This design comes from an exercise in tuning for a short achievable clock period and few clock cycles on the open sky130 flow, not from production work.
At most, simulation tests tie the RTL to the original design; equivalence was not proved.
Not every run is shown, and edits may drop behaviour that the tests do not exercise.
For run 3, only the layout was checked, not whether the RTL still works.
Power figures rest on the tool's default switching activity, not on a simulated workload.

===== flow/config.mk =====
export PLATFORM = sky130hd
export DESIGN_NAME = pipelined_processor
export DESIGN_NICKNAME = pipelined_processor
export VERILOG_FILES = /design/flow/design.v
export SDC_FILE = /design/flow/constraint.sdc
export NUM_CORES = 8
export LEC_CHECK = 0
export CAP_MARGIN = 20
export CORE_MARGIN = 2
export CORE_UTILIZATION = 40
export PLACE_DENSITY = 0.6
export SLEW_MARGIN = 20

===== flow/constraint.sdc =====
create_clock -name core_clock -period 8.5 [get_ports {clk}]
set_input_delay 1.7000 -clock core_clock [delete_from_list [all_inputs] [get_ports {clk}]]
set_output_delay 1.7000 -clock core_clock [all_outputs]
set_load 0.01 [all_outputs]

===== flow/design.v =====
module Adder(
	input [63:0] a,b, 
	output wire [63:0] out
);
	assign out = a + b;
endmodule
module mux(
  input sel,
  input [63:0] a,  
  input [63:0] b,
  output reg [63:0] data_out
);
always @ (sel or a or b)
begin
  if (sel) 
    data_out = a;
  else
    data_out = b;
end
endmodule
module InstructionParser (
  input [31:0] instruction,
  output reg [6:0] opcode,
  output reg [4:0] rd,
  output reg [2:0] funct3,
  output reg [4:0] rs1,
  output reg [4:0] rs2,
  output reg [6:0] funct7
);
  always @ (instruction)
  begin 
    opcode = instruction[6:0];
    rd = instruction[11:7];
    funct3 = instruction[14:12];
    rs1 = instruction[19:15];
    rs2 = instruction[24:20];
    funct7 = instruction[31:25];
  end
endmodule
module ImmDataExtractor(
  input [31:0] instruction,
  output reg [63:0] imm_data
  );
always@(instruction)
	begin
	case(instruction[6]) 
		1'b0:  
			case(instruction[5]) 
				1'b0:  
					imm_data = {{52{instruction[31]}}, instruction[31:20]};
				1'b1:  
					imm_data = {{52{instruction[31]}}, instruction[31:25], instruction[11:7]};
			endcase
		1'b1:  
			imm_data = {{52{instruction[31]}}, instruction[31], instruction[7], instruction[30:25], instruction[11:8]};
	endcase
end
endmodule
module Control_Unit(
	input [6:0] opcode,
	output reg Branch, MemRead, MemToReg, MemWrite, ALUSrc, RegWrite,
	output reg [1:0] ALUOp
);
always @ (*)
begin
	case (opcode)
		7'b0110011:  
			{ALUSrc, MemToReg, RegWrite, MemRead, MemWrite, Branch, ALUOp} = 8'b00100010;
		7'b0000011:  
			{ALUSrc, MemToReg, RegWrite, MemRead, MemWrite, Branch, ALUOp} = 8'b11110000;
		7'b0100011:  
			{ALUSrc, MemToReg, RegWrite, MemRead, MemWrite, Branch, ALUOp} = 8'b10001000;
		7'b1100011:  
			{ALUSrc, MemToReg, RegWrite, MemRead, MemWrite, Branch, ALUOp} = 8'b00000101;
		7'b0010011:  
			{ALUSrc, MemToReg, RegWrite, MemRead, MemWrite, Branch, ALUOp} = 8'b10100010;
		default:     
			{ALUSrc, MemToReg, RegWrite, MemRead, MemWrite, Branch, ALUOp} = 8'b00000000;
	endcase
end
endmodule
module hazard_mux(
  input sel,
  input Branch, MemRead, MemToReg, MemWrite, ALUSrc, RegWrite,
  input [1:0] ALUOp,
  output reg [7:0] out
);
always @ (*)
begin
  if (sel) 
    out = {ALUSrc, MemToReg, RegWrite, MemRead, MemWrite, Branch, ALUOp};
  else
    out = 8'b00000000;
end
endmodule
module Hazard_Detection
(
	input id_ex_memread,
	input[4:0] id_ex_rd, if_id_rs1, if_id_rs2,
	output reg PCWrite, if_id_write, control_mux_sel
);
	always @ (*)
	begin
		if ((id_ex_memread) && ((id_ex_rd == if_id_rs1) ||  (id_ex_rd == if_id_rs2)))
		begin
			PCWrite = 1'b0;
			if_id_write = 1'b0;
			control_mux_sel = 1'b0;
		end
	    else
		begin
			PCWrite = 1'b1;
			if_id_write = 1'b1;
			control_mux_sel = 1'b1;
		end
	end
endmodule
module registerFile(
	input [63:0] WriteData,
	input [4:0] rs1,
	input [4:0] rs2,
	input [4:0] rd,
	output reg [63:0] readData1,
	output reg [63:0] readData2,
	input clk, reset, RegWrite
);
reg [63:0] Registers [31:1];
always @ (posedge clk)
begin
	if (RegWrite && (rd != 5'd0))
		Registers[rd] <= WriteData;
end
always @ (*)
begin
	if (rs1 == 5'd0)
		readData1 = 64'd0;
	else if (RegWrite && (rd == rs1))
		readData1 = WriteData;
	else
		readData1 = Registers[rs1];
	if (rs2 == 5'd0)
		readData2 = 64'd0;
	else if (RegWrite && (rd == rs2))
		readData2 = WriteData;
	else
		readData2 = Registers[rs2];
end
endmodule
module Program_Counter
(
	input clk, reset,
	input [63:0] PC_In,
	input PCWrite,
	output reg [63:0] PC_Out
);
always @ (posedge clk)
begin
	if (reset == 1)
		PC_Out <= 64'd0;
	else if (PCWrite == 1)
		PC_Out <= PC_In;
end
endmodule
module IF_ID(
  input clk,
  input reset,
  input flush,
  input if_id_write,
  input [31:0] Instruction,
  input [63:0] Inst_Addr,
  output reg [31:0] Instruction_Out,
  output reg [63:0] Inst_Addr_Out
);
always @ (posedge clk)
begin
if ((if_id_write == 1) && (flush == 0))
begin
  Instruction_Out <= Instruction;
  Inst_Addr_Out <= Inst_Addr;
end
if (flush == 1)
begin
    Instruction_Out <= 32'h00000000;
    Inst_Addr_Out <=  64'h0000000000000000;
end
if (reset == 1)
    Instruction_Out <= 32'h00000000;
end
endmodule
module ID_EX(
  input clk,
  input reset,
  input flush,
  input [63:0] Inst_Addr,
  output reg [63:0] Inst_Addr_Out,
  input [4:0] rs1,
  output reg [4:0] rs1_Out,
  input [4:0] rs2,
  output reg [4:0] rs2_Out,
  input [4:0] rd,
  output reg [4:0] rd_Out,
  input [63:0] ReadData1, 
  output reg [63:0] ReadData1_Out,
  input [63:0] ReadData2,
  output reg [63:0] ReadData2_Out,
  input [63:0] ImmediateData,
  output reg [63:0] ImmediateData_Out,
  input [3:0] Funct_Instruction,  
  output reg [3:0] Funct_Out,  
  input [1:0] WB,
  output reg [1:0] WB_Out,
  input [2:0] M,
  output reg [2:0] M_Out,
  input [2:0] EX,
  output reg [1:0] ALUOp,
  output reg ALUSrc
);
always @ (posedge clk)
begin
  if ((flush == 1) || (reset == 1))
   begin
  Inst_Addr_Out <= 64'h0000000000000000;
  rs1_Out <= 5'b00000;
  rs2_Out <= 5'b00000;
  rd_Out <= 5'b00000;
  ReadData1_Out <= 64'h0000000000000000;
  ReadData2_Out <= 64'h0000000000000000;
  ImmediateData_Out <= 64'h0000000000000000;
  Funct_Out <= 4'b0000;
  WB_Out <= 2'b00;
  M_Out <= 3'b000;
  ALUOp <= 2'b00;
  ALUSrc <= 1'b0;
 end
 else
 begin
  Inst_Addr_Out <= Inst_Addr;
  rs1_Out <= rs1;
  rs2_Out <= rs2;
  rd_Out <= rd;
  ReadData1_Out <= ReadData1;
  ReadData2_Out <= ReadData2;
  ImmediateData_Out <= ImmediateData;
  Funct_Out <= Funct_Instruction;
  WB_Out <= WB;
  M_Out <= M;
  ALUOp <= EX[1:0];
  ALUSrc <= EX[2];
  end
end
endmodule
module MEM_WB(
  input clk,
  input reset,
  input flush,
  input [1:0] WB,
  output reg [1:0] WB_Out,
  input [2:0] M,
  output reg Branch, MemWrite, MemRead,
  input [63:0] Adder_Result,
  output reg [63:0] Adder_Result_Out,
  input comp,
  output reg comp_Out,
  input [63:0] ALU_Result,
  output reg [63:0] ALU_Result_Out,
  input [63:0] Forward_B_Mux_Result,
  output reg [63:0] Forward_B_Mux_Result_Out,
  input [4:0] rd,
  output reg [4:0] rd_out
);
always @ (posedge clk)
begin
if ((flush == 0) && (reset == 0))
begin
  WB_Out <= WB;
  {Branch, MemWrite, MemRead} <= M;
  Adder_Result_Out <= Adder_Result;
  comp_Out <= comp;
  ALU_Result_Out <= ALU_Result;
  Forward_B_Mux_Result_Out <= Forward_B_Mux_Result;
  rd_out <= rd;
end
else
begin
  WB_Out <= 2'b00;
  {Branch, MemWrite, MemRead} <= 3'b000;
  Adder_Result_Out <= 64'h0000000000000000;
  comp_Out <= 1'b0;
  ALU_Result_Out <= 64'h0000000000000000;
  Forward_B_Mux_Result_Out <= 64'h0000000000000000;
  rd_out <= 5'b00000;
end
end
endmodule
module EX_MEM
(
    input clk,
    input reset,
    input [1:0] WB,
    output reg Mem_to_Reg, Reg_Write,
    input [63:0] Read_Data,
    output reg [63:0] Read_Data_out,
    input [4:0] rd,
    output reg [4:0] rd_out,
    input [63:0] Mem_Address,
    output reg [63:0] Mem_Address_out
);
    always@(posedge clk)
    begin
      Mem_to_Reg <= WB[0];
      Reg_Write <= reset ? 1'b0 : WB[1];
      Read_Data_out <= Read_Data;
      rd_out <= rd;
      Mem_Address_out <= Mem_Address;
    end
endmodule
module ALU_Control(
	input [1:0] ALUOp,
	input [3:0] Funct,
	output reg [3:0] Operation
);
always @ (ALUOp or Funct)
begin
	case (ALUOp)
		2'b00:
			Operation = 4'b0010;
		2'b01:
			Operation = 4'b0110;
		2'b10:
			case (Funct)
				4'b0000:
					Operation = 4'b0010;
				4'b1000:
					Operation = 4'b0110;
				4'b0111:
					Operation = 4'b0000;
				4'b0110:
					Operation = 4'b0001;
				default:
					Operation = 4'b0010;
			endcase
		default:
			Operation = 4'b0010;
	endcase
end
endmodule
module alu_64(
	input [63:0] a,b,
	input [3:0] ALUOp,
	output reg [63:0] Result,
	output reg CarryOut,
	output reg less  
);
always @ (a or b or ALUOp)
begin
	case(ALUOp)
	4'b0000:
		Result = a & b;
	4'b0010:
		Result = a + b;
	4'b0001:
		Result = a | b;
	4'b0110:
		Result = a - b;
	4'b1100:
		Result = ~a & ~b;
	default:
		Result = a + b;
	endcase
	if (Result == 0)            
		CarryOut = 1;
	else
		CarryOut = 0;
	if (a[63] != b[63])         
		less = a[63];
	else if (Result[63] == 1)
		less = 1;
	else
		less = 0;
end
endmodule
module branch_control(
	input [3:0] Funct,
	input less,
	input  CarryOut,
	output reg comp
);
always @ (*)
begin
	if ((Funct[2:0] == 3'b000) && ( CarryOut == 1'b1))
		comp = 1'b1;   
	else if ((Funct[2:0] == 3'b100) && ( less == 1'b1))
		comp = 1'b1;  
	else
		comp = 1'b0;
end
endmodule
module forward_A_mux (
	input [1:0] ForwardA,
	input[63:0] id_ex_input,
	input[63:0] mem_wb_input,
	input[63:0] ex_mem_input,
	output reg [63:0] a
);
	always @ (*)
	begin
		case (ForwardA)
			2'b01 : a = mem_wb_input;
			2'b10 : a = ex_mem_input;
			default : a = id_ex_input;
		endcase
	end
endmodule
module forward_B_mux (
	input [1:0] ForwardB,
	input[63:0] id_ex_input,
	input[63:0] mem_wb_input,
	input[63:0] ex_mem_input,
	output reg [63:0] b
);
	always @ (*)
	begin
		case (ForwardB)
			2'b01 : b = mem_wb_input;
			2'b10 : b = ex_mem_input;
			default : b = id_ex_input;
		endcase
	end
endmodule
module forwarding_unit 
(
	input [4:0] id_ex_rs1,
	input [4:0] id_ex_rs2,
	input ex_mem_RegWrite, 
	input [4:0] ex_mem_rd,
	input mem_wb_RegWrite,
	input [4:0] mem_wb_rd,
	output reg [1:0] ForwardA,
	output reg [1:0] ForwardB
);
	always @ (*)
	begin
		ForwardA = 2'b00;
		ForwardB = 2'b00;
		if(ex_mem_RegWrite == 1'b1) begin
			if(ex_mem_rd != 5'b0) begin
				if(ex_mem_rd == id_ex_rs1) begin
					ForwardA = 2'b10;
				end
			end
		end
		if(mem_wb_RegWrite == 1'b1) 
		begin
			if(mem_wb_rd != 5'b0) 
			begin
				if(mem_wb_rd == id_ex_rs1) 
				begin
					if(ex_mem_RegWrite != 1'b1)
						ForwardA = 2'b01;
					if(ex_mem_rd == 5'b0)
						ForwardA = 2'b01;
					if(ex_mem_rd != id_ex_rs1)
						ForwardA = 2'b01;					
				end
			end
		end
		if(ex_mem_RegWrite == 1'b1) begin
			if(ex_mem_rd != 5'b0) begin
				if(ex_mem_rd == id_ex_rs2) begin
					ForwardB = 2'b10;
				end
			end
		end
		if(mem_wb_RegWrite == 1'b1) begin
			if(mem_wb_rd != 5'b0) begin
				if(mem_wb_rd == id_ex_rs2) begin
					if(ex_mem_RegWrite != 1'b1)
						ForwardB = 2'b01;
					if(ex_mem_rd == 5'b0)
						ForwardB = 2'b01;
					if(ex_mem_rd != id_ex_rs2)
						ForwardB = 2'b01;					
				end
			end
		end
	end
endmodule
module pipelined_processor (
	input clk,     
	input reset,   
	output [63:0] imem_addr,
	input  [31:0] imem_rdata,
	output [63:0] dmem_addr,
	output [63:0] dmem_wdata,
	output        dmem_we,
	input  [63:0] dmem_rdata
);
	wire pc_select;  
	wire [63:0] pc_default_out;  
	wire [63:0] mem_branch_out;  
	wire [63:0] pc_mux_out;  
	wire [63:0] PC_Out;
	wire [31:0] instruction;
	wire [31:0] id_Instruction_Out;
	wire [63:0] if_id_Inst_Addr_Out;
	wire [6:0] opcode;
	wire [4:0] id_rs1;
	wire [4:0] id_rs2;
	wire [4:0] id_rd;
	wire [2:0] funct3; 
	wire [6:0] funct7; 
	wire [3:0] Funct;
	wire [63:0] readData1;
	wire [63:0] readData2;
	wire [63:0] imm_data;
	wire Branch, RegWrite, MemRead, MemToReg, MemWrite, ALUSrc;
	wire [1:0] ALUOp;
	wire [63:0] id_ex_Inst_Addr_Out;
	wire [4:0] ex_rs1;
	wire [4:0] ex_rs2;
	wire [4:0] ex_rd;
	wire [63:0] ex_readData1;
	wire [63:0] ex_readData2;
	wire [63:0] ex_imm_data;
	wire [3:0] ex_Funct;
	wire [1:0] ex_WB_out;
	wire [2:0] ex_M_out;
	wire ex_ALUSrc;
	wire [1:0] ex_ALUOp;
	wire [63:0] forward_mux_a_out;
	wire [63:0] forward_mux_b_out;
	wire [63:0] register_file_mux_out;
	wire [1:0] ForwardA;
	wire [1:0] ForwardB;
	wire [63:0] branch_adder_out;
	wire [3:0] alu_c_aluop;
	wire [63:0] alu_result;
	wire Zero, less, comp;
	wire [1:0] mem_WB_out;
	wire mem_Branch, mem_MemWrite, mem_MemRead, mem_comp;
	wire [63:0] mem_alu_result, mem_WriteData;
	wire [4:0] mem_rd;
	wire [63:0] data_memory_readData, wb_readData;
	wire wb_MemToReg, wb_RegWrite;
	wire [4:0] wb_rd;
	wire [63:0] wb_alu_result, WriteData;
	wire if_id_write, PCWrite, hm_sel;	
	wire [7:0] hm_id_ex;
	wire flush;
	assign Funct = {id_Instruction_Out[30] & opcode[5], id_Instruction_Out[14:12]};
	assign pc_select = mem_Branch & mem_comp;
	assign flush = pc_select;
	Hazard_Detection hd(
		.id_ex_memread(ex_M_out[0]),
		.id_ex_rd(ex_rd), 
		.if_id_rs1(id_rs1), 
		.if_id_rs2(id_rs2),
		.PCWrite(PCWrite), 
		.if_id_write(if_id_write), 
		.control_mux_sel(hm_sel)
	);
	hazard_mux hm(
		.sel(hm_sel),
                  	.Branch(Branch), 
	  	.MemRead(MemRead),
	  	.MemToReg(MemToReg),
	  	.MemWrite(MemWrite), 
	  	.ALUSrc(ALUSrc), 
	  	.RegWrite(RegWrite),
  	  	.ALUOp(ALUOp),
  	  	.out(hm_id_ex)
	);
	mux pc_mux(
		.sel(pc_select), 
		.a(mem_branch_out), 
		.b(pc_default_out),
		.data_out(pc_mux_out)
	);
	Program_Counter pc0(
		.PC_In(pc_mux_out),
		.PC_Out(PC_Out),
		.clk(clk),
		.reset(reset),
		.PCWrite(PCWrite | pc_select)
	);
	Adder pc_default_adder(
		.a(PC_Out),
		.b(64'd4),
		.out(pc_default_out)
	);
	assign imem_addr = PC_Out;
	assign instruction = imem_rdata;
	IF_ID if_id
	(
		.clk(clk),
		.reset(reset),
		.flush(flush),
		.Instruction(instruction),
		.Inst_Addr(PC_Out),
		.Instruction_Out(id_Instruction_Out),
		.Inst_Addr_Out(if_id_Inst_Addr_Out),
		.if_id_write(if_id_write)
	);
	InstructionParser ip0 (
		.opcode(opcode),
		.instruction(id_Instruction_Out),
		.rs1(id_rs1),
		.rs2(id_rs2),
		.rd(id_rd),
		.funct3(funct3),
		.funct7(funct7)
	);
	registerFile rf(
		.WriteData(WriteData), 
		.rs1(id_rs1),
		.rs2(id_rs2),
		.rd(wb_rd),
		.readData1(readData1),
		.readData2(readData2),
		.RegWrite(wb_RegWrite),
		.clk(clk),
		.reset(reset)
	);
	ImmDataExtractor ide0(
		.instruction(id_Instruction_Out),
		.imm_data(imm_data)
	);
	Control_Unit cu(
		.opcode(opcode),
		.Branch(Branch),
		.ALUOp(ALUOp),
		.RegWrite(RegWrite),
		.MemRead(MemRead),
		.MemToReg(MemToReg),
		.MemWrite(MemWrite),
		.ALUSrc(ALUSrc)
	);
	ID_EX id_ex
	(
		.flush(flush),
		.reset(reset),
		.clk(clk),
		.Inst_Addr(if_id_Inst_Addr_Out),
		.Inst_Addr_Out(id_ex_Inst_Addr_Out),
		.rs1(id_rs1),
		.rs1_Out(ex_rs1),
		.rs2(id_rs2),
		.rs2_Out(ex_rs2),
		.rd(id_rd),
		.rd_Out(ex_rd),
		.ReadData1(readData1),
		.ReadData1_Out(ex_readData1),
		.ReadData2(readData2),
		.ReadData2_Out(ex_readData2),
		.ImmediateData(imm_data),
		.ImmediateData_Out(ex_imm_data),
		.Funct_Instruction(Funct),
		.Funct_Out(ex_Funct),
		.WB({hm_id_ex[5], hm_id_ex[6]}),
		.WB_Out(ex_WB_out),
		.M({hm_id_ex[2], hm_id_ex[3], hm_id_ex[4]}),
		.M_Out(ex_M_out),
		.EX({hm_id_ex[7], hm_id_ex[1:0]}),
		.ALUOp(ex_ALUOp),
		.ALUSrc(ex_ALUSrc)
	);
	forward_A_mux fam0(
		.ForwardA(ForwardA),
		.id_ex_input(ex_readData1),
		.mem_wb_input(WriteData),
		.ex_mem_input(mem_alu_result),
		.a(forward_mux_a_out)
	);
	forward_B_mux fbm0(
		.ForwardB(ForwardB),
		.id_ex_input(ex_readData2),
		.mem_wb_input(WriteData),
		.ex_mem_input(mem_alu_result),
		.b(forward_mux_b_out)
	);
	Adder pc_branch_adder(
		.a(id_ex_Inst_Addr_Out),
		.b(ex_imm_data << 1),  
		.out(branch_adder_out) 
	);
	mux register_file_mux(
		.sel(ex_ALUSrc),
		.a(ex_imm_data),
		.b(forward_mux_b_out),
		.data_out(register_file_mux_out)
	);
	ALU_Control alu_c(
		.ALUOp(ex_ALUOp),
		.Funct(ex_Funct),
		.Operation(alu_c_aluop)
	);
	alu_64 a(
		.a(forward_mux_a_out),
		.b(register_file_mux_out),
		.ALUOp(alu_c_aluop),
		.Result(alu_result),
		.CarryOut(Zero),
		.less(less)
	);
	forwarding_unit fu0(
		.id_ex_rs1(ex_rs1),
		.id_ex_rs2(ex_rs2),
		.ex_mem_RegWrite(mem_WB_out[1]),
		.ex_mem_rd(mem_rd),
		.mem_wb_RegWrite(wb_RegWrite),
		.mem_wb_rd(wb_rd),
		.ForwardA(ForwardA),
		.ForwardB(ForwardB)
	);
	branch_control bc0
	(
		.Funct(ex_Funct),
		.less(less),
		.CarryOut(Zero),
		.comp(comp)
	);
	MEM_WB mem_wb
	(
		.clk(clk),
		.reset(reset),
		.flush(flush),
		.WB(ex_WB_out),
		.WB_Out(mem_WB_out),
		.M(ex_M_out),
		.Branch(mem_Branch),
		.MemWrite(mem_MemWrite),
		.MemRead(mem_MemRead),
		.Adder_Result(branch_adder_out),
		.Adder_Result_Out(mem_branch_out),
		.comp(comp),
		.comp_Out(mem_comp),
		.ALU_Result(alu_result),
		.ALU_Result_Out(mem_alu_result),
		.Forward_B_Mux_Result(forward_mux_b_out),
		.Forward_B_Mux_Result_Out(mem_WriteData),
		.rd(ex_rd),
		.rd_out(mem_rd)
	);
	assign dmem_addr = mem_alu_result;
	assign dmem_wdata = mem_WriteData;
	assign dmem_we = mem_MemWrite;
	assign data_memory_readData = dmem_rdata;
	EX_MEM ex_mem
	(
		.clk(clk),
		.reset(reset),
		.WB(mem_WB_out),
		.Mem_to_Reg(wb_MemToReg),
		.Reg_Write(wb_RegWrite),
		.Read_Data(data_memory_readData),
		.Read_Data_out(wb_readData),
		.rd(mem_rd),
		.rd_out(wb_rd),
		.Mem_Address(mem_alu_result),
		.Mem_Address_out(wb_alu_result)
	);
	mux data_memory_mux(
		.sel(wb_MemToReg),
		.a(wb_readData),
		.b(wb_alu_result),
		.data_out(WriteData)
	);
endmodule

===== flow/run.sh =====
#!/bin/bash
# synth_recipe.tcl (not shown) runs the flow's synth.tcl, then flattens the netlist and writes it again
# the make line also repeats each setting of config.mk as NAME=value (left out here)
make -C /OpenROAD-flow-scripts/flow DESIGN_CONFIG=/design/flow/config.mk WORK_HOME=/design/flow/orfs CLKGATE_MAP_FILE= SYNTH_SCRIPT=/design/flow/synth_recipe.tcl finish

run_1/met1.png
Cells faint in the background.
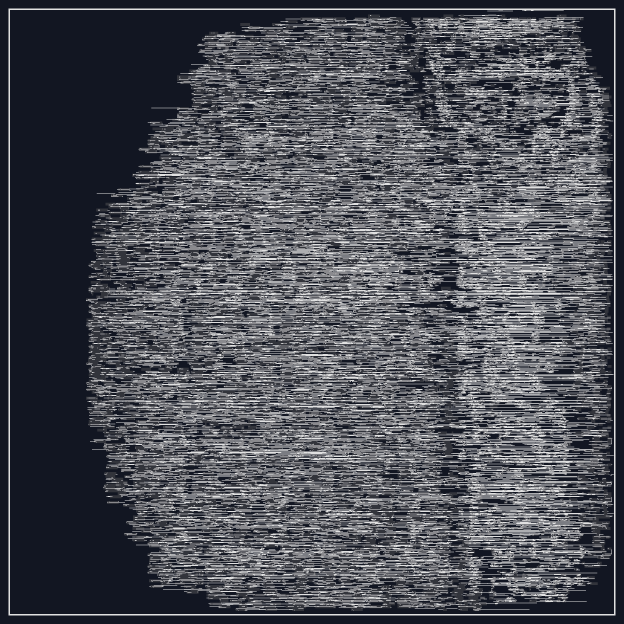
main direction: horizontal
wire length on this layer: 187 mm
nets with wire on the layer: 8933
share of all routed wire: 40%
longest straight run: 188 um
routed wire length: 463000 um
routing usage on met1: 38.4%
DR vias: 87300

run_1/met2.png
Bar = 200 um. Cells faint in the background.
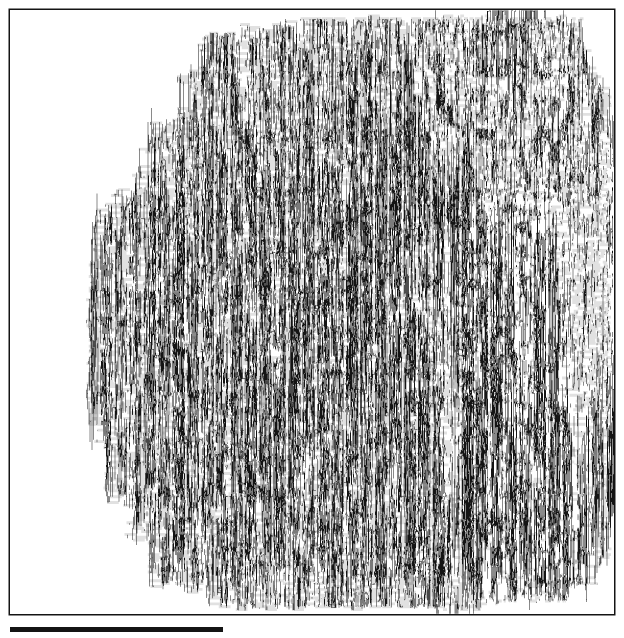
wire length on this layer: 209 mm
nets with wire on the layer: 8246
main direction: vertical
share of all routed wire: 45%

==> metrics.md, run 1 <==
| Metric | Value |
|---|---|
| H-tree Lvls | `5` |
| Tmin final | `8.16 ns` |
| Area leader, netlist | `edfxtp_1` |
| Worst hold start | `mem_wb.WB_Out[0]` |
| Psw | `~8.3 mW` |
| Critical Path Fanout Max | `14` |
| Simple-Gate Fraction of Synth Area | `6.58%` |
| Met2 usage | `43.3%` |
| GRT Max-Usage Layer | `met2` |
| Post-synthesis compound-gate area fraction | `a little under a tenth` |
| Clock share of power | `40.3%` |
| Syn-to-layout area delta | `14.9%` |
| Hold slack | `0.337 ns` |
| R2r endpoint | `mem_wb.comp_Out` |
| RR Startpoint | `mem_wb.rd_out[4]` |
| # DRC | `0` |
| VDD IR-drop max | `0.000164 V` |
| All-Layer GR Usage | `28.0%` |
| R2R setup slack | `0.34 ns` |
| Num ports | `291` |
| CTS Buf Count | `293` |
| DR vias/cell | `6.44` |
| Worst EP required | `9.26 ns` |
| Fin nets | `9388` |
| Total Power | `~32 mW` |
| Initial antenna violation count | `37` |
| Commonest cells in the synthesized netlist | `1984 x edfxtp_1, 876 x mux4_2, 726 x dfxtp_1` |
| Final worst-path cycle share | `a little under 100%` |
| Post-synth EDFFs | `1984` |
| Most used DFF post-synth | `edfxtp_1` |
| Status | `timing/DRC/antenna clean` |
| Slew @ Worst Pin | `1.28 ns` |
| Register area share after synthesis | `58.4%` |
| Final hold violations | `0` |
| Setup TNS | `0 ns` |
| Final Max Slew Viols | `0` |
| CP max stage delay | `around 0.61 ns` |
| CP most frequent cell | `buf_4` |
| Wirelength per Cell | `34.2 um` |
| Post-Synth Adder-Cell Area | `roughly 1.6%` |
| Top post-synthesis cells by area | `edfxtp_1 47%, mux4_2 16%, dfxtp_1 11%` |
| Core area | `315000 um^2` |
| Largest family of logic cells by synthesized area | `multiplexers` |
| I/O Buffers | `290` |
| Post-Place Worst Slack | `between 0.15 and 0.2 ns` |
| DRT Pass-1 Iters | `8` |
| Gate power share | `between 10% and 20%` |
| Final setup viols | `0` |
| Crit path DAT | `8.92 ns` |
| Mux share of post-synthesis cell area | `20.3%` |
| Die ar. | `322000 um^2` |
| Die width | `567 um` |
| Sequential power share | `47.3%` |
| Asr flop ratio synth | `0%` |
| Class of the most critical hold timing path | `register to register` |
| Synth top area share | `47.0%` |
| Setup crit end kind | `register` |
| Layout cell share with drive strength beyond 1 | `22.4%` |
| Crit path max-delay family | `simple AND/OR/NAND/NOR gates` |
| Clock Skew | `0.0625 ns` |
| Critical path's slowest cell | `o31ai_2` |
| Cells after Synth | `approximately 9000` |
| Final ANT Viol Nets | `0` |
| DR iter-0 viols | `~12000` |
| Max Root-Sink Buffers | `4` |
| Worst-path clk slew | `0.06 ns` |
| Worst skew pair latency | `about 0.9 ns` |
| Setup Crit Path Kind | `register to register` |
| Max Fclk | `123 MHz` |
| Initial Util | `between 40% and 50%` |
| Slew headroom | `between 10 and 15%` |
| Worst R2R Path Depth | `31` |
| Hpwl dp | `288000 um` |
| Chip Height | `567 um` |
| CTS tree | `yes` |
| WHS Path Cells | `0` |
| Netlist cell types | `103` |
| Worst setup SP type | `register` |
| Largest net degree at the start of global routing | `125` |
| Grt total ovfl | `0` |
| Std cell rows | `between 200 and 250` |
| Most common cell in the netlist | `edfxtp_1` |
| First-pass GRT wire length | `~650000 um` |
| Switching Share | `roughly a quarter` |
| Maxcap violations | `0` |
| GPL Wtd Cong | `0.981` |
| Unrepaired setup endpoints after global routing | `false` |
| Buf/Inv on CP | `5` |
| Setup WS post-layout | `about 0.34 ns` |
| Synthesized cell area | `127000 um^2` |
| Vias in the first global route | `85700` |
| Count of warnings emitted by yosys | `18` |
| Seq cells post-synth | `2710` |
Testbench counts for the RTL of run 1, summed over its fixed seeds: cycles 43,592.
run_1/met3.png
Bar = 200 um.
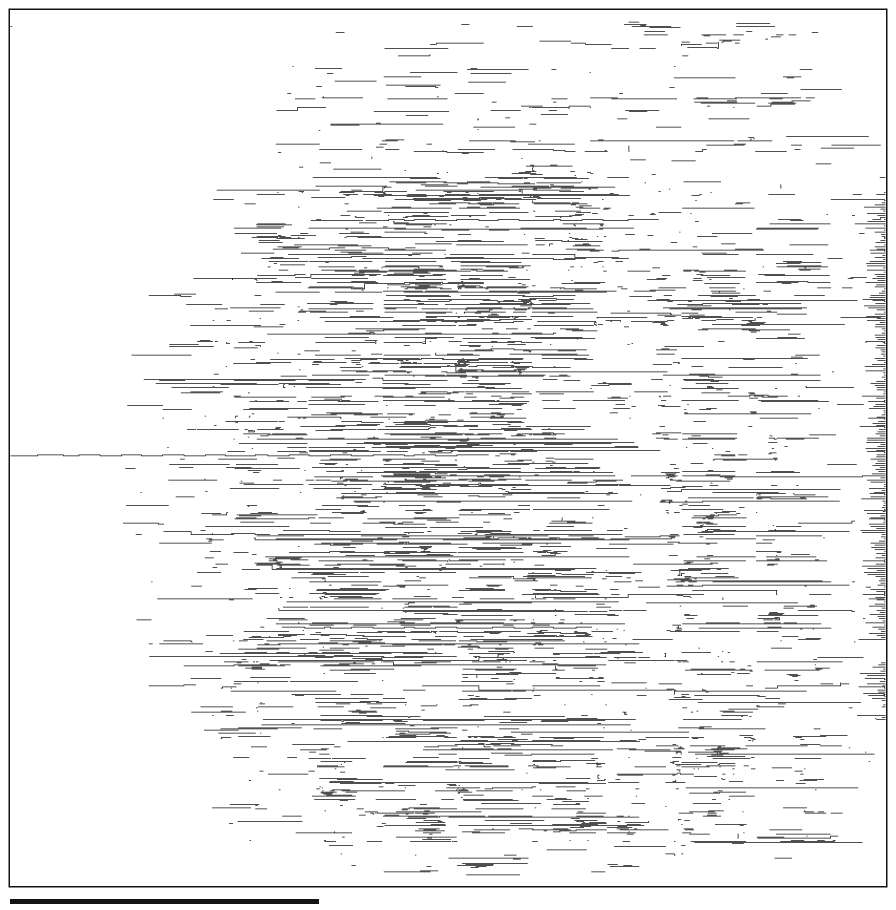
wire length on this layer: 48.4 mm
share of all routed wire: 10%
main direction: horizontal
GR met3 Demand/Resource: 6.53%

run 1: area by class of cell:
type | instances | area [um^2]
clock inverters | 165 | 1600
inverters | 57 | 214
clock buffers | 359 | 7930
fillers | 27300 | 169000
multi-input cells | 5408 | 50500
repair buffers | 676 | 6180
flip-flops and latches | 2710 | 74200
diodes | 24 | 60.1
well taps | 4160 | 5200
run 1: per-stage QoR:
stage               cell area [um^2]  instances
floorplan                     127000       8834
global placement              136000      13000
detailed placement            136000      13000
CTS                           146000      13500
global route                  146000      13500
finish                        146000      13600
run 1: metal layers:
layer,vias up,wire [um]
met5,-,57
met4,12,19200
met3,885,48400
met2,5133,209000
met1,45500,187000
li1,35800,-
run 1: how the worst max path moves through the flow:
stage	from	slack, ns	depth (start not counted)	end
final	mem_wb.rd_out[4]	0.34	31	mem_wb.comp_Out
after global routing	mem_wb.rd_out[4]	0.01	35	mem_wb.comp_Out
after CTS	mem_wb.rd_out[4]	0.13	34	mem_wb.comp_Out
after detailed placement	mem_wb.rd_out[4]	0.20	34	mem_wb.comp_Out
after global placement	mem_wb.rd_out[4]	0.04	34	mem_wb.comp_Out
after floorplan	ex_mem.rd_out[2]	0.83	36	mem_wb.comp_Out
run 1: power groups by stage:
stage,clock [mW],sequential (mW),combinational [mW]
detailed placement,0,15.4,3.87
global route,13.5,15.1,4.16
CTS,13.0,15.1,3.89
global placement,0,15.4,3.85
finish,12.9,15.1,3.97
floorplan,0,15.2,2.15
run 1: timing repair:
item                                    4_1_cts  5_1_grt
hold buffers                                  0        0
gates resized for setup                       0        9
endpoints found under the setup margin        0        1
endpoints found under the hold margin         0        0
buffers inserted                              0        2
run 1: cell families (layout without fill, tap and decap cells):
group | count (synthesis) | count (layout)
muxes | 1444 | 1444
buffers and inverters | 716 | 1257
AOI/OAI and AO/OA | 1773 | 1773
and+or+nand+nor | 1782 | 1782
DFF | 2710 | 2710
other | 0 | 24
adders and majority gates | 166 | 166
xor gates and xnor gates | 243 | 243
run 1: flip-flops by register name, indices dropped and copies added (netlist names), 64 cells and up:
| signal | cells |
|---|---|
| ex_mem.Mem_Address_out | 64 |
| ex_mem.Read_Data_out | 64 |
| id_ex.Inst_Addr_Out | 64 |
| id_ex.ReadData1_Out | 64 |
| id_ex.ReadData2_Out | 64 |
| if_id.Inst_Addr_Out | 64 |
| mem_wb.ALU_Result_Out | 64 |
| mem_wb.Adder_Result_Out | 64 |
| mem_wb.Forward_B_Mux_Result_Out | 64 |
| pc0.PC_Out | 64 |
| rf.Registers | 1984 |
run 1: placed cells by master, fill, tap and decap left out, types with 24 or more instances in the layout:
| cell type | instances |
|---|---|
| o21a_1 | 32 |
| and3_1 | 43 |
| a21o_1 | 61 |
| nand2b_1 | 29 |
| a211oi_1 | 70 |
| o221ai_1 | 77 |
| nor2_4 | 32 |
| nor2_1 | 532 |
| nand4_1 | 49 |
| clkdlybuf4s50_1 | 289 |
| diode_2 | 24 |
| mux2i_1 | 302 |
| bufinv_16 | 26 |
| o21ai_0 | 361 |
| nand2_1 | 486 |
| ha_1 | 138 |
| a221oi_1 | 225 |
| mux4_2 | 876 |
| buf_4 | 355 |
| inv_1 | 55 |
| nor2b_1 | 76 |
| clkbuf_16 | 303 |
| clkinv_2 | 60 |
| clkinv_1 | 46 |
| nor3_1 | 180 |
| and2_1 | 135 |
| xnor2_1 | 130 |
| a22oi_1 | 72 |
| a31oi_1 | 36 |
| nand3_1 | 78 |
| xor2_1 | 113 |
| a221o_1 | 53 |
| buf_12 | 27 |
| a21oi_1 | 579 |
| dfxtp_1 | 713 |
| edfxtp_1 | 1984 |
| clkbuf_1 | 41 |
| or3_1 | 31 |
| mux2_2 | 255 |
==> run 2: a larger rewrite; changed files in full <==
==> flow/design.v <==
module pipelined_processor (
	input clk,     
	input reset,   
	output [63:0] imem_addr,
	input  [31:0] imem_rdata,
	output [63:0] dmem_addr,
	output [63:0] dmem_wdata,
	output        dmem_we,
	input  [63:0] dmem_rdata
);
	localparam OP_R  = 7'b0110011;
	localparam OP_I  = 7'b0010011;
	localparam OP_LD = 7'b0000011;
	localparam OP_ST = 7'b0100011;
	localparam OP_BR = 7'b1100011;
	reg  [63:0] pc;
	reg         d_valid;
	reg  [31:0] d_inst;
	reg  [63:0] d_alt;       
	reg         d_pred;
	reg  [3:0]  d_pidx;
	reg         e_valid;
	reg  [63:0] e_a, e_b, e_c;    
	reg         e_fa, e_fb, e_fc;  
	reg         e_la, e_lb, e_lc;  
	reg         e_sub, e_and, e_or;
	reg         e_ld, e_st, e_br, e_wen;
	reg  [4:0]  e_rd;
	reg         e_beq, e_blt;
	reg         e_pred;
	reg  [63:0] e_alt;
	reg  [3:0]  e_pidx;
	reg  [63:0] m_res;       
	reg  [63:0] m_addr;      
	reg  [63:0] m_wdata;
	reg         m_we;
	reg         m_ld, m_wen;
	reg  [4:0]  m_rd;
	reg         m_br;        
	reg  [63:0] m_ba, m_bb;
	reg         m_beq, m_blt;
	reg         m_pred;
	reg  [63:0] m_alt;
	reg  [3:0]  m_pidx;
	reg  [63:0] rf [1:31];
	reg  [1:0]  bp [0:15];
	assign dmem_addr  = m_addr;
	assign dmem_wdata = m_wdata;
	assign dmem_we    = m_we;
	wire [63:0] m_wbdata = m_ld ? dmem_rdata : m_res;
	wire m_eq = (m_ba == m_bb);
	wire m_lt = (m_ba[63] != m_bb[63]) ? m_ba[63] : (m_ba[62:0] < m_bb[62:0]);
	wire m_taken = (m_beq & m_eq) | (m_blt & m_lt);
	wire m_redir = m_br & (m_taken != m_pred);
	wire [63:0] ea = e_fa ? m_res : e_a;
	wire [63:0] eb = e_fb ? m_res : e_b;
	wire [63:0] ec = e_lc ? dmem_rdata : (e_fc ? m_res : e_c);
	wire [63:0] e_sum = ea + (e_sub ? ~eb : eb) + {63'd0, e_sub};
	wire [63:0] e_res = e_and ? (ea & eb) : e_or ? (ea | eb) : e_sum;
	wire e_late = e_la | e_lb;
	wire e_eq = (ea == eb);
	wire e_lt = (ea[63] != eb[63]) ? ea[63] : (ea[62:0] < eb[62:0]);
	wire e_taken = (e_beq & e_eq) | (e_blt & e_lt);
	wire e_bres = e_valid & e_br & ~e_late;            
	wire e_redir = e_bres & (e_taken != e_pred) & ~m_redir;
	wire e_go = e_valid & ~m_redir;                   
	wire [6:0] d_op  = d_inst[6:0];
	wire [4:0] d_rd  = d_inst[11:7];
	wire [2:0] d_f3  = d_inst[14:12];
	wire [4:0] d_rs1 = d_inst[19:15];
	wire [4:0] d_rs2 = d_inst[24:20];
	wire d_isR  = (d_op == OP_R);
	wire d_isI  = (d_op == OP_I);
	wire d_isLd = (d_op == OP_LD);
	wire d_isSt = (d_op == OP_ST);
	wire d_isBr = (d_op == OP_BR);
	wire d_wen  = (d_isR | d_isI | d_isLd) & (d_rd != 5'd0);
	wire d_use1 = d_isR | d_isI | d_isLd | d_isSt | d_isBr;
	wire d_use2 = d_isR | d_isSt | d_isBr;
	wire [63:0] d_immI = {{52{d_inst[31]}}, d_inst[31:20]};
	wire [63:0] d_immS = {{52{d_inst[31]}}, d_inst[31:25], d_inst[11:7]};
	wire [63:0] d_r1 = (d_rs1 == 5'd0) ? 64'd0 :
	                   (m_wen && m_rd == d_rs1) ? m_wbdata : rf[d_rs1];
	wire [63:0] d_r2 = (d_rs2 == 5'd0) ? 64'd0 :
	                   (m_wen && m_rd == d_rs2) ? m_wbdata : rf[d_rs2];
	wire d_hit1 = e_valid & e_wen & (e_rd == d_rs1);
	wire d_hit2 = e_valid & e_wen & (e_rd == d_rs2);
	wire d_stall = d_valid & e_valid & e_ld &
	               ((d_hit1 & (d_isR | d_isI | d_isLd | d_isSt)) | (d_hit2 & d_isR));
	assign imem_addr = pc;
	wire [31:0] f_inst = imem_rdata;
	wire        f_isBr = (f_inst[6:0] == OP_BR);
	wire        f_same = (f_inst[19:15] == f_inst[24:20]);
	wire        f_beq  = (f_inst[14:12] == 3'b000);
	wire        f_blt  = (f_inst[14:12] == 3'b100);
	wire [3:0]  f_pidx = pc[5:2];
	wire        f_pred = f_isBr & ((f_beq & f_same) | (~(f_blt & f_same) & bp[f_pidx][1]));
	wire [12:0] f_imm = {f_inst[31], f_inst[7], f_inst[30:25], f_inst[11:8], 1'b0};
	wire [13:0] f_lo  = {1'b0, pc[12:0]} + {1'b0, f_imm};
	wire [50:0] pc_hi     = pc[63:13];
	wire [50:0] pc_hi_inc = pc_hi + 51'd1;
	wire [50:0] pc_hi_dec = pc_hi - 51'd1;
	wire [50:0] f_hi = (f_lo[13] == f_imm[12]) ? pc_hi :
	                   f_lo[13] ? pc_hi_inc : pc_hi_dec;
	wire [63:0] f_target = {f_hi, f_lo[12:0]};
	wire [63:0] f_next   = {pc[63:2] + 62'd1, pc[1:0]};
	integer i;
	always @(posedge clk) begin
		if (reset)
			pc <= 64'd0;
		else if (m_redir)
			pc <= m_alt;
		else if (e_redir)
			pc <= e_alt;
		else if (!d_stall)
			pc <= f_pred ? f_target : f_next;
		if (reset || m_redir || e_redir)
			d_valid <= 1'b0;
		else if (!d_stall)
			d_valid <= 1'b1;
		if (!d_stall) begin
			d_inst <= f_inst;
			d_alt  <= f_pred ? f_next : f_target;
			d_pred <= f_pred;
			d_pidx <= f_pidx;
		end
		if (reset || m_redir || e_redir || d_stall)
			e_valid <= 1'b0;
		else
			e_valid <= d_valid;
		e_a  <= d_r1;
		e_b  <= (d_isI | d_isLd) ? d_immI : d_isSt ? d_immS : d_r2;
		e_c  <= d_r2;
		e_fa <= d_hit1 & ~e_ld;
		e_fb <= d_hit2 & ~e_ld & (d_isR | d_isBr);
		e_fc <= d_hit2 & ~e_ld;
		e_la <= d_hit1 & e_ld;
		e_lb <= d_hit2 & e_ld & d_isBr;
		e_lc <= d_hit2 & e_ld;
		e_sub <= d_isBr | (d_isR & d_inst[30] & (d_f3 == 3'b000));
		e_and <= (d_isR | d_isI) & (d_f3 == 3'b111);
		e_or  <= (d_isR | d_isI) & (d_f3 == 3'b110);
		e_ld  <= d_isLd;
		e_st  <= d_isSt;
		e_br  <= d_isBr;
		e_wen <= d_wen;
		e_rd  <= d_rd;
		e_beq <= d_f3 == 3'b000;
		e_blt <= d_f3 == 3'b100;
		e_pred <= d_pred;
		e_alt  <= d_alt;
		e_pidx <= d_pidx;
		m_res <= e_res;
		if (e_ld | e_st)
			m_addr <= e_sum;
		if (e_st)
			m_wdata <= ec;
		if (reset) begin
			m_we  <= 1'b0;
			m_wen <= 1'b0;
			m_br  <= 1'b0;
		end else begin
			m_we  <= e_go & e_st;
			m_wen <= e_go & e_wen;
			m_br  <= e_go & e_br & e_late;
		end
		m_ld  <= e_ld;
		m_rd  <= e_rd;
		m_ba  <= e_la ? dmem_rdata : ea;
		m_bb  <= e_lb ? dmem_rdata : eb;
		m_beq <= e_beq;
		m_blt <= e_blt;
		m_pred <= e_pred;
		m_alt  <= e_alt;
		m_pidx <= e_pidx;
		if (m_wen)
			rf[m_rd] <= m_wbdata;
		if (reset) begin
			for (i = 0; i < 16; i = i + 1)
				bp[i] <= 2'b10;
		end else begin
			if (m_br) begin
				if (m_taken && bp[m_pidx] != 2'b11)
					bp[m_pidx] <= bp[m_pidx] + 2'b01;
				else if (!m_taken && bp[m_pidx] != 2'b00)
					bp[m_pidx] <= bp[m_pidx] - 2'b01;
			end
			if (e_bres && !m_redir) begin
				if (e_taken && bp[e_pidx] != 2'b11)
					bp[e_pidx] <= bp[e_pidx] + 2'b01;
				else if (!e_taken && bp[e_pidx] != 2'b00)
					bp[e_pidx] <= bp[e_pidx] - 2'b01;
			end
		end
	end
endmodule
run_2/final_congestion.png
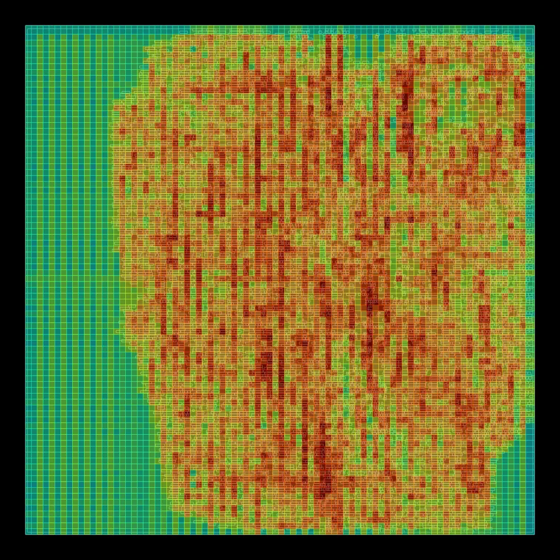
met2 usage: 42.6%
GR met3 Demand/Resource: 5.61%
GRT Max-Usage Layer: met2

run_2/met1.png
Cells faint in the background.
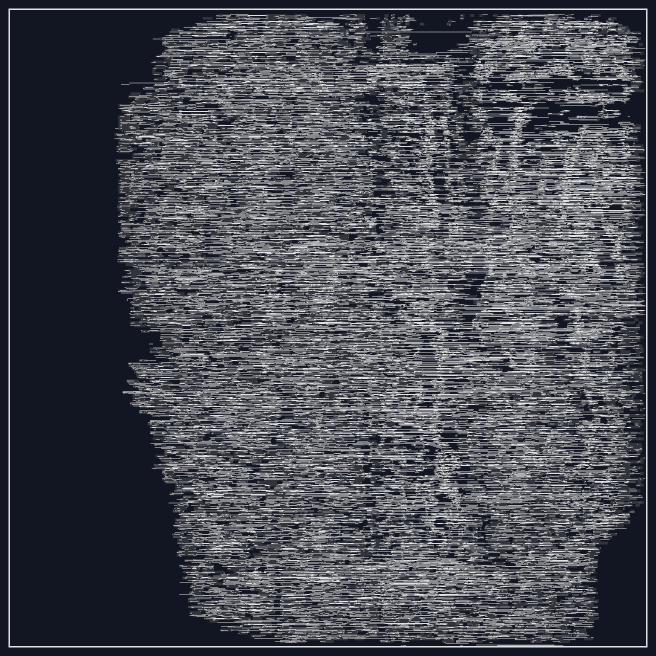
share of all routed wire: 39%
main direction: horizontal

run_2/met3.png
Bar = 200 um.
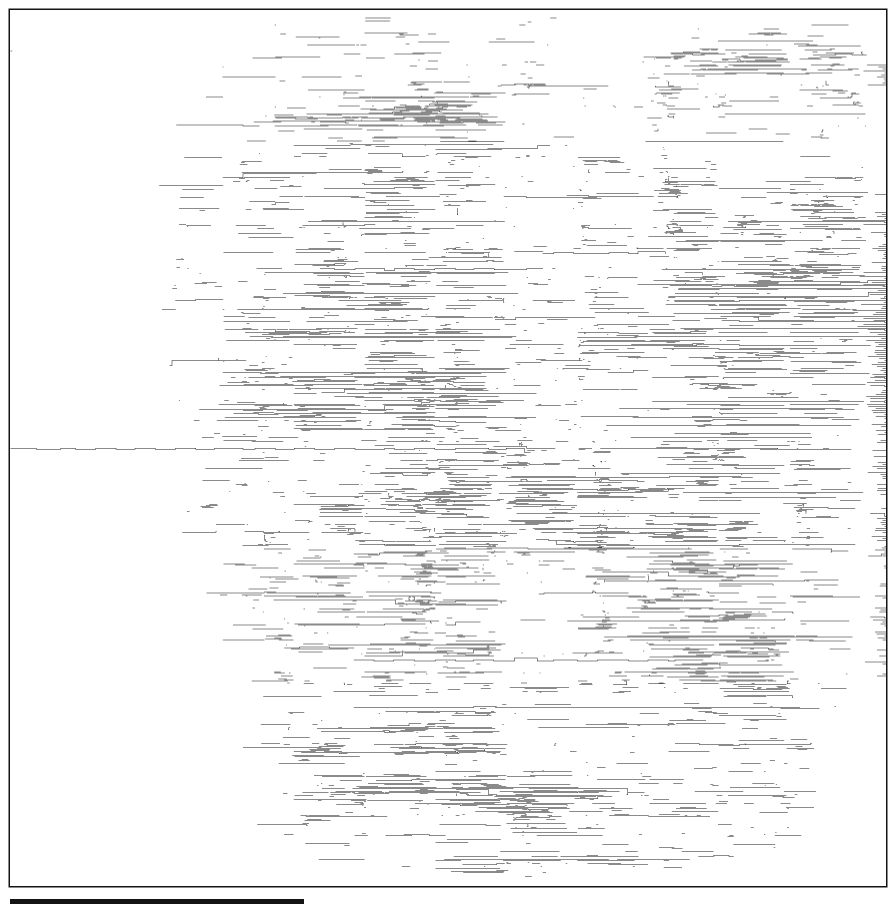
main direction: horizontal
longest straight run: 208 um

==> run 2 against run 1 <==
- hold slack lost 0.023 ns
- largest power group unchanged
- critical path type is now primary input to register
- largest cell class unchanged
- sequential power grew 16%
- final area up 8.9%
- critical endpoint is now d_alt[60]
- worst setup slack improved by 1.3 ns
- via count up 6.0%
- final cell count up 6.9%
- first-iteration DRC count is 2.3% lower
==> metrics.md, run 2 <==
| Metric | Value |
|---|---|
| Crit path DAT | `7.51 ns (was 8.92 ns)` |
| Largest register FFs | `1984 (unchanged)` |
| Synth top area share | `48.0% (was 47.0%)` |
| Final setup viols | `0 (unchanged)` |
| Critical path endpoint | `d_alt[60] (was mem_wb.comp_Out)` |
| Final worst-path cycle share | `81.2% (was 96.0%)` |
| Clock sinks | `2873 (was 2710)` |
| Hold-fix buffers at CTS | `0 (unchanged)` |
| Chip Height | `597 um (was 567 um)` |
| Netlist cell types | `92 (was 103)` |
| Die width | `597 um (was 567 um)` |
| Final cell count without fillers | `14500 (was 13600)` |
| Leak | `54.2 nW (was 48.3 nW)` |
| Num ports | `291 (unchanged)` |
| DRT Pass-1 Iters | `6 (was 8)` |
| DR vias | `92500 (was 87300)` |
| CTS tree | `yes (unchanged)` |
| Worst skew pair latency | `0.91 ns (was 0.88 ns)` |
| Commonest cells in the synthesized netlist | `2245 x edfxtp_1, 1019 x mux4_2, 628 x dfxtp_1 (was 1984 x edfxtp_1, 876 x mux4_2, 726 x dfxtp_1)` |
| Register area | `80000 um^2 (was 74200 um^2)` |
| R2R setup slack | `1.92 ns (was 0.34 ns)` |
| Worst-path clk slew | `0.07 ns (was 0.06 ns)` |
| Std cell rows | `217 (was 206)` |
| Syn_area_per_cell | `14.8 um^2 (was 14.4 um^2)` |
| Routed wire length | `484000 um (was 463000 um)` |
| Die ar. | `356000 um^2 (was 322000 um^2)` |
| Critical Path Fanout Max | `22 (was 14)` |
| CTS Buf Count | `311 (was 293)` |
| VDD IR-drop max | `0.000162 V (was 0.000164 V)` |
| R2r endpoint | `pc[5] (was mem_wb.comp_Out)` |
| Max Root-Sink Buffers | `4 (unchanged)` |
| Setup WS post-layout | `1.59 ns (was 0.338 ns)` |
| I/O Buffers | `290 (unchanged)` |
| Vias in the first global route | `91600 (was 85700)` |
| Seq cells post-synth | `2873 (was 2710)` |
| Clock Skew | `0.0611 ns (was 0.0625 ns)` |
| Core area | `350000 um^2 (was 315000 um^2)` |
| Top post-synthesis cells by area | `edfxtp_1 48%, mux4_2 16%, dfxtp_1 8.9% (was edfxtp_1 47%, mux4_2 16%, dfxtp_1 11%)` |
| Post-synth EDFFs | `2245 (was 1984)` |
| # DRC | `0 (unchanged)` |
| CP startpoint | `imem_rdata[8] (was mem_wb.rd_out[4])` |
| Setup crit end kind | `register (unchanged)` |
| Maxcap violations | `0 (unchanged)` |
| Slew @ Worst Pin | `1.23 ns (was 1.28 ns)` |
| Placed cell area | `149000 um^2 (was 136000 um^2)` |
| Unrepaired setup endpoints after global routing | `false (unchanged)` |
| Register with the most flip-flops | `rf (was rf.Registers)` |
| Initial antenna violation count | `31 (was 37)` |
| Count of warnings emitted by yosys | `1 (was 18)` |
| Final Max Slew Viols | `0 (unchanged)` |
| Class of the most critical hold timing path | `register to register (unchanged)` |
| Grt total ovfl | `0 (unchanged)` |
| Setup Crit Path Kind | `primary input to register (was register to register)` |
| Register area share after synthesis | `56.9% (was 58.4%)` |
| Final hold violations | `0 (unchanged)` |
| Post-Synth Adder-Cell Area | `3.41% (was 1.61%)` |
| DR iter-0 viols | `11400 (was 11700)` |
| Cell area after layout | `159000 um^2 (was 146000 um^2)` |
| Setup bufs post-CTS | `0 (unchanged)` |
| Simple-Gate Fraction of Synth Area | `5.08% (was 6.58%)` |
| Max Fclk | `145 MHz (was 123 MHz)` |
| Most common cell in the netlist | `edfxtp_1 (unchanged)` |
| Post-synthesis xor/xnor area fraction | `1.45% (was 1.68%)` |
| GPL Wtd Cong | `0.941 (was 0.981)` |
| Final ANT Viol Nets | `0 (unchanged)` |
| Placed Instances | `13900 (was 13000)` |
| Setup TNS | `0 ns (unchanged)` |
| RR Startpoint | `e_fb (was mem_wb.rd_out[4])` |
| Cells after Synth | `9517 (was 8834)` |
| Synthesized cell area | `141000 um^2 (was 127000 um^2)` |
| Worst setup SP type | `primary input (was register)` |
| Largest net degree at the start of global routing | `132 (was 125)` |
| Largest family of logic cells by synthesized area | `multiplexers (unchanged)` |
| Post-synthesis compound-gate area fraction | `7.77% (was 9.18%)` |
| Most used DFF post-synth | `edfxtp_1 (unchanged)` |
| Area of the multi-input gates | `57200 um^2 (was 50500 um^2)` |
| Root buf cell | `clkbuf_16 (unchanged)` |
| Initial Util | `40.2% (about the same)` |
| Cell Pwr Density | `233 nW/um^2 (was 219 nW/um^2)` |
| Area leader, netlist | `edfxtp_1 (unchanged)` |
| DR vias/cell | `6.38 (was 6.44)` |
| Worst EP required | `9.10 ns (was 9.26 ns)` |
| All-Layer GR Usage | `26.5% (was 28.0%)` |
| Total Power | `36.9 mW (was 31.9 mW)` |
| Status | `timing/DRC/antenna clean (unchanged)` |
| Tmin final | `6.91 ns (was 8.16 ns)` |
| Wirelength per Cell | `33.3 um (was 34.2 um)` |
| Worst R2R Path Depth | `14 (was 31)` |
| Hpwl dp | `296000 um (was 288000 um)` |
| Layout cell share with drive strength beyond 1 | `21.9% (was 22.4%)` |
| Asr flop ratio synth | `0% (unchanged)` |
| First-pass GRT wire length | `682000 um (was 648000 um)` |
| CTS resizes | `0 (unchanged)` |
| Most common cell after layout, fill and taps aside | `edfxtp_1 (unchanged)` |
| Most frequent cells in the layout | `2245 x edfxtp_1, 1019 x mux4_2, 613 x dfxtp_1 (was 1984 x edfxtp_1, 876 x mux4_2, 713 x dfxtp_1)` |
| Mux share of post-synthesis cell area | `22.7% (was 20.3%)` |
| Syn-to-layout area delta | `12.9% (was 14.9%)` |
| Slew headroom | `17.2% (was 13.7%)` |
| # fillers | `30400 (was 27300)` |
| Fin nets | `10100 (was 9388)` |
| Post-Place Worst Slack | `0.761 ns (was 0.199 ns)` |
| H-tree Lvls | `5 (unchanged)` |
Testbench counts for the RTL of run 2, summed over its fixed seeds: cycles 27,357.
==> run 2: cell count changes after synthesis, sizes merged, moves of 67 or more <==
cell,previous run,this run
and2,137,28
mux4,876,1019
nor2,567,468
edfxtp,1984,2245
ha,142,378
dfxtp,726,628
inv,57,300
mux2,266,373
a21o,62,138
nand2,490,360
nand3,81,148
a221oi,236,128
mux2i,302,469
==> run 2: stage by stage <==
step                      utilization (%)  hold WS, ns
after floorplan                         -        0.323
after global placement               42.5        0.325
after detailed placement             42.5        0.327
after CTS                            45.4        0.315
after global routing                 45.4        0.322
final                                45.4        0.314
==> run 2: worst min-delay path by stage <==
stage | slack, ns | start | cells past startpoint | endpoint
after floorplan | 0.32 | e_alt[23] | 0 | m_alt[23]
after global placement | 0.32 | d_alt[56] | 0 | e_alt[56]
after detailed placement | 0.33 | d_alt[1] | 0 | e_alt[1]
after CTS | 0.31 | e_alt[26] | 0 | m_alt[26]
after global routing | 0.32 | e_alt[26] | 0 | m_alt[26]
final | 0.31 | e_alt[20] | 0 | m_alt[20]
==> run 2: final cells by class <==
cell class | count | area share (%)
Timing Repair Buffer | 487 | 2.93
Inverter | 300 | 0.715
Tap cell | 4599 | 3.63
Multi-Input combinational cell | 5673 | 36.0
Antenna cell | 9 | 0.0142
Sequential cell | 2873 | 50.4
Clock buffer | 406 | 5.38
Clock inverter | 153 | 0.906
==> run 2: critical path, stage by stage <==
cell	delay, ns
clkdlybuf4s50_1	0.44
ha_1	0.23
fa_1	0.42
a211o_1	0.29
o211ai_1	0.17
a211o_1	0.23
nand3_1	0.13
nand2_2	0.50
buf_4	0.28
ha_1	0.31
a21oi_1	0.31
o211ai_1	0.13
a211oi_1	0.33
a211oi_1	0.21
o21ai_0	0.48
o21ai_0	0.39
a311oi_1	0.62
xor2_1	0.20
a21oi_1	0.09
==> run 2: kinds of logic after synthesis <==
kind of cell	after synthesis
buffers and inverters	971
XOR/XNOR	233
adder cells (fa/ha/maj)	381
AND/OR/NAND/NOR	1484
AO/OA/AOI/OAI	1714
flip-flops	2873
multiplexers	1861
==> run 2: report_power, final <==
part	total, mW	leakage [nW]	switching, mW	internal (mW)
combinational	5.87	23.7	4.09	1.78
sequential	17.5	25.6	0.354	17.1
clock	13.6	4.86	5.78	7.79
==> run 2: routing by layer <==
metal | wire length (um) | vias to the layer above | GRT usage [%] | share of wire, %
li1 | - | 38100 | - | -
met1 | 187000 | 48200 | 35.2 | 39
met5 | 67 | - | 0 | 0.014
met4 | 21100 | 10 | 10.5 | 4.4
met2 | 227000 | 5219 | 42.6 | 47
met3 | 48400 | 1026 | 5.61 | 10
==> run 3: a larger rewrite; changed files in full <==
removed: flow/run.sh
==> flow/design.v <==
module pipelined_processor (
	input clk,     
	input reset,   
	output [63:0] imem_addr,
	input  [31:0] imem_rdata,
	output [63:0] dmem_addr,
	output [63:0] dmem_wdata,
	output        dmem_we,
	input  [63:0] dmem_rdata
);
	localparam OP_R  = 7'b0110011;
	localparam OP_I  = 7'b0010011;
	localparam OP_LD = 7'b0000011;
	localparam OP_ST = 7'b0100011;
	localparam OP_BR = 7'b1100011;
	localparam K_NONE = 2'd0;    
	localparam K_OWN  = 2'd1;    
	localparam K_FOLD = 2'd2;    
	reg  [61:0] pc;          
	reg         f_sq;        
	reg         f_recov;     
	reg         d_valid;
	reg  [31:0] d_inst;
	reg  [61:0] d_pc;
	reg         d_sq;
	reg  [1:0]  d_kind;
	reg  [4:0]  d_frs;       
	reg         d_fsw, d_fpz;    
	reg         d_fbeq, d_fblt;
	reg         d_pred;      
	reg  [61:0] d_alt;       
	reg  [1:0]  d_pidx;
	reg  [4:0]  d_ghr;
	reg         e_valid;
	reg  [63:0] e_a, e_b, e_c;     
	reg         e_fa, e_fb, e_fc;  
	reg         e_la, e_lb, e_lc;  
	reg         e_sub, e_and, e_or;
	reg         e_ld, e_st, e_wen;
	reg  [4:0]  e_rd;
	reg         e_car;             
	reg         e_br;              
	reg         e_beq, e_blt;
	reg         e_fold;            
	reg  [63:0] e_x;               
	reg         e_xf, e_xl, e_fsw, e_fpz;
	reg         e_fbeq, e_fblt;
	reg         e_pred;
	reg  [1:0]  e_pidx;
	reg  [4:0]  e_ghr;
	reg  [61:0] e_ra;              
	reg         e_sok;             
	reg  [2:0]  e_sidx;
	reg  [63:0] m_res;       
	reg  [63:0] m_addr;      
	reg  [63:0] m_wdata;
	reg         m_we;
	reg         m_ld, m_wen;
	reg  [4:0]  m_rd;
	reg         m_fold;
	reg  [63:0] m_x;
	reg         m_fsw, m_fpz;
	reg         m_beq, m_blt;
	reg         m_pred;
	reg  [1:0]  m_pidx;
	reg  [4:0]  m_ghr;
	reg  [61:0] m_ra;
	reg         m_sok;
	reg  [2:0]  m_sidx;
	reg  [63:0] rf [1:31];
	reg  [1:0]  bp [0:127];
	reg  [4:0]  ghr;
	reg         u_v, u_taken, w_v, w_taken;
	reg  [6:0]  u_idx, w_idx;
	reg  [1:0]  u_old, w_old;
	reg  [47:0] rg;
	reg         bv   [0:15];
	reg  [9:0]  btag [0:15];
	reg  [13:0] btgt [0:15];
	reg         bunc [0:15];
	reg         bnev [0:15];
	reg         bcar [0:15];
	reg         bbeq [0:15];
	reg         bblt [0:15];
	reg  [4:0]  brs  [0:15];
	reg         bsw  [0:15];
	reg         bpz  [0:15];
	reg         l_v, l_ok, l_unc, l_nev, l_car, l_beq, l_blt;
	reg  [47:0] l_rg;
	reg  [3:0]  l_idx;
	reg  [9:0]  l_tag;
	reg  [13:0] l_tgt;
	reg  [4:0]  l_rs;
	wire        l_new = (l_rg != rg);    
	reg         l_sw, l_pz;
	reg         sv    [0:7];
	reg  [10:0] stag  [0:7];
	reg  [31:0] sword [0:7];
	assign dmem_addr  = m_addr;
	assign dmem_wdata = m_wdata;
	assign dmem_we    = m_we;
	wire [63:0] m_wbdata = m_ld ? dmem_rdata : m_res;
	wire [63:0] mo = m_fpz ? 64'd0 : m_res;
	wire [63:0] mx = m_fsw ? mo : m_x;
	wire [63:0] my = m_fsw ? m_x : mo;
	wire m_eq = (mx == my);
	wire m_lt = (mx[63] != my[63]) ? mx[63] : (mx[62:0] < my[62:0]);
	wire m_taken = (m_beq & m_eq) | (m_blt & m_lt);
	wire m_redir = m_fold & (m_taken != m_pred);
	wire m_rsh   = m_redir & m_sok;
	wire m_rpc   = m_redir & ~m_sok;
	wire [63:0] ea = e_fa ? m_res : e_a;
	wire [63:0] eb = e_fb ? m_res : e_b;
	wire [63:0] ec = e_lc ? dmem_rdata : (e_fc ? m_res : e_c);
	wire [63:0] e_sum = ea + (e_sub ? ~eb : eb) + {63'd0, e_sub};
	wire [63:0] e_res = e_and ? (ea & eb) : e_or ? (ea | eb) : e_sum;
	wire [63:0] ca = e_la ? dmem_rdata : ea;
	wire [63:0] cb = e_lb ? dmem_rdata : eb;
	wire e_eq = (ca == cb);
	wire e_lt = (ca[63] != cb[63]) ? ca[63] : (ca[62:0] < cb[62:0]);
	wire e_taken = (e_beq & e_eq) | (e_blt & e_lt);
	wire e_redir = e_br & (e_taken != e_pred);     
	wire e_rsh   = e_redir & e_sok;
	wire e_rpc   = e_redir & ~e_sok;
	wire [63:0] ex = e_xl ? dmem_rdata : e_xf ? m_res : e_x;
	wire [6:0] d_op  = d_inst[6:0];
	wire [4:0] d_rd  = d_inst[11:7];
	wire [2:0] d_f3  = d_inst[14:12];
	wire [4:0] d_rs1 = d_inst[19:15];
	wire [4:0] d_rs2 = d_inst[24:20];
	wire d_isR  = (d_op == OP_R);
	wire d_isI  = (d_op == OP_I);
	wire d_isLd = (d_op == OP_LD);
	wire d_isSt = (d_op == OP_ST);
	wire d_isBr = (d_op == OP_BR);
	wire d_own  = (d_kind == K_OWN);
	wire d_wen  = (d_isR | d_isI | d_isLd) & (d_rd != 5'd0);
	wire [63:0] d_immI = {{52{d_inst[31]}}, d_inst[31:20]};
	wire [63:0] d_immS = {{52{d_inst[31]}}, d_inst[31:25], d_inst[11:7]};
	wire [61:0] d_tgt  = d_pc + {{52{d_inst[31]}}, d_inst[7], d_inst[30:25], d_inst[11:9]};
	wire        d_same = (d_rs1 == d_rs2);
	wire        d_z1 = (d_rs1 == 5'd0), d_z2 = (d_rs2 == 5'd0);
	wire        d_q1 = e_wen & (e_rd == d_rs1), d_q2 = e_wen & (e_rd == d_rs2);
	wire        d_sa = (d_z1 | d_q1) & ~d_q2;      
	wire        d_sb = (d_z2 | d_q2) & ~d_q1;      
	wire        d_car  = d_sq & e_valid & e_car & (d_sa | d_sb);
	wire        d_learn = d_valid & d_isBr & (~d_own | d_car);
	wire [14:0] d_tlo  = {1'b0, d_pc[13:0]} + {{4{d_inst[31]}}, d_inst[31], d_inst[7], d_inst[30:25], d_inst[11:9]};
	wire        d_bpred = d_own & d_pred;
	wire [61:0] d_balt  = d_own ? d_alt : d_tgt;
	wire [2:0] d_sidx = d_alt[2:0];
	wire       d_sok  = (d_own | (d_kind == K_FOLD)) & (d_alt[61:14] == rg) &
	                    sv[d_sidx] & (stag[d_sidx] == d_alt[13:3]) &
	                    (sword[d_sidx][6:0] != OP_BR);
	function [63:0] rd_reg(input [4:0] r);
		rd_reg = (r == 5'd0) ? 64'd0 : (m_wen && m_rd == r) ? m_wbdata : rf[r];
	endfunction
	wire [63:0] d_r1 = rd_reg(d_rs1);
	wire [63:0] d_r2 = rd_reg(d_rs2);
	wire [63:0] d_x  = rd_reg(d_frs);
	wire d_hit1 = e_valid & e_wen & (e_rd == d_rs1);
	wire d_hit2 = e_valid & e_wen & (e_rd == d_rs2);
	wire d_hitx = e_valid & e_wen & (e_rd == d_frs);
	wire d_stall = d_valid & e_valid & e_ld &
	               ((d_hit1 & (d_isR | d_isI | d_isLd | d_isSt)) | (d_hit2 & d_isR));
	assign imem_addr = {pc, 2'b00};
	wire [61:0] pc1 = pc + 62'd1;
	wire [61:0] pc2 = pc + 62'd2;
	wire        f_inrg  = (pc[61:14] == rg);
	wire        f_inrg1 = f_inrg & ~(&pc[13:0]);
	wire [3:0]  i0 = pc[3:0];
	wire [3:0]  i1 = pc[3:0] + 4'd1;
	wire        h0 = f_inrg  & bv[i0] & (btag[i0] == pc[13:4]);
	wire        h1 = f_inrg1 & bv[i1] & (btag[i1] == pc1[13:4]);
	wire [61:0] t0 = {pc[61:14], btgt[i0]};
	wire [61:0] t1 = {pc[61:14], btgt[i1]};
	wire        p0 = bunc[i0] | (~bnev[i0] & bp[{i0[1:0], ghr}][1]);
	wire        p1 = bunc[i1] | (~bnev[i1] & bp[{i1[1:0], ghr}][1]);
	wire        j1 = h1 & bunc[i1];              
	wire        c1 = h1 & ~bunc[i1] & bcar[i1];  
	wire [61:0] f_ft   = j1 ? t1 : pc1;
	wire [61:0] f_go   = h0 ? (p0 ? t0 : f_ft) : j1 ? t1 : c1 ? (p1 ? t1 : pc2) : pc1;
	wire [61:0] f_alt  = h0 ? (p0 ? f_ft : t0) : (p1 ? pc2 : t1);
	wire        f_seqn = h0 ? (~p0 & ~j1) : (~j1 & ~c1);   
	wire [1:0]  f_kind = h0 ? K_OWN : c1 ? K_FOLD : K_NONE;
	wire        f_bpred = h0 ? p0 : p1;
	wire        f_push = (h0 & ~bunc[i0]) | c1;
	wire [61:0] re_1 = e_ra + 62'd1, re_2 = e_ra + 62'd2;
	wire [3:0]  re_i = re_1[3:0];
	wire        re_h = (re_1[61:14] == rg) & bv[re_i] & (btag[re_i] == re_1[13:4]);
	wire [4:0]  re_ghr = {e_ghr[3:0], ~e_pred};
	wire        re_p = bunc[re_i] | (~bnev[re_i] & bp[{re_i[1:0], re_ghr}][1]);
	wire        re_j = re_h & bunc[re_i];
	wire        re_c = re_h & ~bunc[re_i] & bcar[re_i];
	wire [61:0] re_t = {re_1[61:14], btgt[re_i]};
	wire [61:0] re_alt = re_p ? re_2 : re_t;
	wire        re_sq = ~re_j & ~re_c;
	wire [61:0] re_pc = ~e_sok ? e_ra : re_j ? re_t : re_c ? (re_p ? re_t : re_2) : re_1;
	wire [61:0] rm_1 = m_ra + 62'd1, rm_2 = m_ra + 62'd2;
	wire [3:0]  rm_i = rm_1[3:0];
	wire        rm_h = (rm_1[61:14] == rg) & bv[rm_i] & (btag[rm_i] == rm_1[13:4]);
	wire [4:0]  rm_ghr = {m_ghr[3:0], ~m_pred};
	wire        rm_p = bunc[rm_i] | (~bnev[rm_i] & bp[{rm_i[1:0], rm_ghr}][1]);
	wire        rm_j = rm_h & bunc[rm_i];
	wire        rm_c = rm_h & ~bunc[rm_i] & bcar[rm_i];
	wire [61:0] rm_t = {rm_1[61:14], btgt[rm_i]};
	wire [61:0] rm_alt = rm_p ? rm_2 : rm_t;
	wire        rm_sq = ~rm_j & ~rm_c;
	wire [61:0] rm_pc = ~m_sok ? m_ra : rm_j ? rm_t : rm_c ? (rm_p ? rm_t : rm_2) : rm_1;
	wire [61:0] pc_keep = d_stall ? pc : f_go;
	wire [61:0] pc_e    = e_redir ? re_pc : pc_keep;
	wire [61:0] pc_nxt  = m_redir ? rm_pc : pc_e;
	integer i;
	always @(posedge clk) begin
		if (reset)
			pc <= 62'd0;
		else
			pc <= pc_nxt;
		if (reset || m_rpc || (e_rpc && !m_redir))
			f_sq <= 1'b0;
		else if (m_rsh)
			f_sq <= rm_sq;
		else if (e_rsh)
			f_sq <= re_sq;
		else if (!d_stall)
			f_sq <= f_seqn;
		if (reset || m_rpc || (e_rpc && !m_redir))
			d_valid <= 1'b0;
		else if (!d_stall)
			d_valid <= 1'b1;
		if (m_rsh) begin
			d_inst <= sword[m_sidx];
			d_kind <= rm_c ? K_FOLD : K_NONE;
			d_sq   <= 1'b0;
			d_pred <= rm_p;
			d_alt  <= rm_alt;
			d_pidx <= rm_i[1:0];
			d_ghr  <= rm_ghr;
			d_frs  <= brs[rm_i];
			d_fsw  <= bsw[rm_i];
			d_fpz  <= bpz[rm_i];
			d_fbeq <= bbeq[rm_i];
			d_fblt <= bblt[rm_i];
		end else if (e_rsh) begin
			d_inst <= sword[e_sidx];
			d_kind <= re_c ? K_FOLD : K_NONE;
			d_sq   <= 1'b0;
			d_pred <= re_p;
			d_alt  <= re_alt;
			d_pidx <= re_i[1:0];
			d_ghr  <= re_ghr;
			d_frs  <= brs[re_i];
			d_fsw  <= bsw[re_i];
			d_fpz  <= bpz[re_i];
			d_fbeq <= bbeq[re_i];
			d_fblt <= bblt[re_i];
		end else if (!d_stall) begin
			d_inst <= imem_rdata;
			d_kind <= f_kind;
			d_sq   <= f_sq;
			d_pc   <= pc;
			d_pred <= f_bpred;
			d_alt  <= f_alt;
			d_pidx <= h0 ? i0[1:0] : i1[1:0];
			d_ghr  <= ghr;
			d_frs  <= brs[i1];
			d_fsw  <= bsw[i1];
			d_fpz  <= bpz[i1];
			d_fbeq <= bbeq[i1];
			d_fblt <= bblt[i1];
		end
		if (reset)
			f_recov <= 1'b0;
		else
			f_recov <= m_rpc | (e_rpc & ~m_redir);
		if (reset || (l_v && l_new)) begin
			for (i = 0; i < 8; i = i + 1)
				sv[i] <= 1'b0;
		end else if (f_recov && f_inrg) begin
			sv[pc[2:0]]    <= 1'b1;
			stag[pc[2:0]]  <= pc[13:3];
			sword[pc[2:0]] <= imem_rdata;
		end
		if (reset)
			l_v <= 1'b0;
		else
			l_v <= d_learn;
		l_ok   <= ~d_tlo[14];
		l_rg   <= d_pc[61:14];
		l_idx  <= d_pc[3:0];
		l_tag  <= d_pc[13:4];
		l_tgt  <= d_tlo[13:0];
		l_unc  <= (d_f3 == 3'b000) & d_same;
		l_nev  <= (d_f3 == 3'b100) & d_same;
		l_car  <= d_car;
		l_beq  <= (d_f3 == 3'b000);
		l_blt  <= (d_f3 == 3'b100);
		l_rs   <= d_sa ? d_rs2 : d_rs1;
		l_sw   <= d_sa;
		l_pz   <= d_sa ? d_z1 : d_z2;
		if (reset) begin
			for (i = 0; i < 16; i = i + 1)
				bv[i] <= 1'b0;
		end else if (l_v) begin
			if (l_new) begin
				rg <= l_rg;
				for (i = 0; i < 16; i = i + 1)
					bv[i] <= 1'b0;
			end
			if (l_ok) begin
				bv[l_idx]   <= 1'b1;
				btag[l_idx] <= l_tag;
				btgt[l_idx] <= l_tgt;
				bunc[l_idx] <= l_unc;
				bnev[l_idx] <= l_nev;
				bcar[l_idx] <= l_car;
				bbeq[l_idx] <= l_beq;
				bblt[l_idx] <= l_blt;
				brs[l_idx]  <= l_rs;
				bsw[l_idx]  <= l_sw;
				bpz[l_idx]  <= l_pz;
			end
		end
		if (reset)
			ghr <= 5'd0;
		else if (m_redir)
			ghr <= (m_sok & rm_c) ? {rm_ghr[3:0], rm_p} : rm_ghr;
		else if (e_redir)
			ghr <= (e_sok & re_c) ? {re_ghr[3:0], re_p} : re_ghr;
		else if (!d_stall && f_push)
			ghr <= {ghr[3:0], f_bpred};
		if (reset || m_redir || e_redir || d_stall) begin
			e_valid <= 1'b0;
			e_br    <= 1'b0;
			e_fold  <= 1'b0;
		end else begin
			e_valid <= d_valid;
			e_br    <= d_valid & d_isBr;
			e_fold  <= d_valid & (d_kind == K_FOLD);
		end
		e_a  <= d_r1;
		e_b  <= (d_isI | d_isLd) ? d_immI : d_isSt ? d_immS : d_r2;
		e_c  <= d_r2;
		e_fa <= d_hit1 & ~e_ld;
		e_fb <= d_hit2 & ~e_ld & (d_isR | d_isBr);
		e_fc <= d_hit2 & ~e_ld;
		e_la <= d_hit1 & e_ld;
		e_lb <= d_hit2 & e_ld & d_isBr;
		e_lc <= d_hit2 & e_ld;
		e_sub <= d_isR & d_inst[30] & (d_f3 == 3'b000);
		e_and <= (d_isR | d_isI) & (d_f3 == 3'b111);
		e_or  <= (d_isR | d_isI) & (d_f3 == 3'b110);
		e_ld  <= d_isLd;
		e_st  <= d_isSt;
		e_wen <= d_wen;
		e_rd  <= d_rd;
		e_car <= ~d_isBr & ~d_isLd & (d_kind != K_FOLD);
		e_beq <= d_f3 == 3'b000;
		e_blt <= d_f3 == 3'b100;
		e_x  <= d_x;
		e_xf <= d_hitx & ~e_ld;
		e_xl <= d_hitx & e_ld;
		e_fsw <= d_fsw;
		e_fpz <= d_fpz;
		e_fbeq <= d_fbeq;
		e_fblt <= d_fblt;
		e_pred <= d_isBr ? d_bpred : d_pred;
		e_pidx <= d_isBr ? d_pc[1:0] : d_pidx;
		e_ghr  <= d_ghr;
		e_sok  <= d_sok;
		e_sidx <= d_sidx;
		e_ra   <= d_isBr ? d_balt : d_alt;
		m_res <= e_res;
		if (e_ld | e_st)
			m_addr <= e_sum;
		if (e_st)
			m_wdata <= ec;
		if (reset) begin
			m_we   <= 1'b0;
			m_wen  <= 1'b0;
			m_fold <= 1'b0;
		end else begin
			m_we   <= e_valid & e_st & ~m_redir;
			m_wen  <= e_valid & e_wen & ~m_redir;
			m_fold <= e_fold & ~m_redir;
		end
		m_ld  <= e_ld;
		m_rd  <= e_rd;
		m_x   <= ex;
		m_fsw <= e_fsw;
		m_fpz <= e_fpz;
		m_beq <= e_fbeq;
		m_blt <= e_fblt;
		m_pred <= e_pred;
		m_pidx <= e_pidx;
		m_ghr  <= e_ghr;
		m_ra   <= e_ra;
		m_sok  <= e_sok;
		m_sidx <= e_sidx;
		if (m_wen)
			rf[m_rd] <= m_wbdata;
		if (reset) begin
			u_v <= 1'b0;
			w_v <= 1'b0;
		end else begin
			u_v <= e_br & ~m_redir;
			w_v <= m_fold;
		end
		u_taken <= e_taken;
		u_idx   <= {e_pidx, e_ghr};
		u_old   <= bp[{e_pidx, e_ghr}];
		w_taken <= m_taken;
		w_idx   <= {m_pidx, m_ghr};
		w_old   <= bp[{m_pidx, m_ghr}];
		if (reset) begin
			for (i = 0; i < 128; i = i + 1)
				bp[i] <= 2'b10;
		end else begin
			if (w_v)
				bp[w_idx] <= w_taken ? (w_old == 2'b11 ? 2'b11 : w_old + 2'b01)
				                     : (w_old == 2'b00 ? 2'b00 : w_old - 2'b01);
			if (u_v)
				bp[u_idx] <= u_taken ? (u_old == 2'b11 ? 2'b11 : u_old + 2'b01)
				                     : (u_old == 2'b00 ? 2'b00 : u_old - 2'b01);
		end
	end
endmodule
==> flow/flow/run.sh <==
#!/bin/bash
# Layout flow: the standard flow step by step, except that the ports are
# buffered with plain buffers (sky130_fd_sc_hd__buf_4) instead of the delay
# cell buffer_ports picks by default. Each step's output goes to its own log.
set -euo pipefail
export BUFFER_PORTS_ARGS="-buffer_cell sky130_fd_sc_hd__buf_4"
for step in synth floorplan place cts route finish; do
  bash standard.sh "$step" > "log_$step.txt" 2>&1
done
==> flow/standard.sh <==
#!/bin/bash
# synth_recipe.tcl (not shown) runs the flow's synth.tcl, then flattens the netlist and writes it again
# the make line also repeats each setting of config.mk as NAME=value (left out here)
make -C /OpenROAD-flow-scripts/flow DESIGN_CONFIG=/design/flow/config.mk WORK_HOME=/design/flow/orfs CLKGATE_MAP_FILE= SYNTH_SCRIPT=/design/flow/synth_recipe.tcl "${@:-finish}"
==> flow/config.mk <==
export PLATFORM = sky130hd
export DESIGN_NAME = pipelined_processor
export DESIGN_NICKNAME = pipelined_processor
export VERILOG_FILES = /design/flow/design.v
export SDC_FILE = /design/flow/constraint.sdc
export NUM_CORES = 8
export LEC_CHECK = 0
export CAP_MARGIN = 20
export CORE_MARGIN = 2
export CORE_UTILIZATION = 40
export PLACE_DENSITY = 0.6
export SETUP_SLACK_MARGIN = 5
export SLEW_MARGIN = 20
export TNS_END_PERCENT = 30
run_3/met2.png
Bar = 200 um. Cells faint in the background.
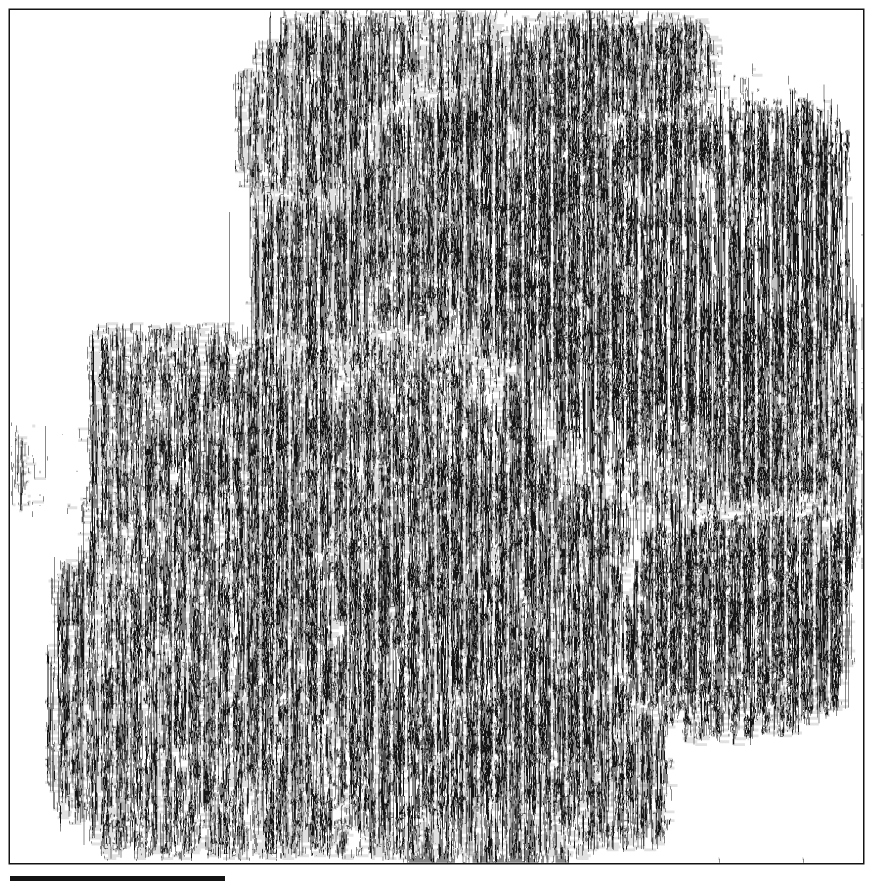
nets with wire on the layer: 17154
main direction: vertical

run_3/met1.png
Cells faint in the background.
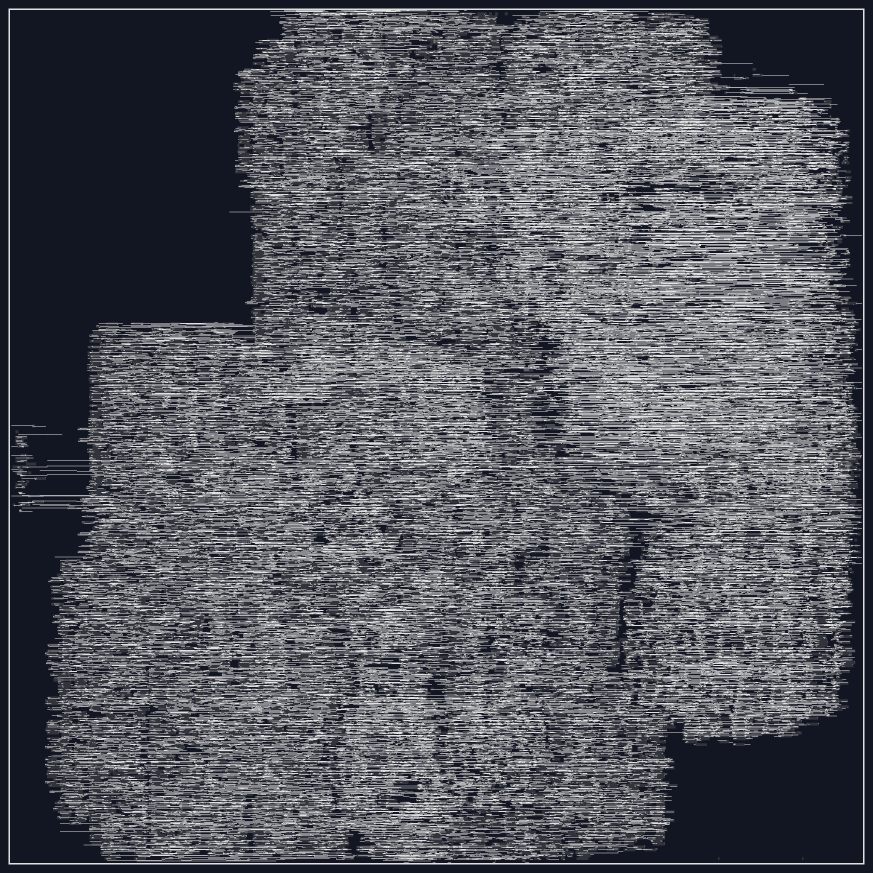
share of all routed wire: 36%
longest straight run: 198 um
wire length on this layer: 414 mm
nets with wire on the layer: 18857
main direction: horizontal

run_3/met3.png
Bar = 200 um.
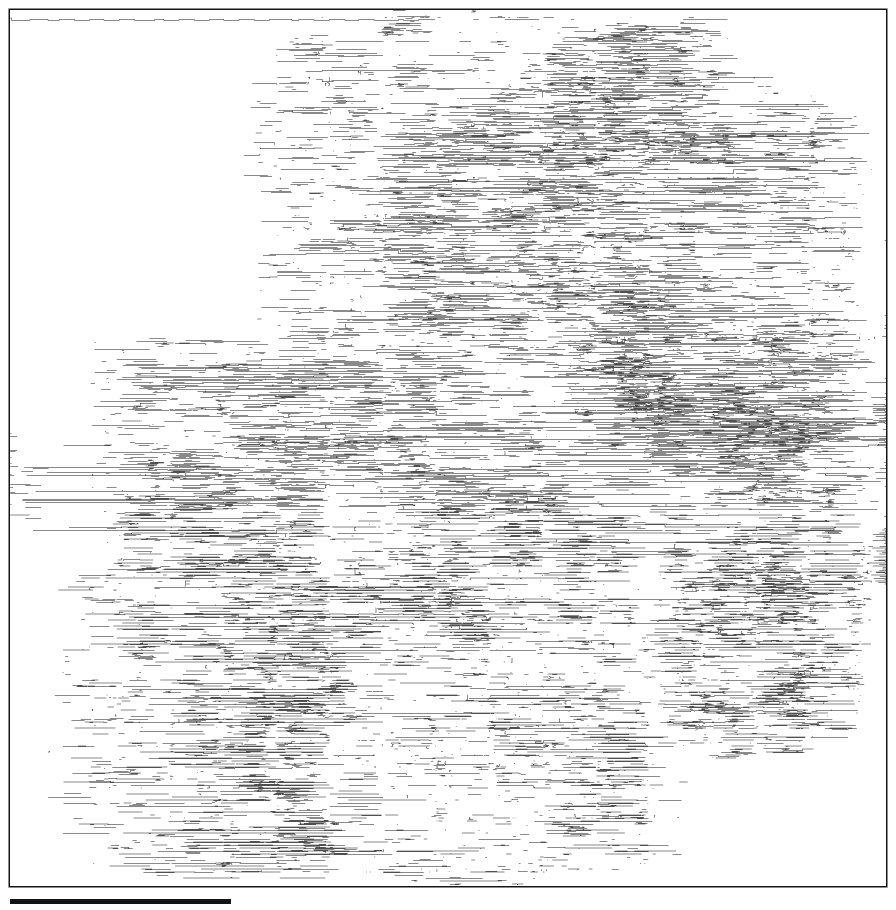
share of all routed wire: 13%
wire length on this layer: 148 mm
main direction: horizontal

==> run 3 against run 2 <==
- critical path type is now register to register
- routed wire length increased by 140%
- flip-flop and latch count up 1422
- highest routed layer unchanged
- sequential share of layout area is 10 points lower
- critical endpoint is now pc[44]
- worst setup slack better by 1.6 ns
- still clean
==> metrics.md, run 3 <==
| Metric | Value |
|---|---|
| Status | `timing/DRC/antenna clean (unchanged)` |
| H-tree Lvls | `5 (unchanged)` |
| GPL Wtd Cong | `1.05 (was 0.941)` |
| Core area | `623000 um^2 (was 350000 um^2)` |
| Seq cells post-synth | `4295 (was 2873)` |
| VDD IR-drop max | `0.000213 V (was 0.000162 V)` |
| Leak | `101 nW (was 54.2 nW)` |
| CTS Buf Count | `471 (was 311)` |
| Top post-synthesis cells by area | `edfxtp_1 42%, mux4_2 23%, dfxtp_1 6.3% (was edfxtp_1 48%, mux4_2 16%, dfxtp_1 8.9%)` |
| Synth top area share | `42.3% (was 48.0%)` |
| Clock Skew | `0.109 ns (was 0.0611 ns)` |
| Final worst-path cycle share | `62.8% (was 81.2%)` |
| Die width | `794 um (was 597 um)` |
| Largest register FFs | `1984 (unchanged)` |
| Placed Instances | `26200 (was 13900)` |
| Register area share after synthesis | `48.6% (was 56.9%)` |
| CTS tree | `yes (unchanged)` |
| Cell Pwr Density | `215 nW/um^2 (was 233 nW/um^2)` |
| Max Fclk | `187 MHz (was 145 MHz)` |
| Final Util | `48.6% (was 45.4%)` |
| Final cell count without fillers | `28100 (was 14500)` |
| DR iter-0 viols | `32800 (was 11400)` |
| Most common cell after layout, fill and taps aside | `edfxtp_1 (unchanged)` |
| Worst EP required | `9.56 ns (was 9.10 ns)` |
| # DRC | `0 (unchanged)` |
| Setup crit end kind | `register (unchanged)` |
| Post-synth EDFFs | `3511 (was 2245)` |
| Most common cell in the netlist | `edfxtp_1 (unchanged)` |
| Num ports | `291 (unchanged)` |
| Cells after Synth | `18400 (was 9517)` |
| Worst skew pair latency | `1.14 ns (was 0.91 ns)` |
| Class of the most critical hold timing path | `register to register (unchanged)` |
| Area leader, netlist | `edfxtp_1 (unchanged)` |
| Wirelength per Cell | `41.4 um (was 33.3 um)` |
| Asr flop ratio synth | `0% (unchanged)` |
| Setup WS post-layout | `3.17 ns (was 1.59 ns)` |
| Critical Path Fanout Max | `8 (was 22)` |
| DR vias | `196000 (was 92500)` |
| Hold slack | `0.326 ns (was 0.314 ns)` |
| Post-Place Worst Slack | `1.11 ns (was 0.761 ns)` |
| Maxcap violations | `0 (unchanged)` |
| Syn-to-layout area delta | `21.3% (was 12.9%)` |
| All-Layer GR Usage | `35.1% (was 26.5%)` |
| Initial antenna violation count | `91 (was 31)` |
| Die ar. | `630000 um^2 (was 356000 um^2)` |
| First-pass GRT wire length | `1550000 um (was 682000 um)` |
| Register with the most flip-flops | `rf (unchanged)` |
| Clock sinks | `4295 (was 2873)` |
| Synthesized cell area | `249000 um^2 (was 141000 um^2)` |
| Setup Crit Path Kind | `register to register (was primary input to register)` |
| Most frequent cells in the layout | `3511 x edfxtp_1, 2541 x mux4_2, 1282 x buf_4 (was 2245 x edfxtp_1, 1019 x mux4_2, 613 x dfxtp_1)` |
| Final Max Slew Viols | `0 (unchanged)` |
| Max Root-Sink Buffers | `4 (unchanged)` |
| Commonest cells in the synthesized netlist | `3511 x edfxtp_1, 2541 x mux4_2, 1337 x nand2_1 (was 2245 x edfxtp_1, 1019 x mux4_2, 628 x dfxtp_1)` |
| DRT Pass-1 Iters | `7 (was 6)` |
| Unrepaired setup endpoints after global routing | `true (was false)` |
| Routed wire length | `1160000 um (was 484000 um)` |
| Slew headroom | `12.3% (was 17.2%)` |
| Syn_area_per_cell | `13.5 um^2 (was 14.8 um^2)` |
| Layout cell share with drive strength beyond 1 | `35.3% (was 21.9%)` |
| Netlist cell types | `116 (was 92)` |
| Std cell rows | `290 (was 217)` |
| Slew @ Worst Pin | `1.30 ns (was 1.23 ns)` |
| Initial Util | `40.1% (was 40.2%)` |
| Grt total ovfl | `0 (unchanged)` |
| DR vias/cell | `6.95 (was 6.38)` |
| I/O Buffers | `288 (was 290)` |
| Chip Height | `794 um (was 597 um)` |
| Fin nets | `19700 (was 10100)` |
| Setup TNS | `0 ns (unchanged)` |
| Count of warnings emitted by yosys | `1 (unchanged)` |
| Crit path DAT | `6.40 ns (was 7.51 ns)` |
| # fillers | `53200 (was 30400)` |
| Final setup viols | `0 (unchanged)` |
| Hpwl dp | `735000 um (was 296000 um)` |
| Tmin final | `5.33 ns (was 6.91 ns)` |
| Largest net degree at the start of global routing | `118 (was 132)` |
| Worst-path clk slew | `0.07 ns (about the same)` |
| Worst setup SP type | `register (was primary input)` |
| Final ANT Viol Nets | `0 (unchanged)` |
| Most used DFF post-synth | `edfxtp_1 (unchanged)` |
| Final hold violations | `0 (unchanged)` |
| Vias in the first global route | `183000 (was 91600)` |
| Root buf cell | `clkbuf_16 (unchanged)` |
run 3: power breakdown:
group	leakage, nW	total [mW]	switching (mW)	internal (mW)
registers	38.5	26.1	1.14	25.0
clock network	7.82	21.5	9.19	12.3
logic	55.0	17.3	10.5	6.84
run 3: layout make-up:
cell class	count	area (um^2)	area share (%)
repair inverters	2	17.5	0.00579
flip-flops and latches	4295	121000	40.1
clock buffers	634	13000	4.29
diodes	53	133	0.0438
well taps	8322	10400	3.44
inverters	241	986	0.326
repair buffers	1984	22600	7.48
multi-input cells	12300	131000	43.3
clock inverters	261	3030	1.00
run 3: metrics by stage:
stage          power (mW)  area (um^2)
3_3_place_gp         40.9       263000
4_1_cts              63.7       294000
6_report             65.0       303000
5_1_grt              66.5       302000
3_5_place_dp         40.9       263000
2_1_floorplan        35.3       251000
run 3: path summary, 6_finish.rpt:
path | startpoint | end | slack, ns | cells past startpoint
hold reg to reg | d_fblt | e_fblt | 0.33 | 0
setup reg to reg | m_ra[2] | pc[44] | 3.17 | 16
hold / removal | d_fblt | e_fblt | 0.33 | 0
setup / recovery | m_ra[2] | pc[44] | 3.17 | 16
run 3: layer usage:
metal | GRT usage, % | share of wire, %
met1 | 45.1 | 36
met2 | 51.6 | 43
met3 | 9.89 | 13
met4 | 24.0 | 8.7
met5 | 0.0454 | 0.024
run 3: repair_timing:
item | CTS | global route
hold buffers | 0 | 0
endpoints found under the setup margin | 1671 | 1926
cloned | 93 | 48
hold endpoints to repair | 0 | 0
setup buffers | 596 | 271
resized for setup | 1445 | 925
pin swaps | 312 | 313
run 3: cells by family (layout without fill, tap and decap cells):
logic type	count (synthesis)	count (layout)	synth area share [%]
adders and majority gates	263	263	1.32
xor gates and xnor gates	840	840	2.96
other	1	55	0.00150
AOI/OAI and AO/OA	3228	3228	8.21
buffers and inverters	1828	3122	2.86
and+or+nand+nor	4236	4247	8.18
muxes	3745	3746	27.9
DFF	4295	4295	48.6
run 3: worst max-delay path, stage by stage, from the launching register on:
cell,delay [ns]
dfxtp_2,0.46
ha_4,0.25
nand3_2,0.28
nor2_1,0.62
nand4_1,0.32
or4_1,0.49
o21ai_0,0.19
nand3_1,0.10
buf_4,0.19
nand3b_1,0.28
or4_4,0.75
mux2_4,0.36
nand3b_1,0.20
xnor2_2,0.32
buf_6,0.23
a22oi_2,0.07
a31oi_1,0.15
## Run 4: large edit since run 3, in outline
flow/design.v: 427 -> 508 lines; modules unchanged: 0
  pipelined_processor: edited, 427 -> 508 lines
--- a/flow/config.mk
+++ b/flow/config.mk
@@ -12,3 +12,3 @@
 export SETUP_SLACK_MARGIN = 5
 export SLEW_MARGIN = 20
-export TNS_END_PERCENT = 30
+export TNS_END_PERCENT = 100
run_4/met4.png
Cells faint in the background.
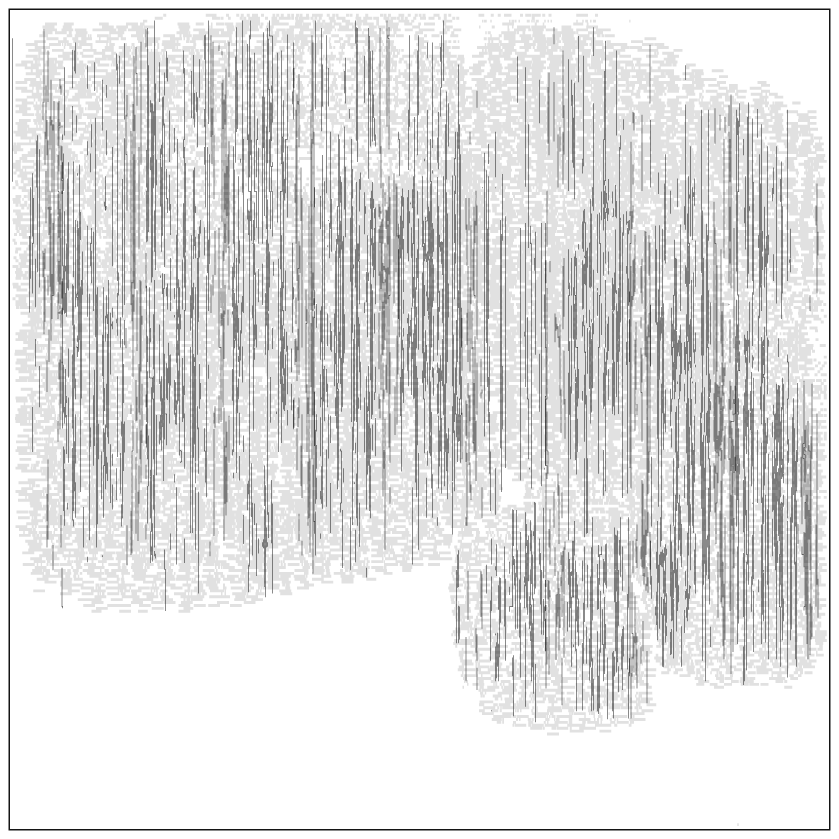
share of all routed wire: 9.6%
wire length on this layer: 98.5 mm
nets with wire on the layer: 1142
main direction: vertical
DR vias: 185000
routed wire length: 1020000 um

run_4/met1.png
Cells faint in the background.
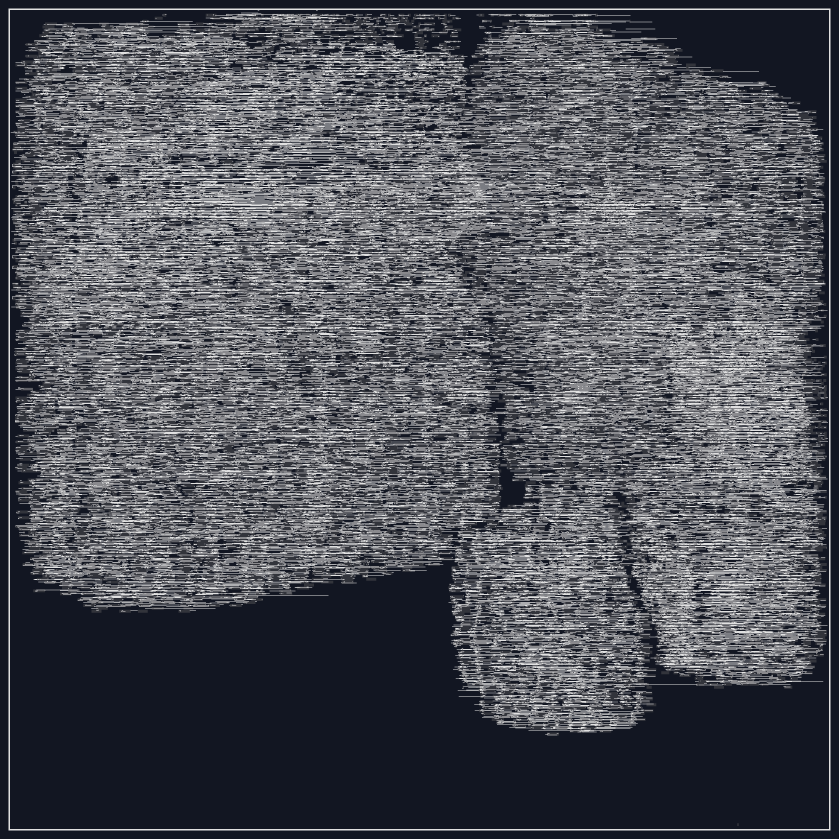
share of all routed wire: 34%
nets with wire on the layer: 19071
main direction: horizontal
routing usage on met1: 41.4%

run_4/final_congestion.png
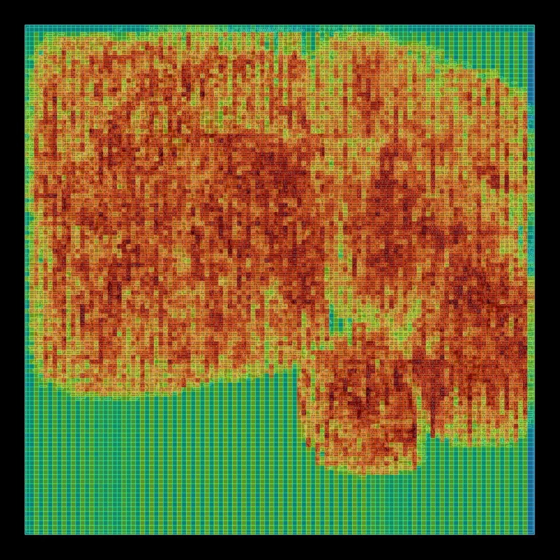
Final Util: 51.5%
All-Layer GR Usage: 32.9%

==> run 4 against run 3 <==
- sequential power up 14%
- hold slack better by 0.0029 ns
- worst setup slack better by 0.40 ns
- combinational power up about 90%
- utilization up 2.9 points
- routed wire length down 12%
- critical path depth down 2
- die area down 7.7%
- flip-flop and latch count up 452
==> metrics.md, run 4 <==
| Metric | Value |
|---|---|
| Worst setup SP type | `register (unchanged)` |
| Final cell count without fillers | `27800 (was 28100)` |
| Initial antenna violation count | `70 (was 91)` |
| Max Fclk | `203 MHz (was 187 MHz)` |
| Final hold violations | `0 (unchanged)` |
| # DRC | `0 (unchanged)` |
| Worst R2R Path Depth | `14 (was 16)` |
| Slew headroom | `10.9% (was 12.3%)` |
| Largest register FFs | `1984 (unchanged)` |
| Chip Height | `762 um (was 794 um)` |
| Critical Path Fanout Max | `7 (was 8)` |
| Final setup viols | `0 (unchanged)` |
| Most frequent cells in the layout | `3727 x edfxtp_1, 2822 x nand2_1, 1250 x mux4_2 (was 3511 x edfxtp_1, 2541 x mux4_2, 1282 x buf_4)` |
| Cells after Synth | `18300 (was 18400)` |
| CTS Buf Count | `481 (was 471)` |
| Class of the most critical hold timing path | `register to register (unchanged)` |
| Tmin final | `4.94 ns (was 5.33 ns)` |
| Vias in the first global route | `171000 (was 183000)` |
| Cell Pwr Density | `285 nW/um^2 (was 215 nW/um^2)` |
| Synth top area share | `48.6% (was 42.3%)` |
| Status | `timing/DRC/antenna clean (unchanged)` |
| WHS Path Cells | `0 (unchanged)` |
| Max Root-Sink Buffers | `4 (unchanged)` |
| Die width | `762 um (was 794 um)` |
| Top post-synthesis cells by area | `edfxtp_1 49%, mux4_2 12%, dfxtp_1 8.9% (was edfxtp_1 42%, mux4_2 23%, dfxtp_1 6.3%)` |
| Initial Util | `40.1% (about the same)` |
| Root buf cell | `clkbuf_16 (unchanged)` |
| Wirelength per Cell | `36.8 um (was 41.4 um)` |
| Seq cells post-synth | `4747 (was 4295)` |
| Worst EP required | `9.29 ns (was 9.56 ns)` |
| Clock sinks | `4747 (was 4295)` |
| I/O Buffers | `288 (unchanged)` |
| Most common cell after layout, fill and taps aside | `edfxtp_1 (unchanged)` |
| RR Startpoint | `d_alt[54] (was m_ra[2])` |
| Grt total ovfl | `0 (unchanged)` |
| Die ar. | `581000 um^2 (was 630000 um^2)` |
| Commonest cells in the synthesized netlist | `3727 x edfxtp_1, 2981 x nand2_1, 1250 x mux4_2 (was 3511 x edfxtp_1, 2541 x mux4_2, 1337 x nand2_1)` |
| Worst skew pair latency | `1.13 ns (was 1.14 ns)` |
| Largest net degree at the start of global routing | `110 (was 118)` |
| Leak | `103 nW (was 101 nW)` |
| Maxcap violations | `0 (unchanged)` |
| CP startpoint | `d_alt[54] (was m_ra[2])` |
| Core area | `573000 um^2 (was 623000 um^2)` |
| First-pass GRT wire length | `1360000 um (was 1550000 um)` |
| Placed Instances | `25200 (was 26200)` |
| Syn-to-layout area delta | `28.3% (was 21.3%)` |
| # fillers | `47000 (was 53200)` |
| Num ports | `291 (unchanged)` |
| Final ANT Viol Nets | `0 (unchanged)` |
| GPL Wtd Cong | `0.995 (was 1.05)` |
| Register area share after synthesis | `57.5% (was 48.6%)` |
| H-tree Lvls | `5 (unchanged)` |
| CTS tree | `yes (unchanged)` |
| Worst-path clk slew | `0.06 ns (was 0.07 ns)` |
| Final worst-path cycle share | `58.1% (was 62.8%)` |
| Synthesized cell area | `230000 um^2 (was 249000 um^2)` |
| Asr flop ratio synth | `0% (unchanged)` |
| Slew @ Worst Pin | `1.33 ns (was 1.30 ns)` |
| Worst hold start | `e_fp (was d_fblt)` |
| VDD IR-drop max | `0.000354 V (was 0.000213 V)` |
| Netlist cell types | `101 (was 116)` |
| Setup crit end kind | `register (unchanged)` |
| Hpwl dp | `540000 um (was 735000 um)` |
| DRT Pass-1 Iters | `7 (unchanged)` |
| Fin nets | `20200 (was 19700)` |
| Setup TNS | `0 ns (unchanged)` |
| Std cell rows | `278 (was 290)` |
| Final Max Slew Viols | `0 (unchanged)` |
| Most used DFF post-synth | `edfxtp_1 (unchanged)` |
| Post-synth EDFFs | `3727 (was 3511)` |
| Count of warnings emitted by yosys | `1 (unchanged)` |
| Crit path DAT | `5.72 ns (was 6.40 ns)` |
| DR iter-0 viols | `30000 (was 32800)` |
| Area leader, netlist | `edfxtp_1 (unchanged)` |
| Register with the most flip-flops | `rf (unchanged)` |
| Most common cell in the netlist | `edfxtp_1 (unchanged)` |
| Layout cell share with drive strength beyond 1 | `32.1% (was 35.3%)` |
| DR vias/cell | `6.66 (was 6.95)` |
| Setup Crit Path Kind | `register to register (unchanged)` |
| Unrepaired setup endpoints after global routing | `true (unchanged)` |
| Clock Skew | `0.0861 ns (was 0.109 ns)` |
| Syn_area_per_cell | `12.6 um^2 (was 13.5 um^2)` |
Testbench counts for the RTL of run 4, summed over its fixed seeds: cycles 21,942.
==> run 4: final cells by class <==
class	count	area, um^2	share of cell area, %
antenna	54	135	0.0458
clock buffer	634	13200	4.47
clock inverter	266	2520	0.853
inverter	446	1730	0.585
multi-input combinational	11700	103000	35.0
sequential	4747	133000	44.9
tap	7560	9460	3.20
timing repair buffer	2295	32300	10.9
timing repair inverter	2	15.0	0.00509
==> run 4: power by group <==
part           switching (mW)  internal [mW]
clock                    9.59           12.1
sequential               1.47           28.2
combinational            19.4           13.4
total                    30.5           53.8
==> run 4: cells by family (layout without fill, tap and decap cells) <==
logic type | after synthesis | in the layout | synth area share (%)
XOR/XNOR | 567 | 567 | 2.16
adder cells (fa/ha/maj) | 415 | 415 | 2.27
multiplexers | 1840 | 1855 | 14.9
buffers and inverters | 1833 | 3643 | 3.09
other | 1 | 56 | 0.00163
flip-flops | 4747 | 4747 | 57.5
AND/OR/NAND/NOR | 5907 | 5920 | 11.3
AO/OA/AOI/OAI | 2986 | 2987 | 8.69
==> run 4: layer usage <==
metal / vias to the layer above / routed length, um / track usage [%]
li1: 73000 / - / -
met1: 92300 / 348000 / 41.4
met2: 15400 / 443000 / 49.5
met3: 3984 / 132000 / 7.94
met4: 48 / 98500 / 24.3
met5: - / 615 / 0.0573
==> run 4: final timing paths <==
check,slack [ns],end
max,3.56,spred[1]
min,0.33,x_fp
max reg2reg,3.56,spred[1]
min reg2reg,0.33,x_fp
==> run 4: worst max-delay path, cell delays in order (launching register included) <==
cell      delay (ns)
edfxtp_1        0.40
xor2_1          0.21
nor4_2          0.52
nand4_1         0.29
nor3_4          0.70
and4_1          0.36
nand4_1         0.18
o211a_4         0.33
or4_4           0.50
or2_4           0.31
buf_6           0.13
nor3_4          0.17
buf_12          0.19
buf_12          0.15
buf_16          0.16
==> run 4: per-stage QoR <==
| step | worst slack [ns] | instance area (um^2) | power (mW) | utilization [%] | hold slack [ns] |
|---|---|---|---|---|---|
| floorplan | 2.97 | 230000 | 42.5 | - | 0.310 |
| global placement | 1.37 | 241000 | 51.4 | 42.1 | 0.313 |
| detailed placement | 2.26 | 242000 | 51.5 | 42.1 | 0.312 |
| CTS | 3.78 | 284000 | 80.0 | 49.5 | 0.331 |
| global route | 3.70 | 295000 | 85.7 | 51.5 | 0.335 |
| finish | 3.56 | 295000 | 84.2 | 51.5 | 0.329 |
==> run 4: what timing repair did <==
action,4_1_cts,5_1_grt
endpoints found under the setup margin,2586,2037
setup buffers,800,388
pin swaps,692,693
gates resized for setup,2449,1279
gates cloned,320,102
hold buffers,0,0
## Run 5: large edit since run 4, in outline
flow/design.v: 508 -> 685 lines; modules unchanged: 0
  pipelined_processor: edited, 508 -> 685 lines
run_5/met1.png
Cells faint in the background.
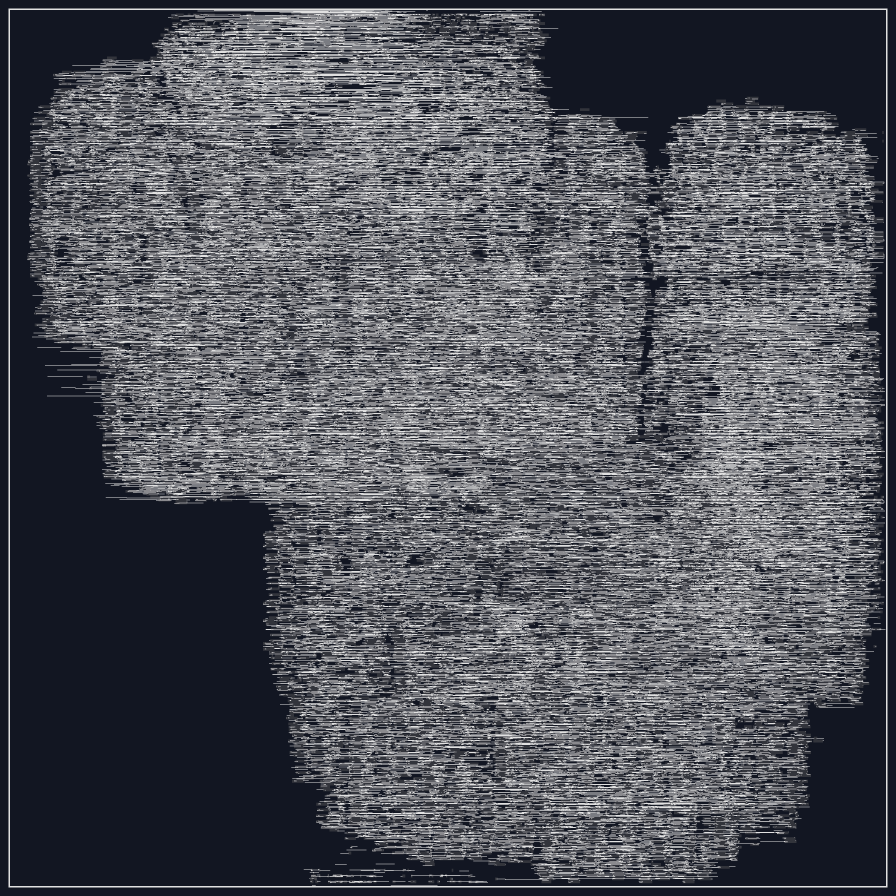
longest straight run: 179 um
nets with wire on the layer: 23276
wire length on this layer: 424 mm
main direction: horizontal
routed wire length: 1240000 um
DR vias: 227000
routing usage on met1: 42.2%

run_5/final_congestion.png
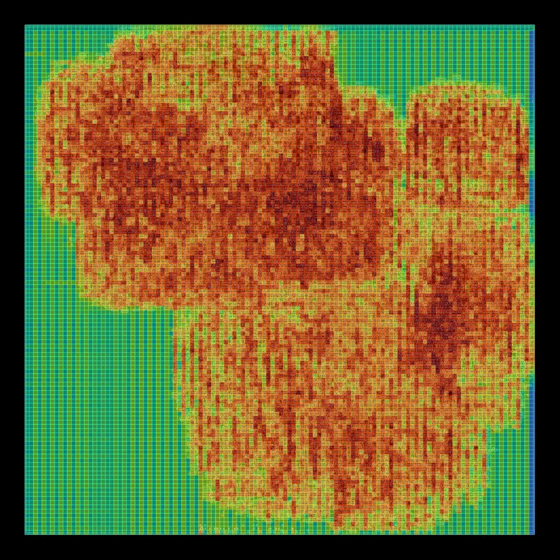
All-Layer GR Usage: 33.1%
met2 usage: 49.4%
Final Util: 49.6%

run_5/met2.png
Bar = 200 um. Cells faint in the background.
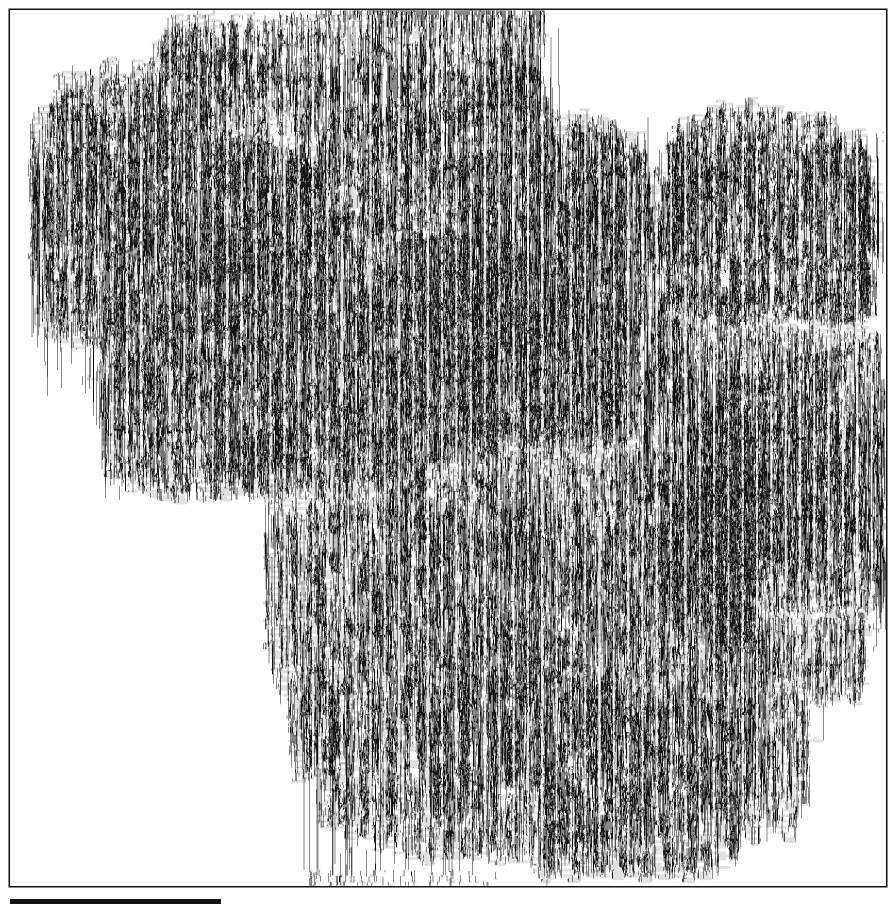
main direction: vertical
share of all routed wire: 42%
nets with wire on the layer: 20696

==> run 5 against run 4 <==
- routed wire length is 21% higher
- die area up 19%
- worst setup slack improved by 0.060 ns
- area after synthesis up 19%
- clock skew up 0.0057 ns
- sequential power increased by 15%
- critical path depth fell by 1
- utilization decreased by 1.9 points
- register-to-register slack better by 0.06 ns
- critical path type unchanged
- largest cell class unchanged
==> metrics.md, run 5 <==
| Metric | Value |
|---|---|
| Worst skew pair latency | `1.20 ns (was 1.13 ns)` |
| Netlist cell types | `125 (was 101)` |
| Critical path endpoint | `x_v (was spred[1])` |
| Area leader, netlist | `edfxtp_1 (unchanged)` |
| Syn-to-layout area delta | `23.6% (was 28.3%)` |
| RR Startpoint | `m_x[4] (was d_alt[54])` |
| Most used DFF post-synth | `edfxtp_1 (unchanged)` |
| Leak | `120 nW (was 103 nW)` |
| Final setup viols | `0 (unchanged)` |
| Worst EP required | `9.55 ns (was 9.29 ns)` |
| Cell Pwr Density | `261 nW/um^2 (was 285 nW/um^2)` |
| Clock sinks | `5510 (was 4747)` |
| Max Fclk | `205 MHz (was 203 MHz)` |
| Top post-synthesis cells by area | `edfxtp_1 47%, mux4_2 9.9%, dfxtp_1 9.1% (was edfxtp_1 49%, mux4_2 12%, dfxtp_1 8.9%)` |
| Die ar. | `689000 um^2 (was 581000 um^2)` |
| Wirelength per Cell | `36.7 um (was 36.8 um)` |
| DRT Pass-1 Iters | `10 (was 7)` |
| Slew headroom | `8.37% (was 10.9%)` |
| Crit path DAT | `5.93 ns (was 5.72 ns)` |
| Class of the most critical hold timing path | `register to register (unchanged)` |
| DR iter-0 viols | `39500 (was 30000)` |
| Hpwl dp | `678000 um (was 540000 um)` |
| Largest register FFs | `1984 (unchanged)` |
| Register area share after synthesis | `56.1% (was 57.5%)` |
| Grt total ovfl | `0 (unchanged)` |
| Most common cell in the netlist | `nand2_1 (was edfxtp_1)` |
| Tmin final | `4.87 ns (was 4.94 ns)` |
| Synth top area share | `47.0% (was 48.6%)` |
| Largest net degree at the start of global routing | `123 (was 110)` |
| Slew @ Worst Pin | `1.37 ns (was 1.33 ns)` |
| CTS Buf Count | `605 (was 481)` |
| Total Power | `88.2 mW (was 84.2 mW)` |
| Register with the most flip-flops | `rf (unchanged)` |
| Status | `timing/DRC/antenna clean (unchanged)` |
| GPL Wtd Cong | `0.995 (about the same)` |
| # DRC | `0 (unchanged)` |
| H-tree Lvls | `6 (was 5)` |
| Worst setup SP type | `register (unchanged)` |
| Maxcap violations | `0 (unchanged)` |
| Commonest cells in the synthesized netlist | `4632 x nand2_1, 4274 x edfxtp_1, 1481 x nand3_1 (was 3727 x edfxtp_1, 2981 x nand2_1, 1250 x mux4_2)` |
| Most common cell after layout, fill and taps aside | `nand2_1 (was edfxtp_1)` |
| # fillers | `57600 (was 47000)` |
| Vias in the first global route | `207000 (was 171000)` |
| Seq cells post-synth | `5510 (was 4747)` |
| Asr flop ratio synth | `0% (unchanged)` |
| Final ANT Viol Nets | `0 (unchanged)` |
| Cells after Synth | `23300 (was 18300)` |
| DR vias/cell | `6.71 (was 6.66)` |
| Std cell rows | `303 (was 278)` |
| Initial Util | `40.1% (about the same)` |
| Root buf cell | `clkbuf_16 (unchanged)` |
| CTS tree | `yes (unchanged)` |
| Initial antenna violation count | `107 (was 70)` |
| Syn_area_per_cell | `11.7 um^2 (was 12.6 um^2)` |
| Final cell count without fillers | `33800 (was 27800)` |
| R2r endpoint | `x_v (was spred[1])` |
| Critical Path Fanout Max | `4 (was 7)` |
| Layout cell share with drive strength beyond 1 | `25.9% (was 32.1%)` |
| Max Root-Sink Buffers | `4 (unchanged)` |
| I/O Buffers | `288 (unchanged)` |
| VDD IR-drop max | `0.000283 V (was 0.000354 V)` |
| Core area | `681000 um^2 (was 573000 um^2)` |
| Die width | `830 um (was 762 um)` |
| Placed Instances | `31300 (was 25200)` |
| Most frequent cells in the layout | `4517 x nand2_1, 4274 x edfxtp_1, 1431 x nand3_1 (was 3727 x edfxtp_1, 2822 x nand2_1, 1250 x mux4_2)` |
| Num ports | `291 (unchanged)` |
| Setup TNS | `0 ns (unchanged)` |
| Unrepaired setup endpoints after global routing | `true (unchanged)` |
| Chip Height | `830 um (was 762 um)` |
| Final worst-path cycle share | `57.4% (was 58.1%)` |
| CP startpoint | `m_x[4] (was d_alt[54])` |
| Fin nets | `24700 (was 20200)` |
| Synthesized cell area | `273000 um^2 (was 230000 um^2)` |
| Final Max Slew Viols | `0 (unchanged)` |
| Worst-path clk slew | `0.06 ns (about the same)` |
| Setup Crit Path Kind | `register to register (unchanged)` |
| Worst R2R Path Depth | `13 (was 14)` |
| Clock Skew | `0.0918 ns (was 0.0861 ns)` |
| First-pass GRT wire length | `1630000 um (was 1360000 um)` |
| R2R setup slack | `3.63 ns (was 3.56 ns)` |
| Setup crit end kind | `register (unchanged)` |
| Post-synth EDFFs | `4274 (was 3727)` |
| Count of warnings emitted by yosys | `1 (unchanged)` |
| Final hold violations | `0 (unchanged)` |
Testbench counts for the RTL of run 5, summed over its fixed seeds: cycles 20,939.
[run 5: changes by cell type after synthesis, sizes merged, moves of 109 or more]
cell	previous run	this run
mux2i	341	590
edfxtp	3727	4274
o21ai	547	735
dfxtp	1020	1236
clkbuf	1022	1345
a311oi	314	606
buf	365	474
a31oi	112	271
nand2	2981	4634
nand3	1106	1482
and3	170	400
[run 5: worst min path at each step]
stage / from / end / slack, ns / cells past startpoint
floorplan: e_fbeq / m_beq / 0.31 / 0
global placement: e_fpz / m_fpz / 0.32 / 0
detailed placement: e_fsw / m_fsw / 0.31 / 0
CTS: e_ra[8] / m_ra[8] / 0.32 / 0
global route: e_ra[8] / m_ra[8] / 0.32 / 0
finish: e_ra[8] / m_ra[8] / 0.31 / 0
[run 5: logic make-up (layout without fill, tap and decap cells)]
| kind of cell | count (synthesis) | in the layout | share of synthesized area [%] |
|---|---|---|---|
| AOI/OAI and AO/OA | 3870 | 3876 | 9.61 |
| xor gates and xnor gates | 657 | 657 | 2.11 |
| adders and majority gates | 414 | 414 | 1.90 |
| buffers and inverters | 2334 | 3714 | 3.38 |
| DFF | 5510 | 5510 | 56.1 |
| muxes | 2090 | 2095 | 13.3 |
| other | 1 | 76 | 0.00137 |
| and+or+nand+nor | 8395 | 8412 | 13.6 |
[run 5: timing repair]
| action | 4_1_cts | 5_1_grt |
|---|---|---|
| endpoints found under the setup margin | 3166 | 1533 |
| cloned | 207 | 119 |
| buffers inserted | 557 | 413 |
| pin swaps | 382 | 731 |
| hold buffers | 0 | 0 |
| resized for setup | 1994 | 1439 |
[run 5: final cells by class]
type	count	area (um^2)	share of cell area, %
repair inverters	6	51.3	0.0152
flip-flops and latches	5510	153000	45.5
well taps	8997	11300	3.34
clock buffers	840	17000	5.05
inverters	515	2060	0.611
multi-input cells	15500	123000	36.3
repair buffers	2083	27900	8.26
clock inverters	270	2970	0.880
diodes	74	185	0.0549
[run 5: critical path, stage by stage, from the launching register on]
cell,delay [ns]
dfxtp_1,0.47
nor4_4,0.96
nand4_1,0.57
nor4_1,0.51
buf_4,0.23
nor3b_1,0.05
o21ai_0,0.20
a21oi_1,0.10
a31oi_1,0.15
nand2_1,0.40
or3_4,0.53
a311o_2,0.41
buf_6,0.13
nor2_1,0.08
[run 5: metrics by stage]
step | cell area (um^2) | setup WS [ns] | util [%] | hold WS, ns
detailed placement | 286000 | 2.19 | 42.0 | 0.315
global placement | 285000 | 2.27 | 41.9 | 0.317
CTS | 325000 | 4.07 | 47.7 | 0.318
floorplan | 273000 | 3.24 | - | 0.310
finish | 338000 | 3.63 | 49.6 | 0.306
global route | 337000 | 3.73 | 49.6 | 0.320
[run 5: power breakdown]
| part | switching [mW] | internal [mW] | total [mW] |
|---|---|---|---|
| clock network | 11.8 | 15.0 | 26.9 |
| logic | 17.1 | 10.1 | 27.2 |
| registers | 1.73 | 32.3 | 34.1 |
[run 5: layer usage]
layer	global-route usage (%)	vias up	routed length [um]
met2	49.4	19700	526000
met3	9.22	4924	178000
met1	42.2	112000	424000
met5	0	-	877
met4	22.2	72	110000
li1	-	89800	-

==> gallery <==
M4 wires.
Cells faint in the background.
shot_01.png
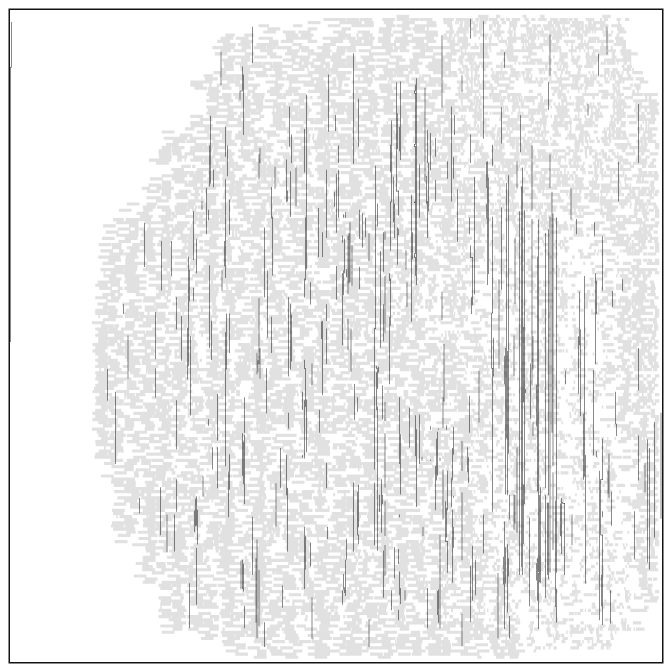
shot_02.png
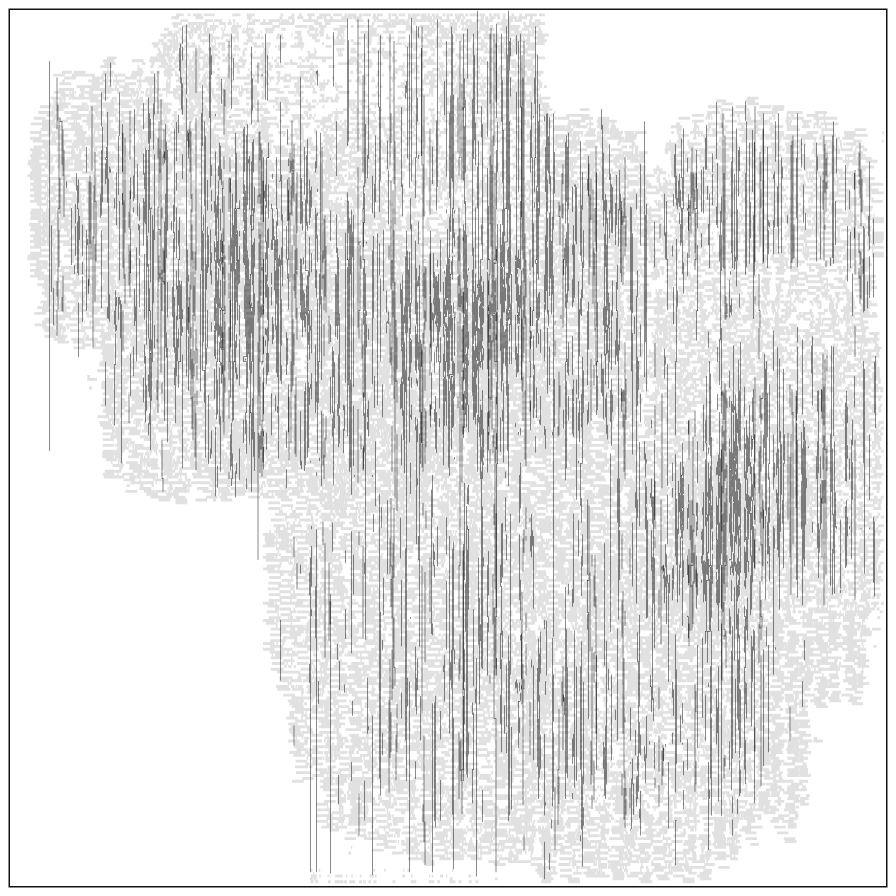
shot_03.png
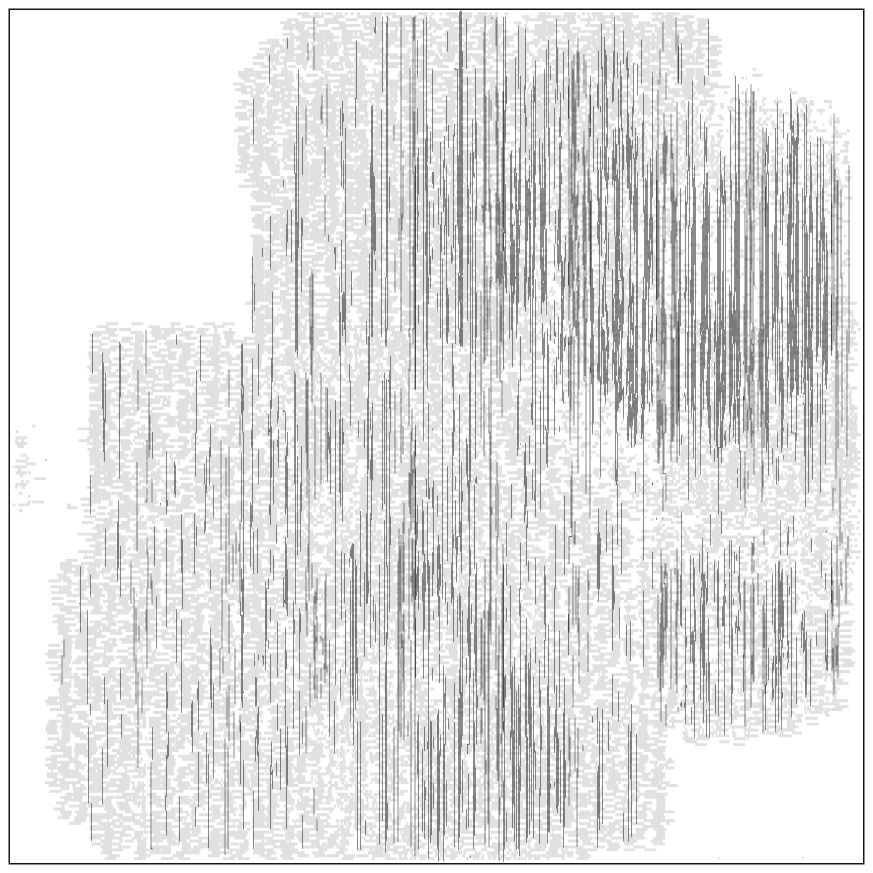
For run 3, see shot_03.png.
For run 1, see shot_01.png.
For run 5, see shot_02.png.

Key to shot_01.png:
longest straight run: 354 um
main direction: vertical
share of all routed wire: 4.1%

[re-timing with driven ports]
In the flow no input, the clock included, has a driving cell. The finished layouts below were timed again as built, in two steps.
Step 1, drivers: a clkbuf_16 drives clk and a buf_2 each remaining input, both assumed.
Step 2, shift: input delay + t, output delay - t, t = (earliest + latest rising clock arrival at the registers) / 2. This alone moves slack from input paths to output paths.
Slacks: ideal / step 1 / step 2; pairs: ideal / step 1.
| run | t (ns) | slack for setup (ns) | clock arrival spread, ns | worst slew at a driven data input, ns |
|---|---|---|---|---|
| run 1 | 0.957 | 0.338 / 0.338 / 0.338 | 0.072 / 0.071 | 0.14 |
| run 2 | 0.988 | 1.595 / 1.671 / 0.682 | 0.065 / 0.065 | 0.24 |
| run 3 | 1.236 | 3.165 / 3.165 / 2.289 | 0.117 / 0.117 | 0.45 |
| run 4 | 1.228 | 3.565 / 3.565 / 3.561 | 0.099 / 0.100 | 0.28 |
| run 5 | 1.304 | 3.625 / 3.625 / 3.157 | 0.109 / 0.109 | 0.38 |
After both steps every run listed still meets setup and hold. For run 2, which loses most, drivers alone change the setup slack by +0.076 ns; drivers and shift together by -0.913 ns.
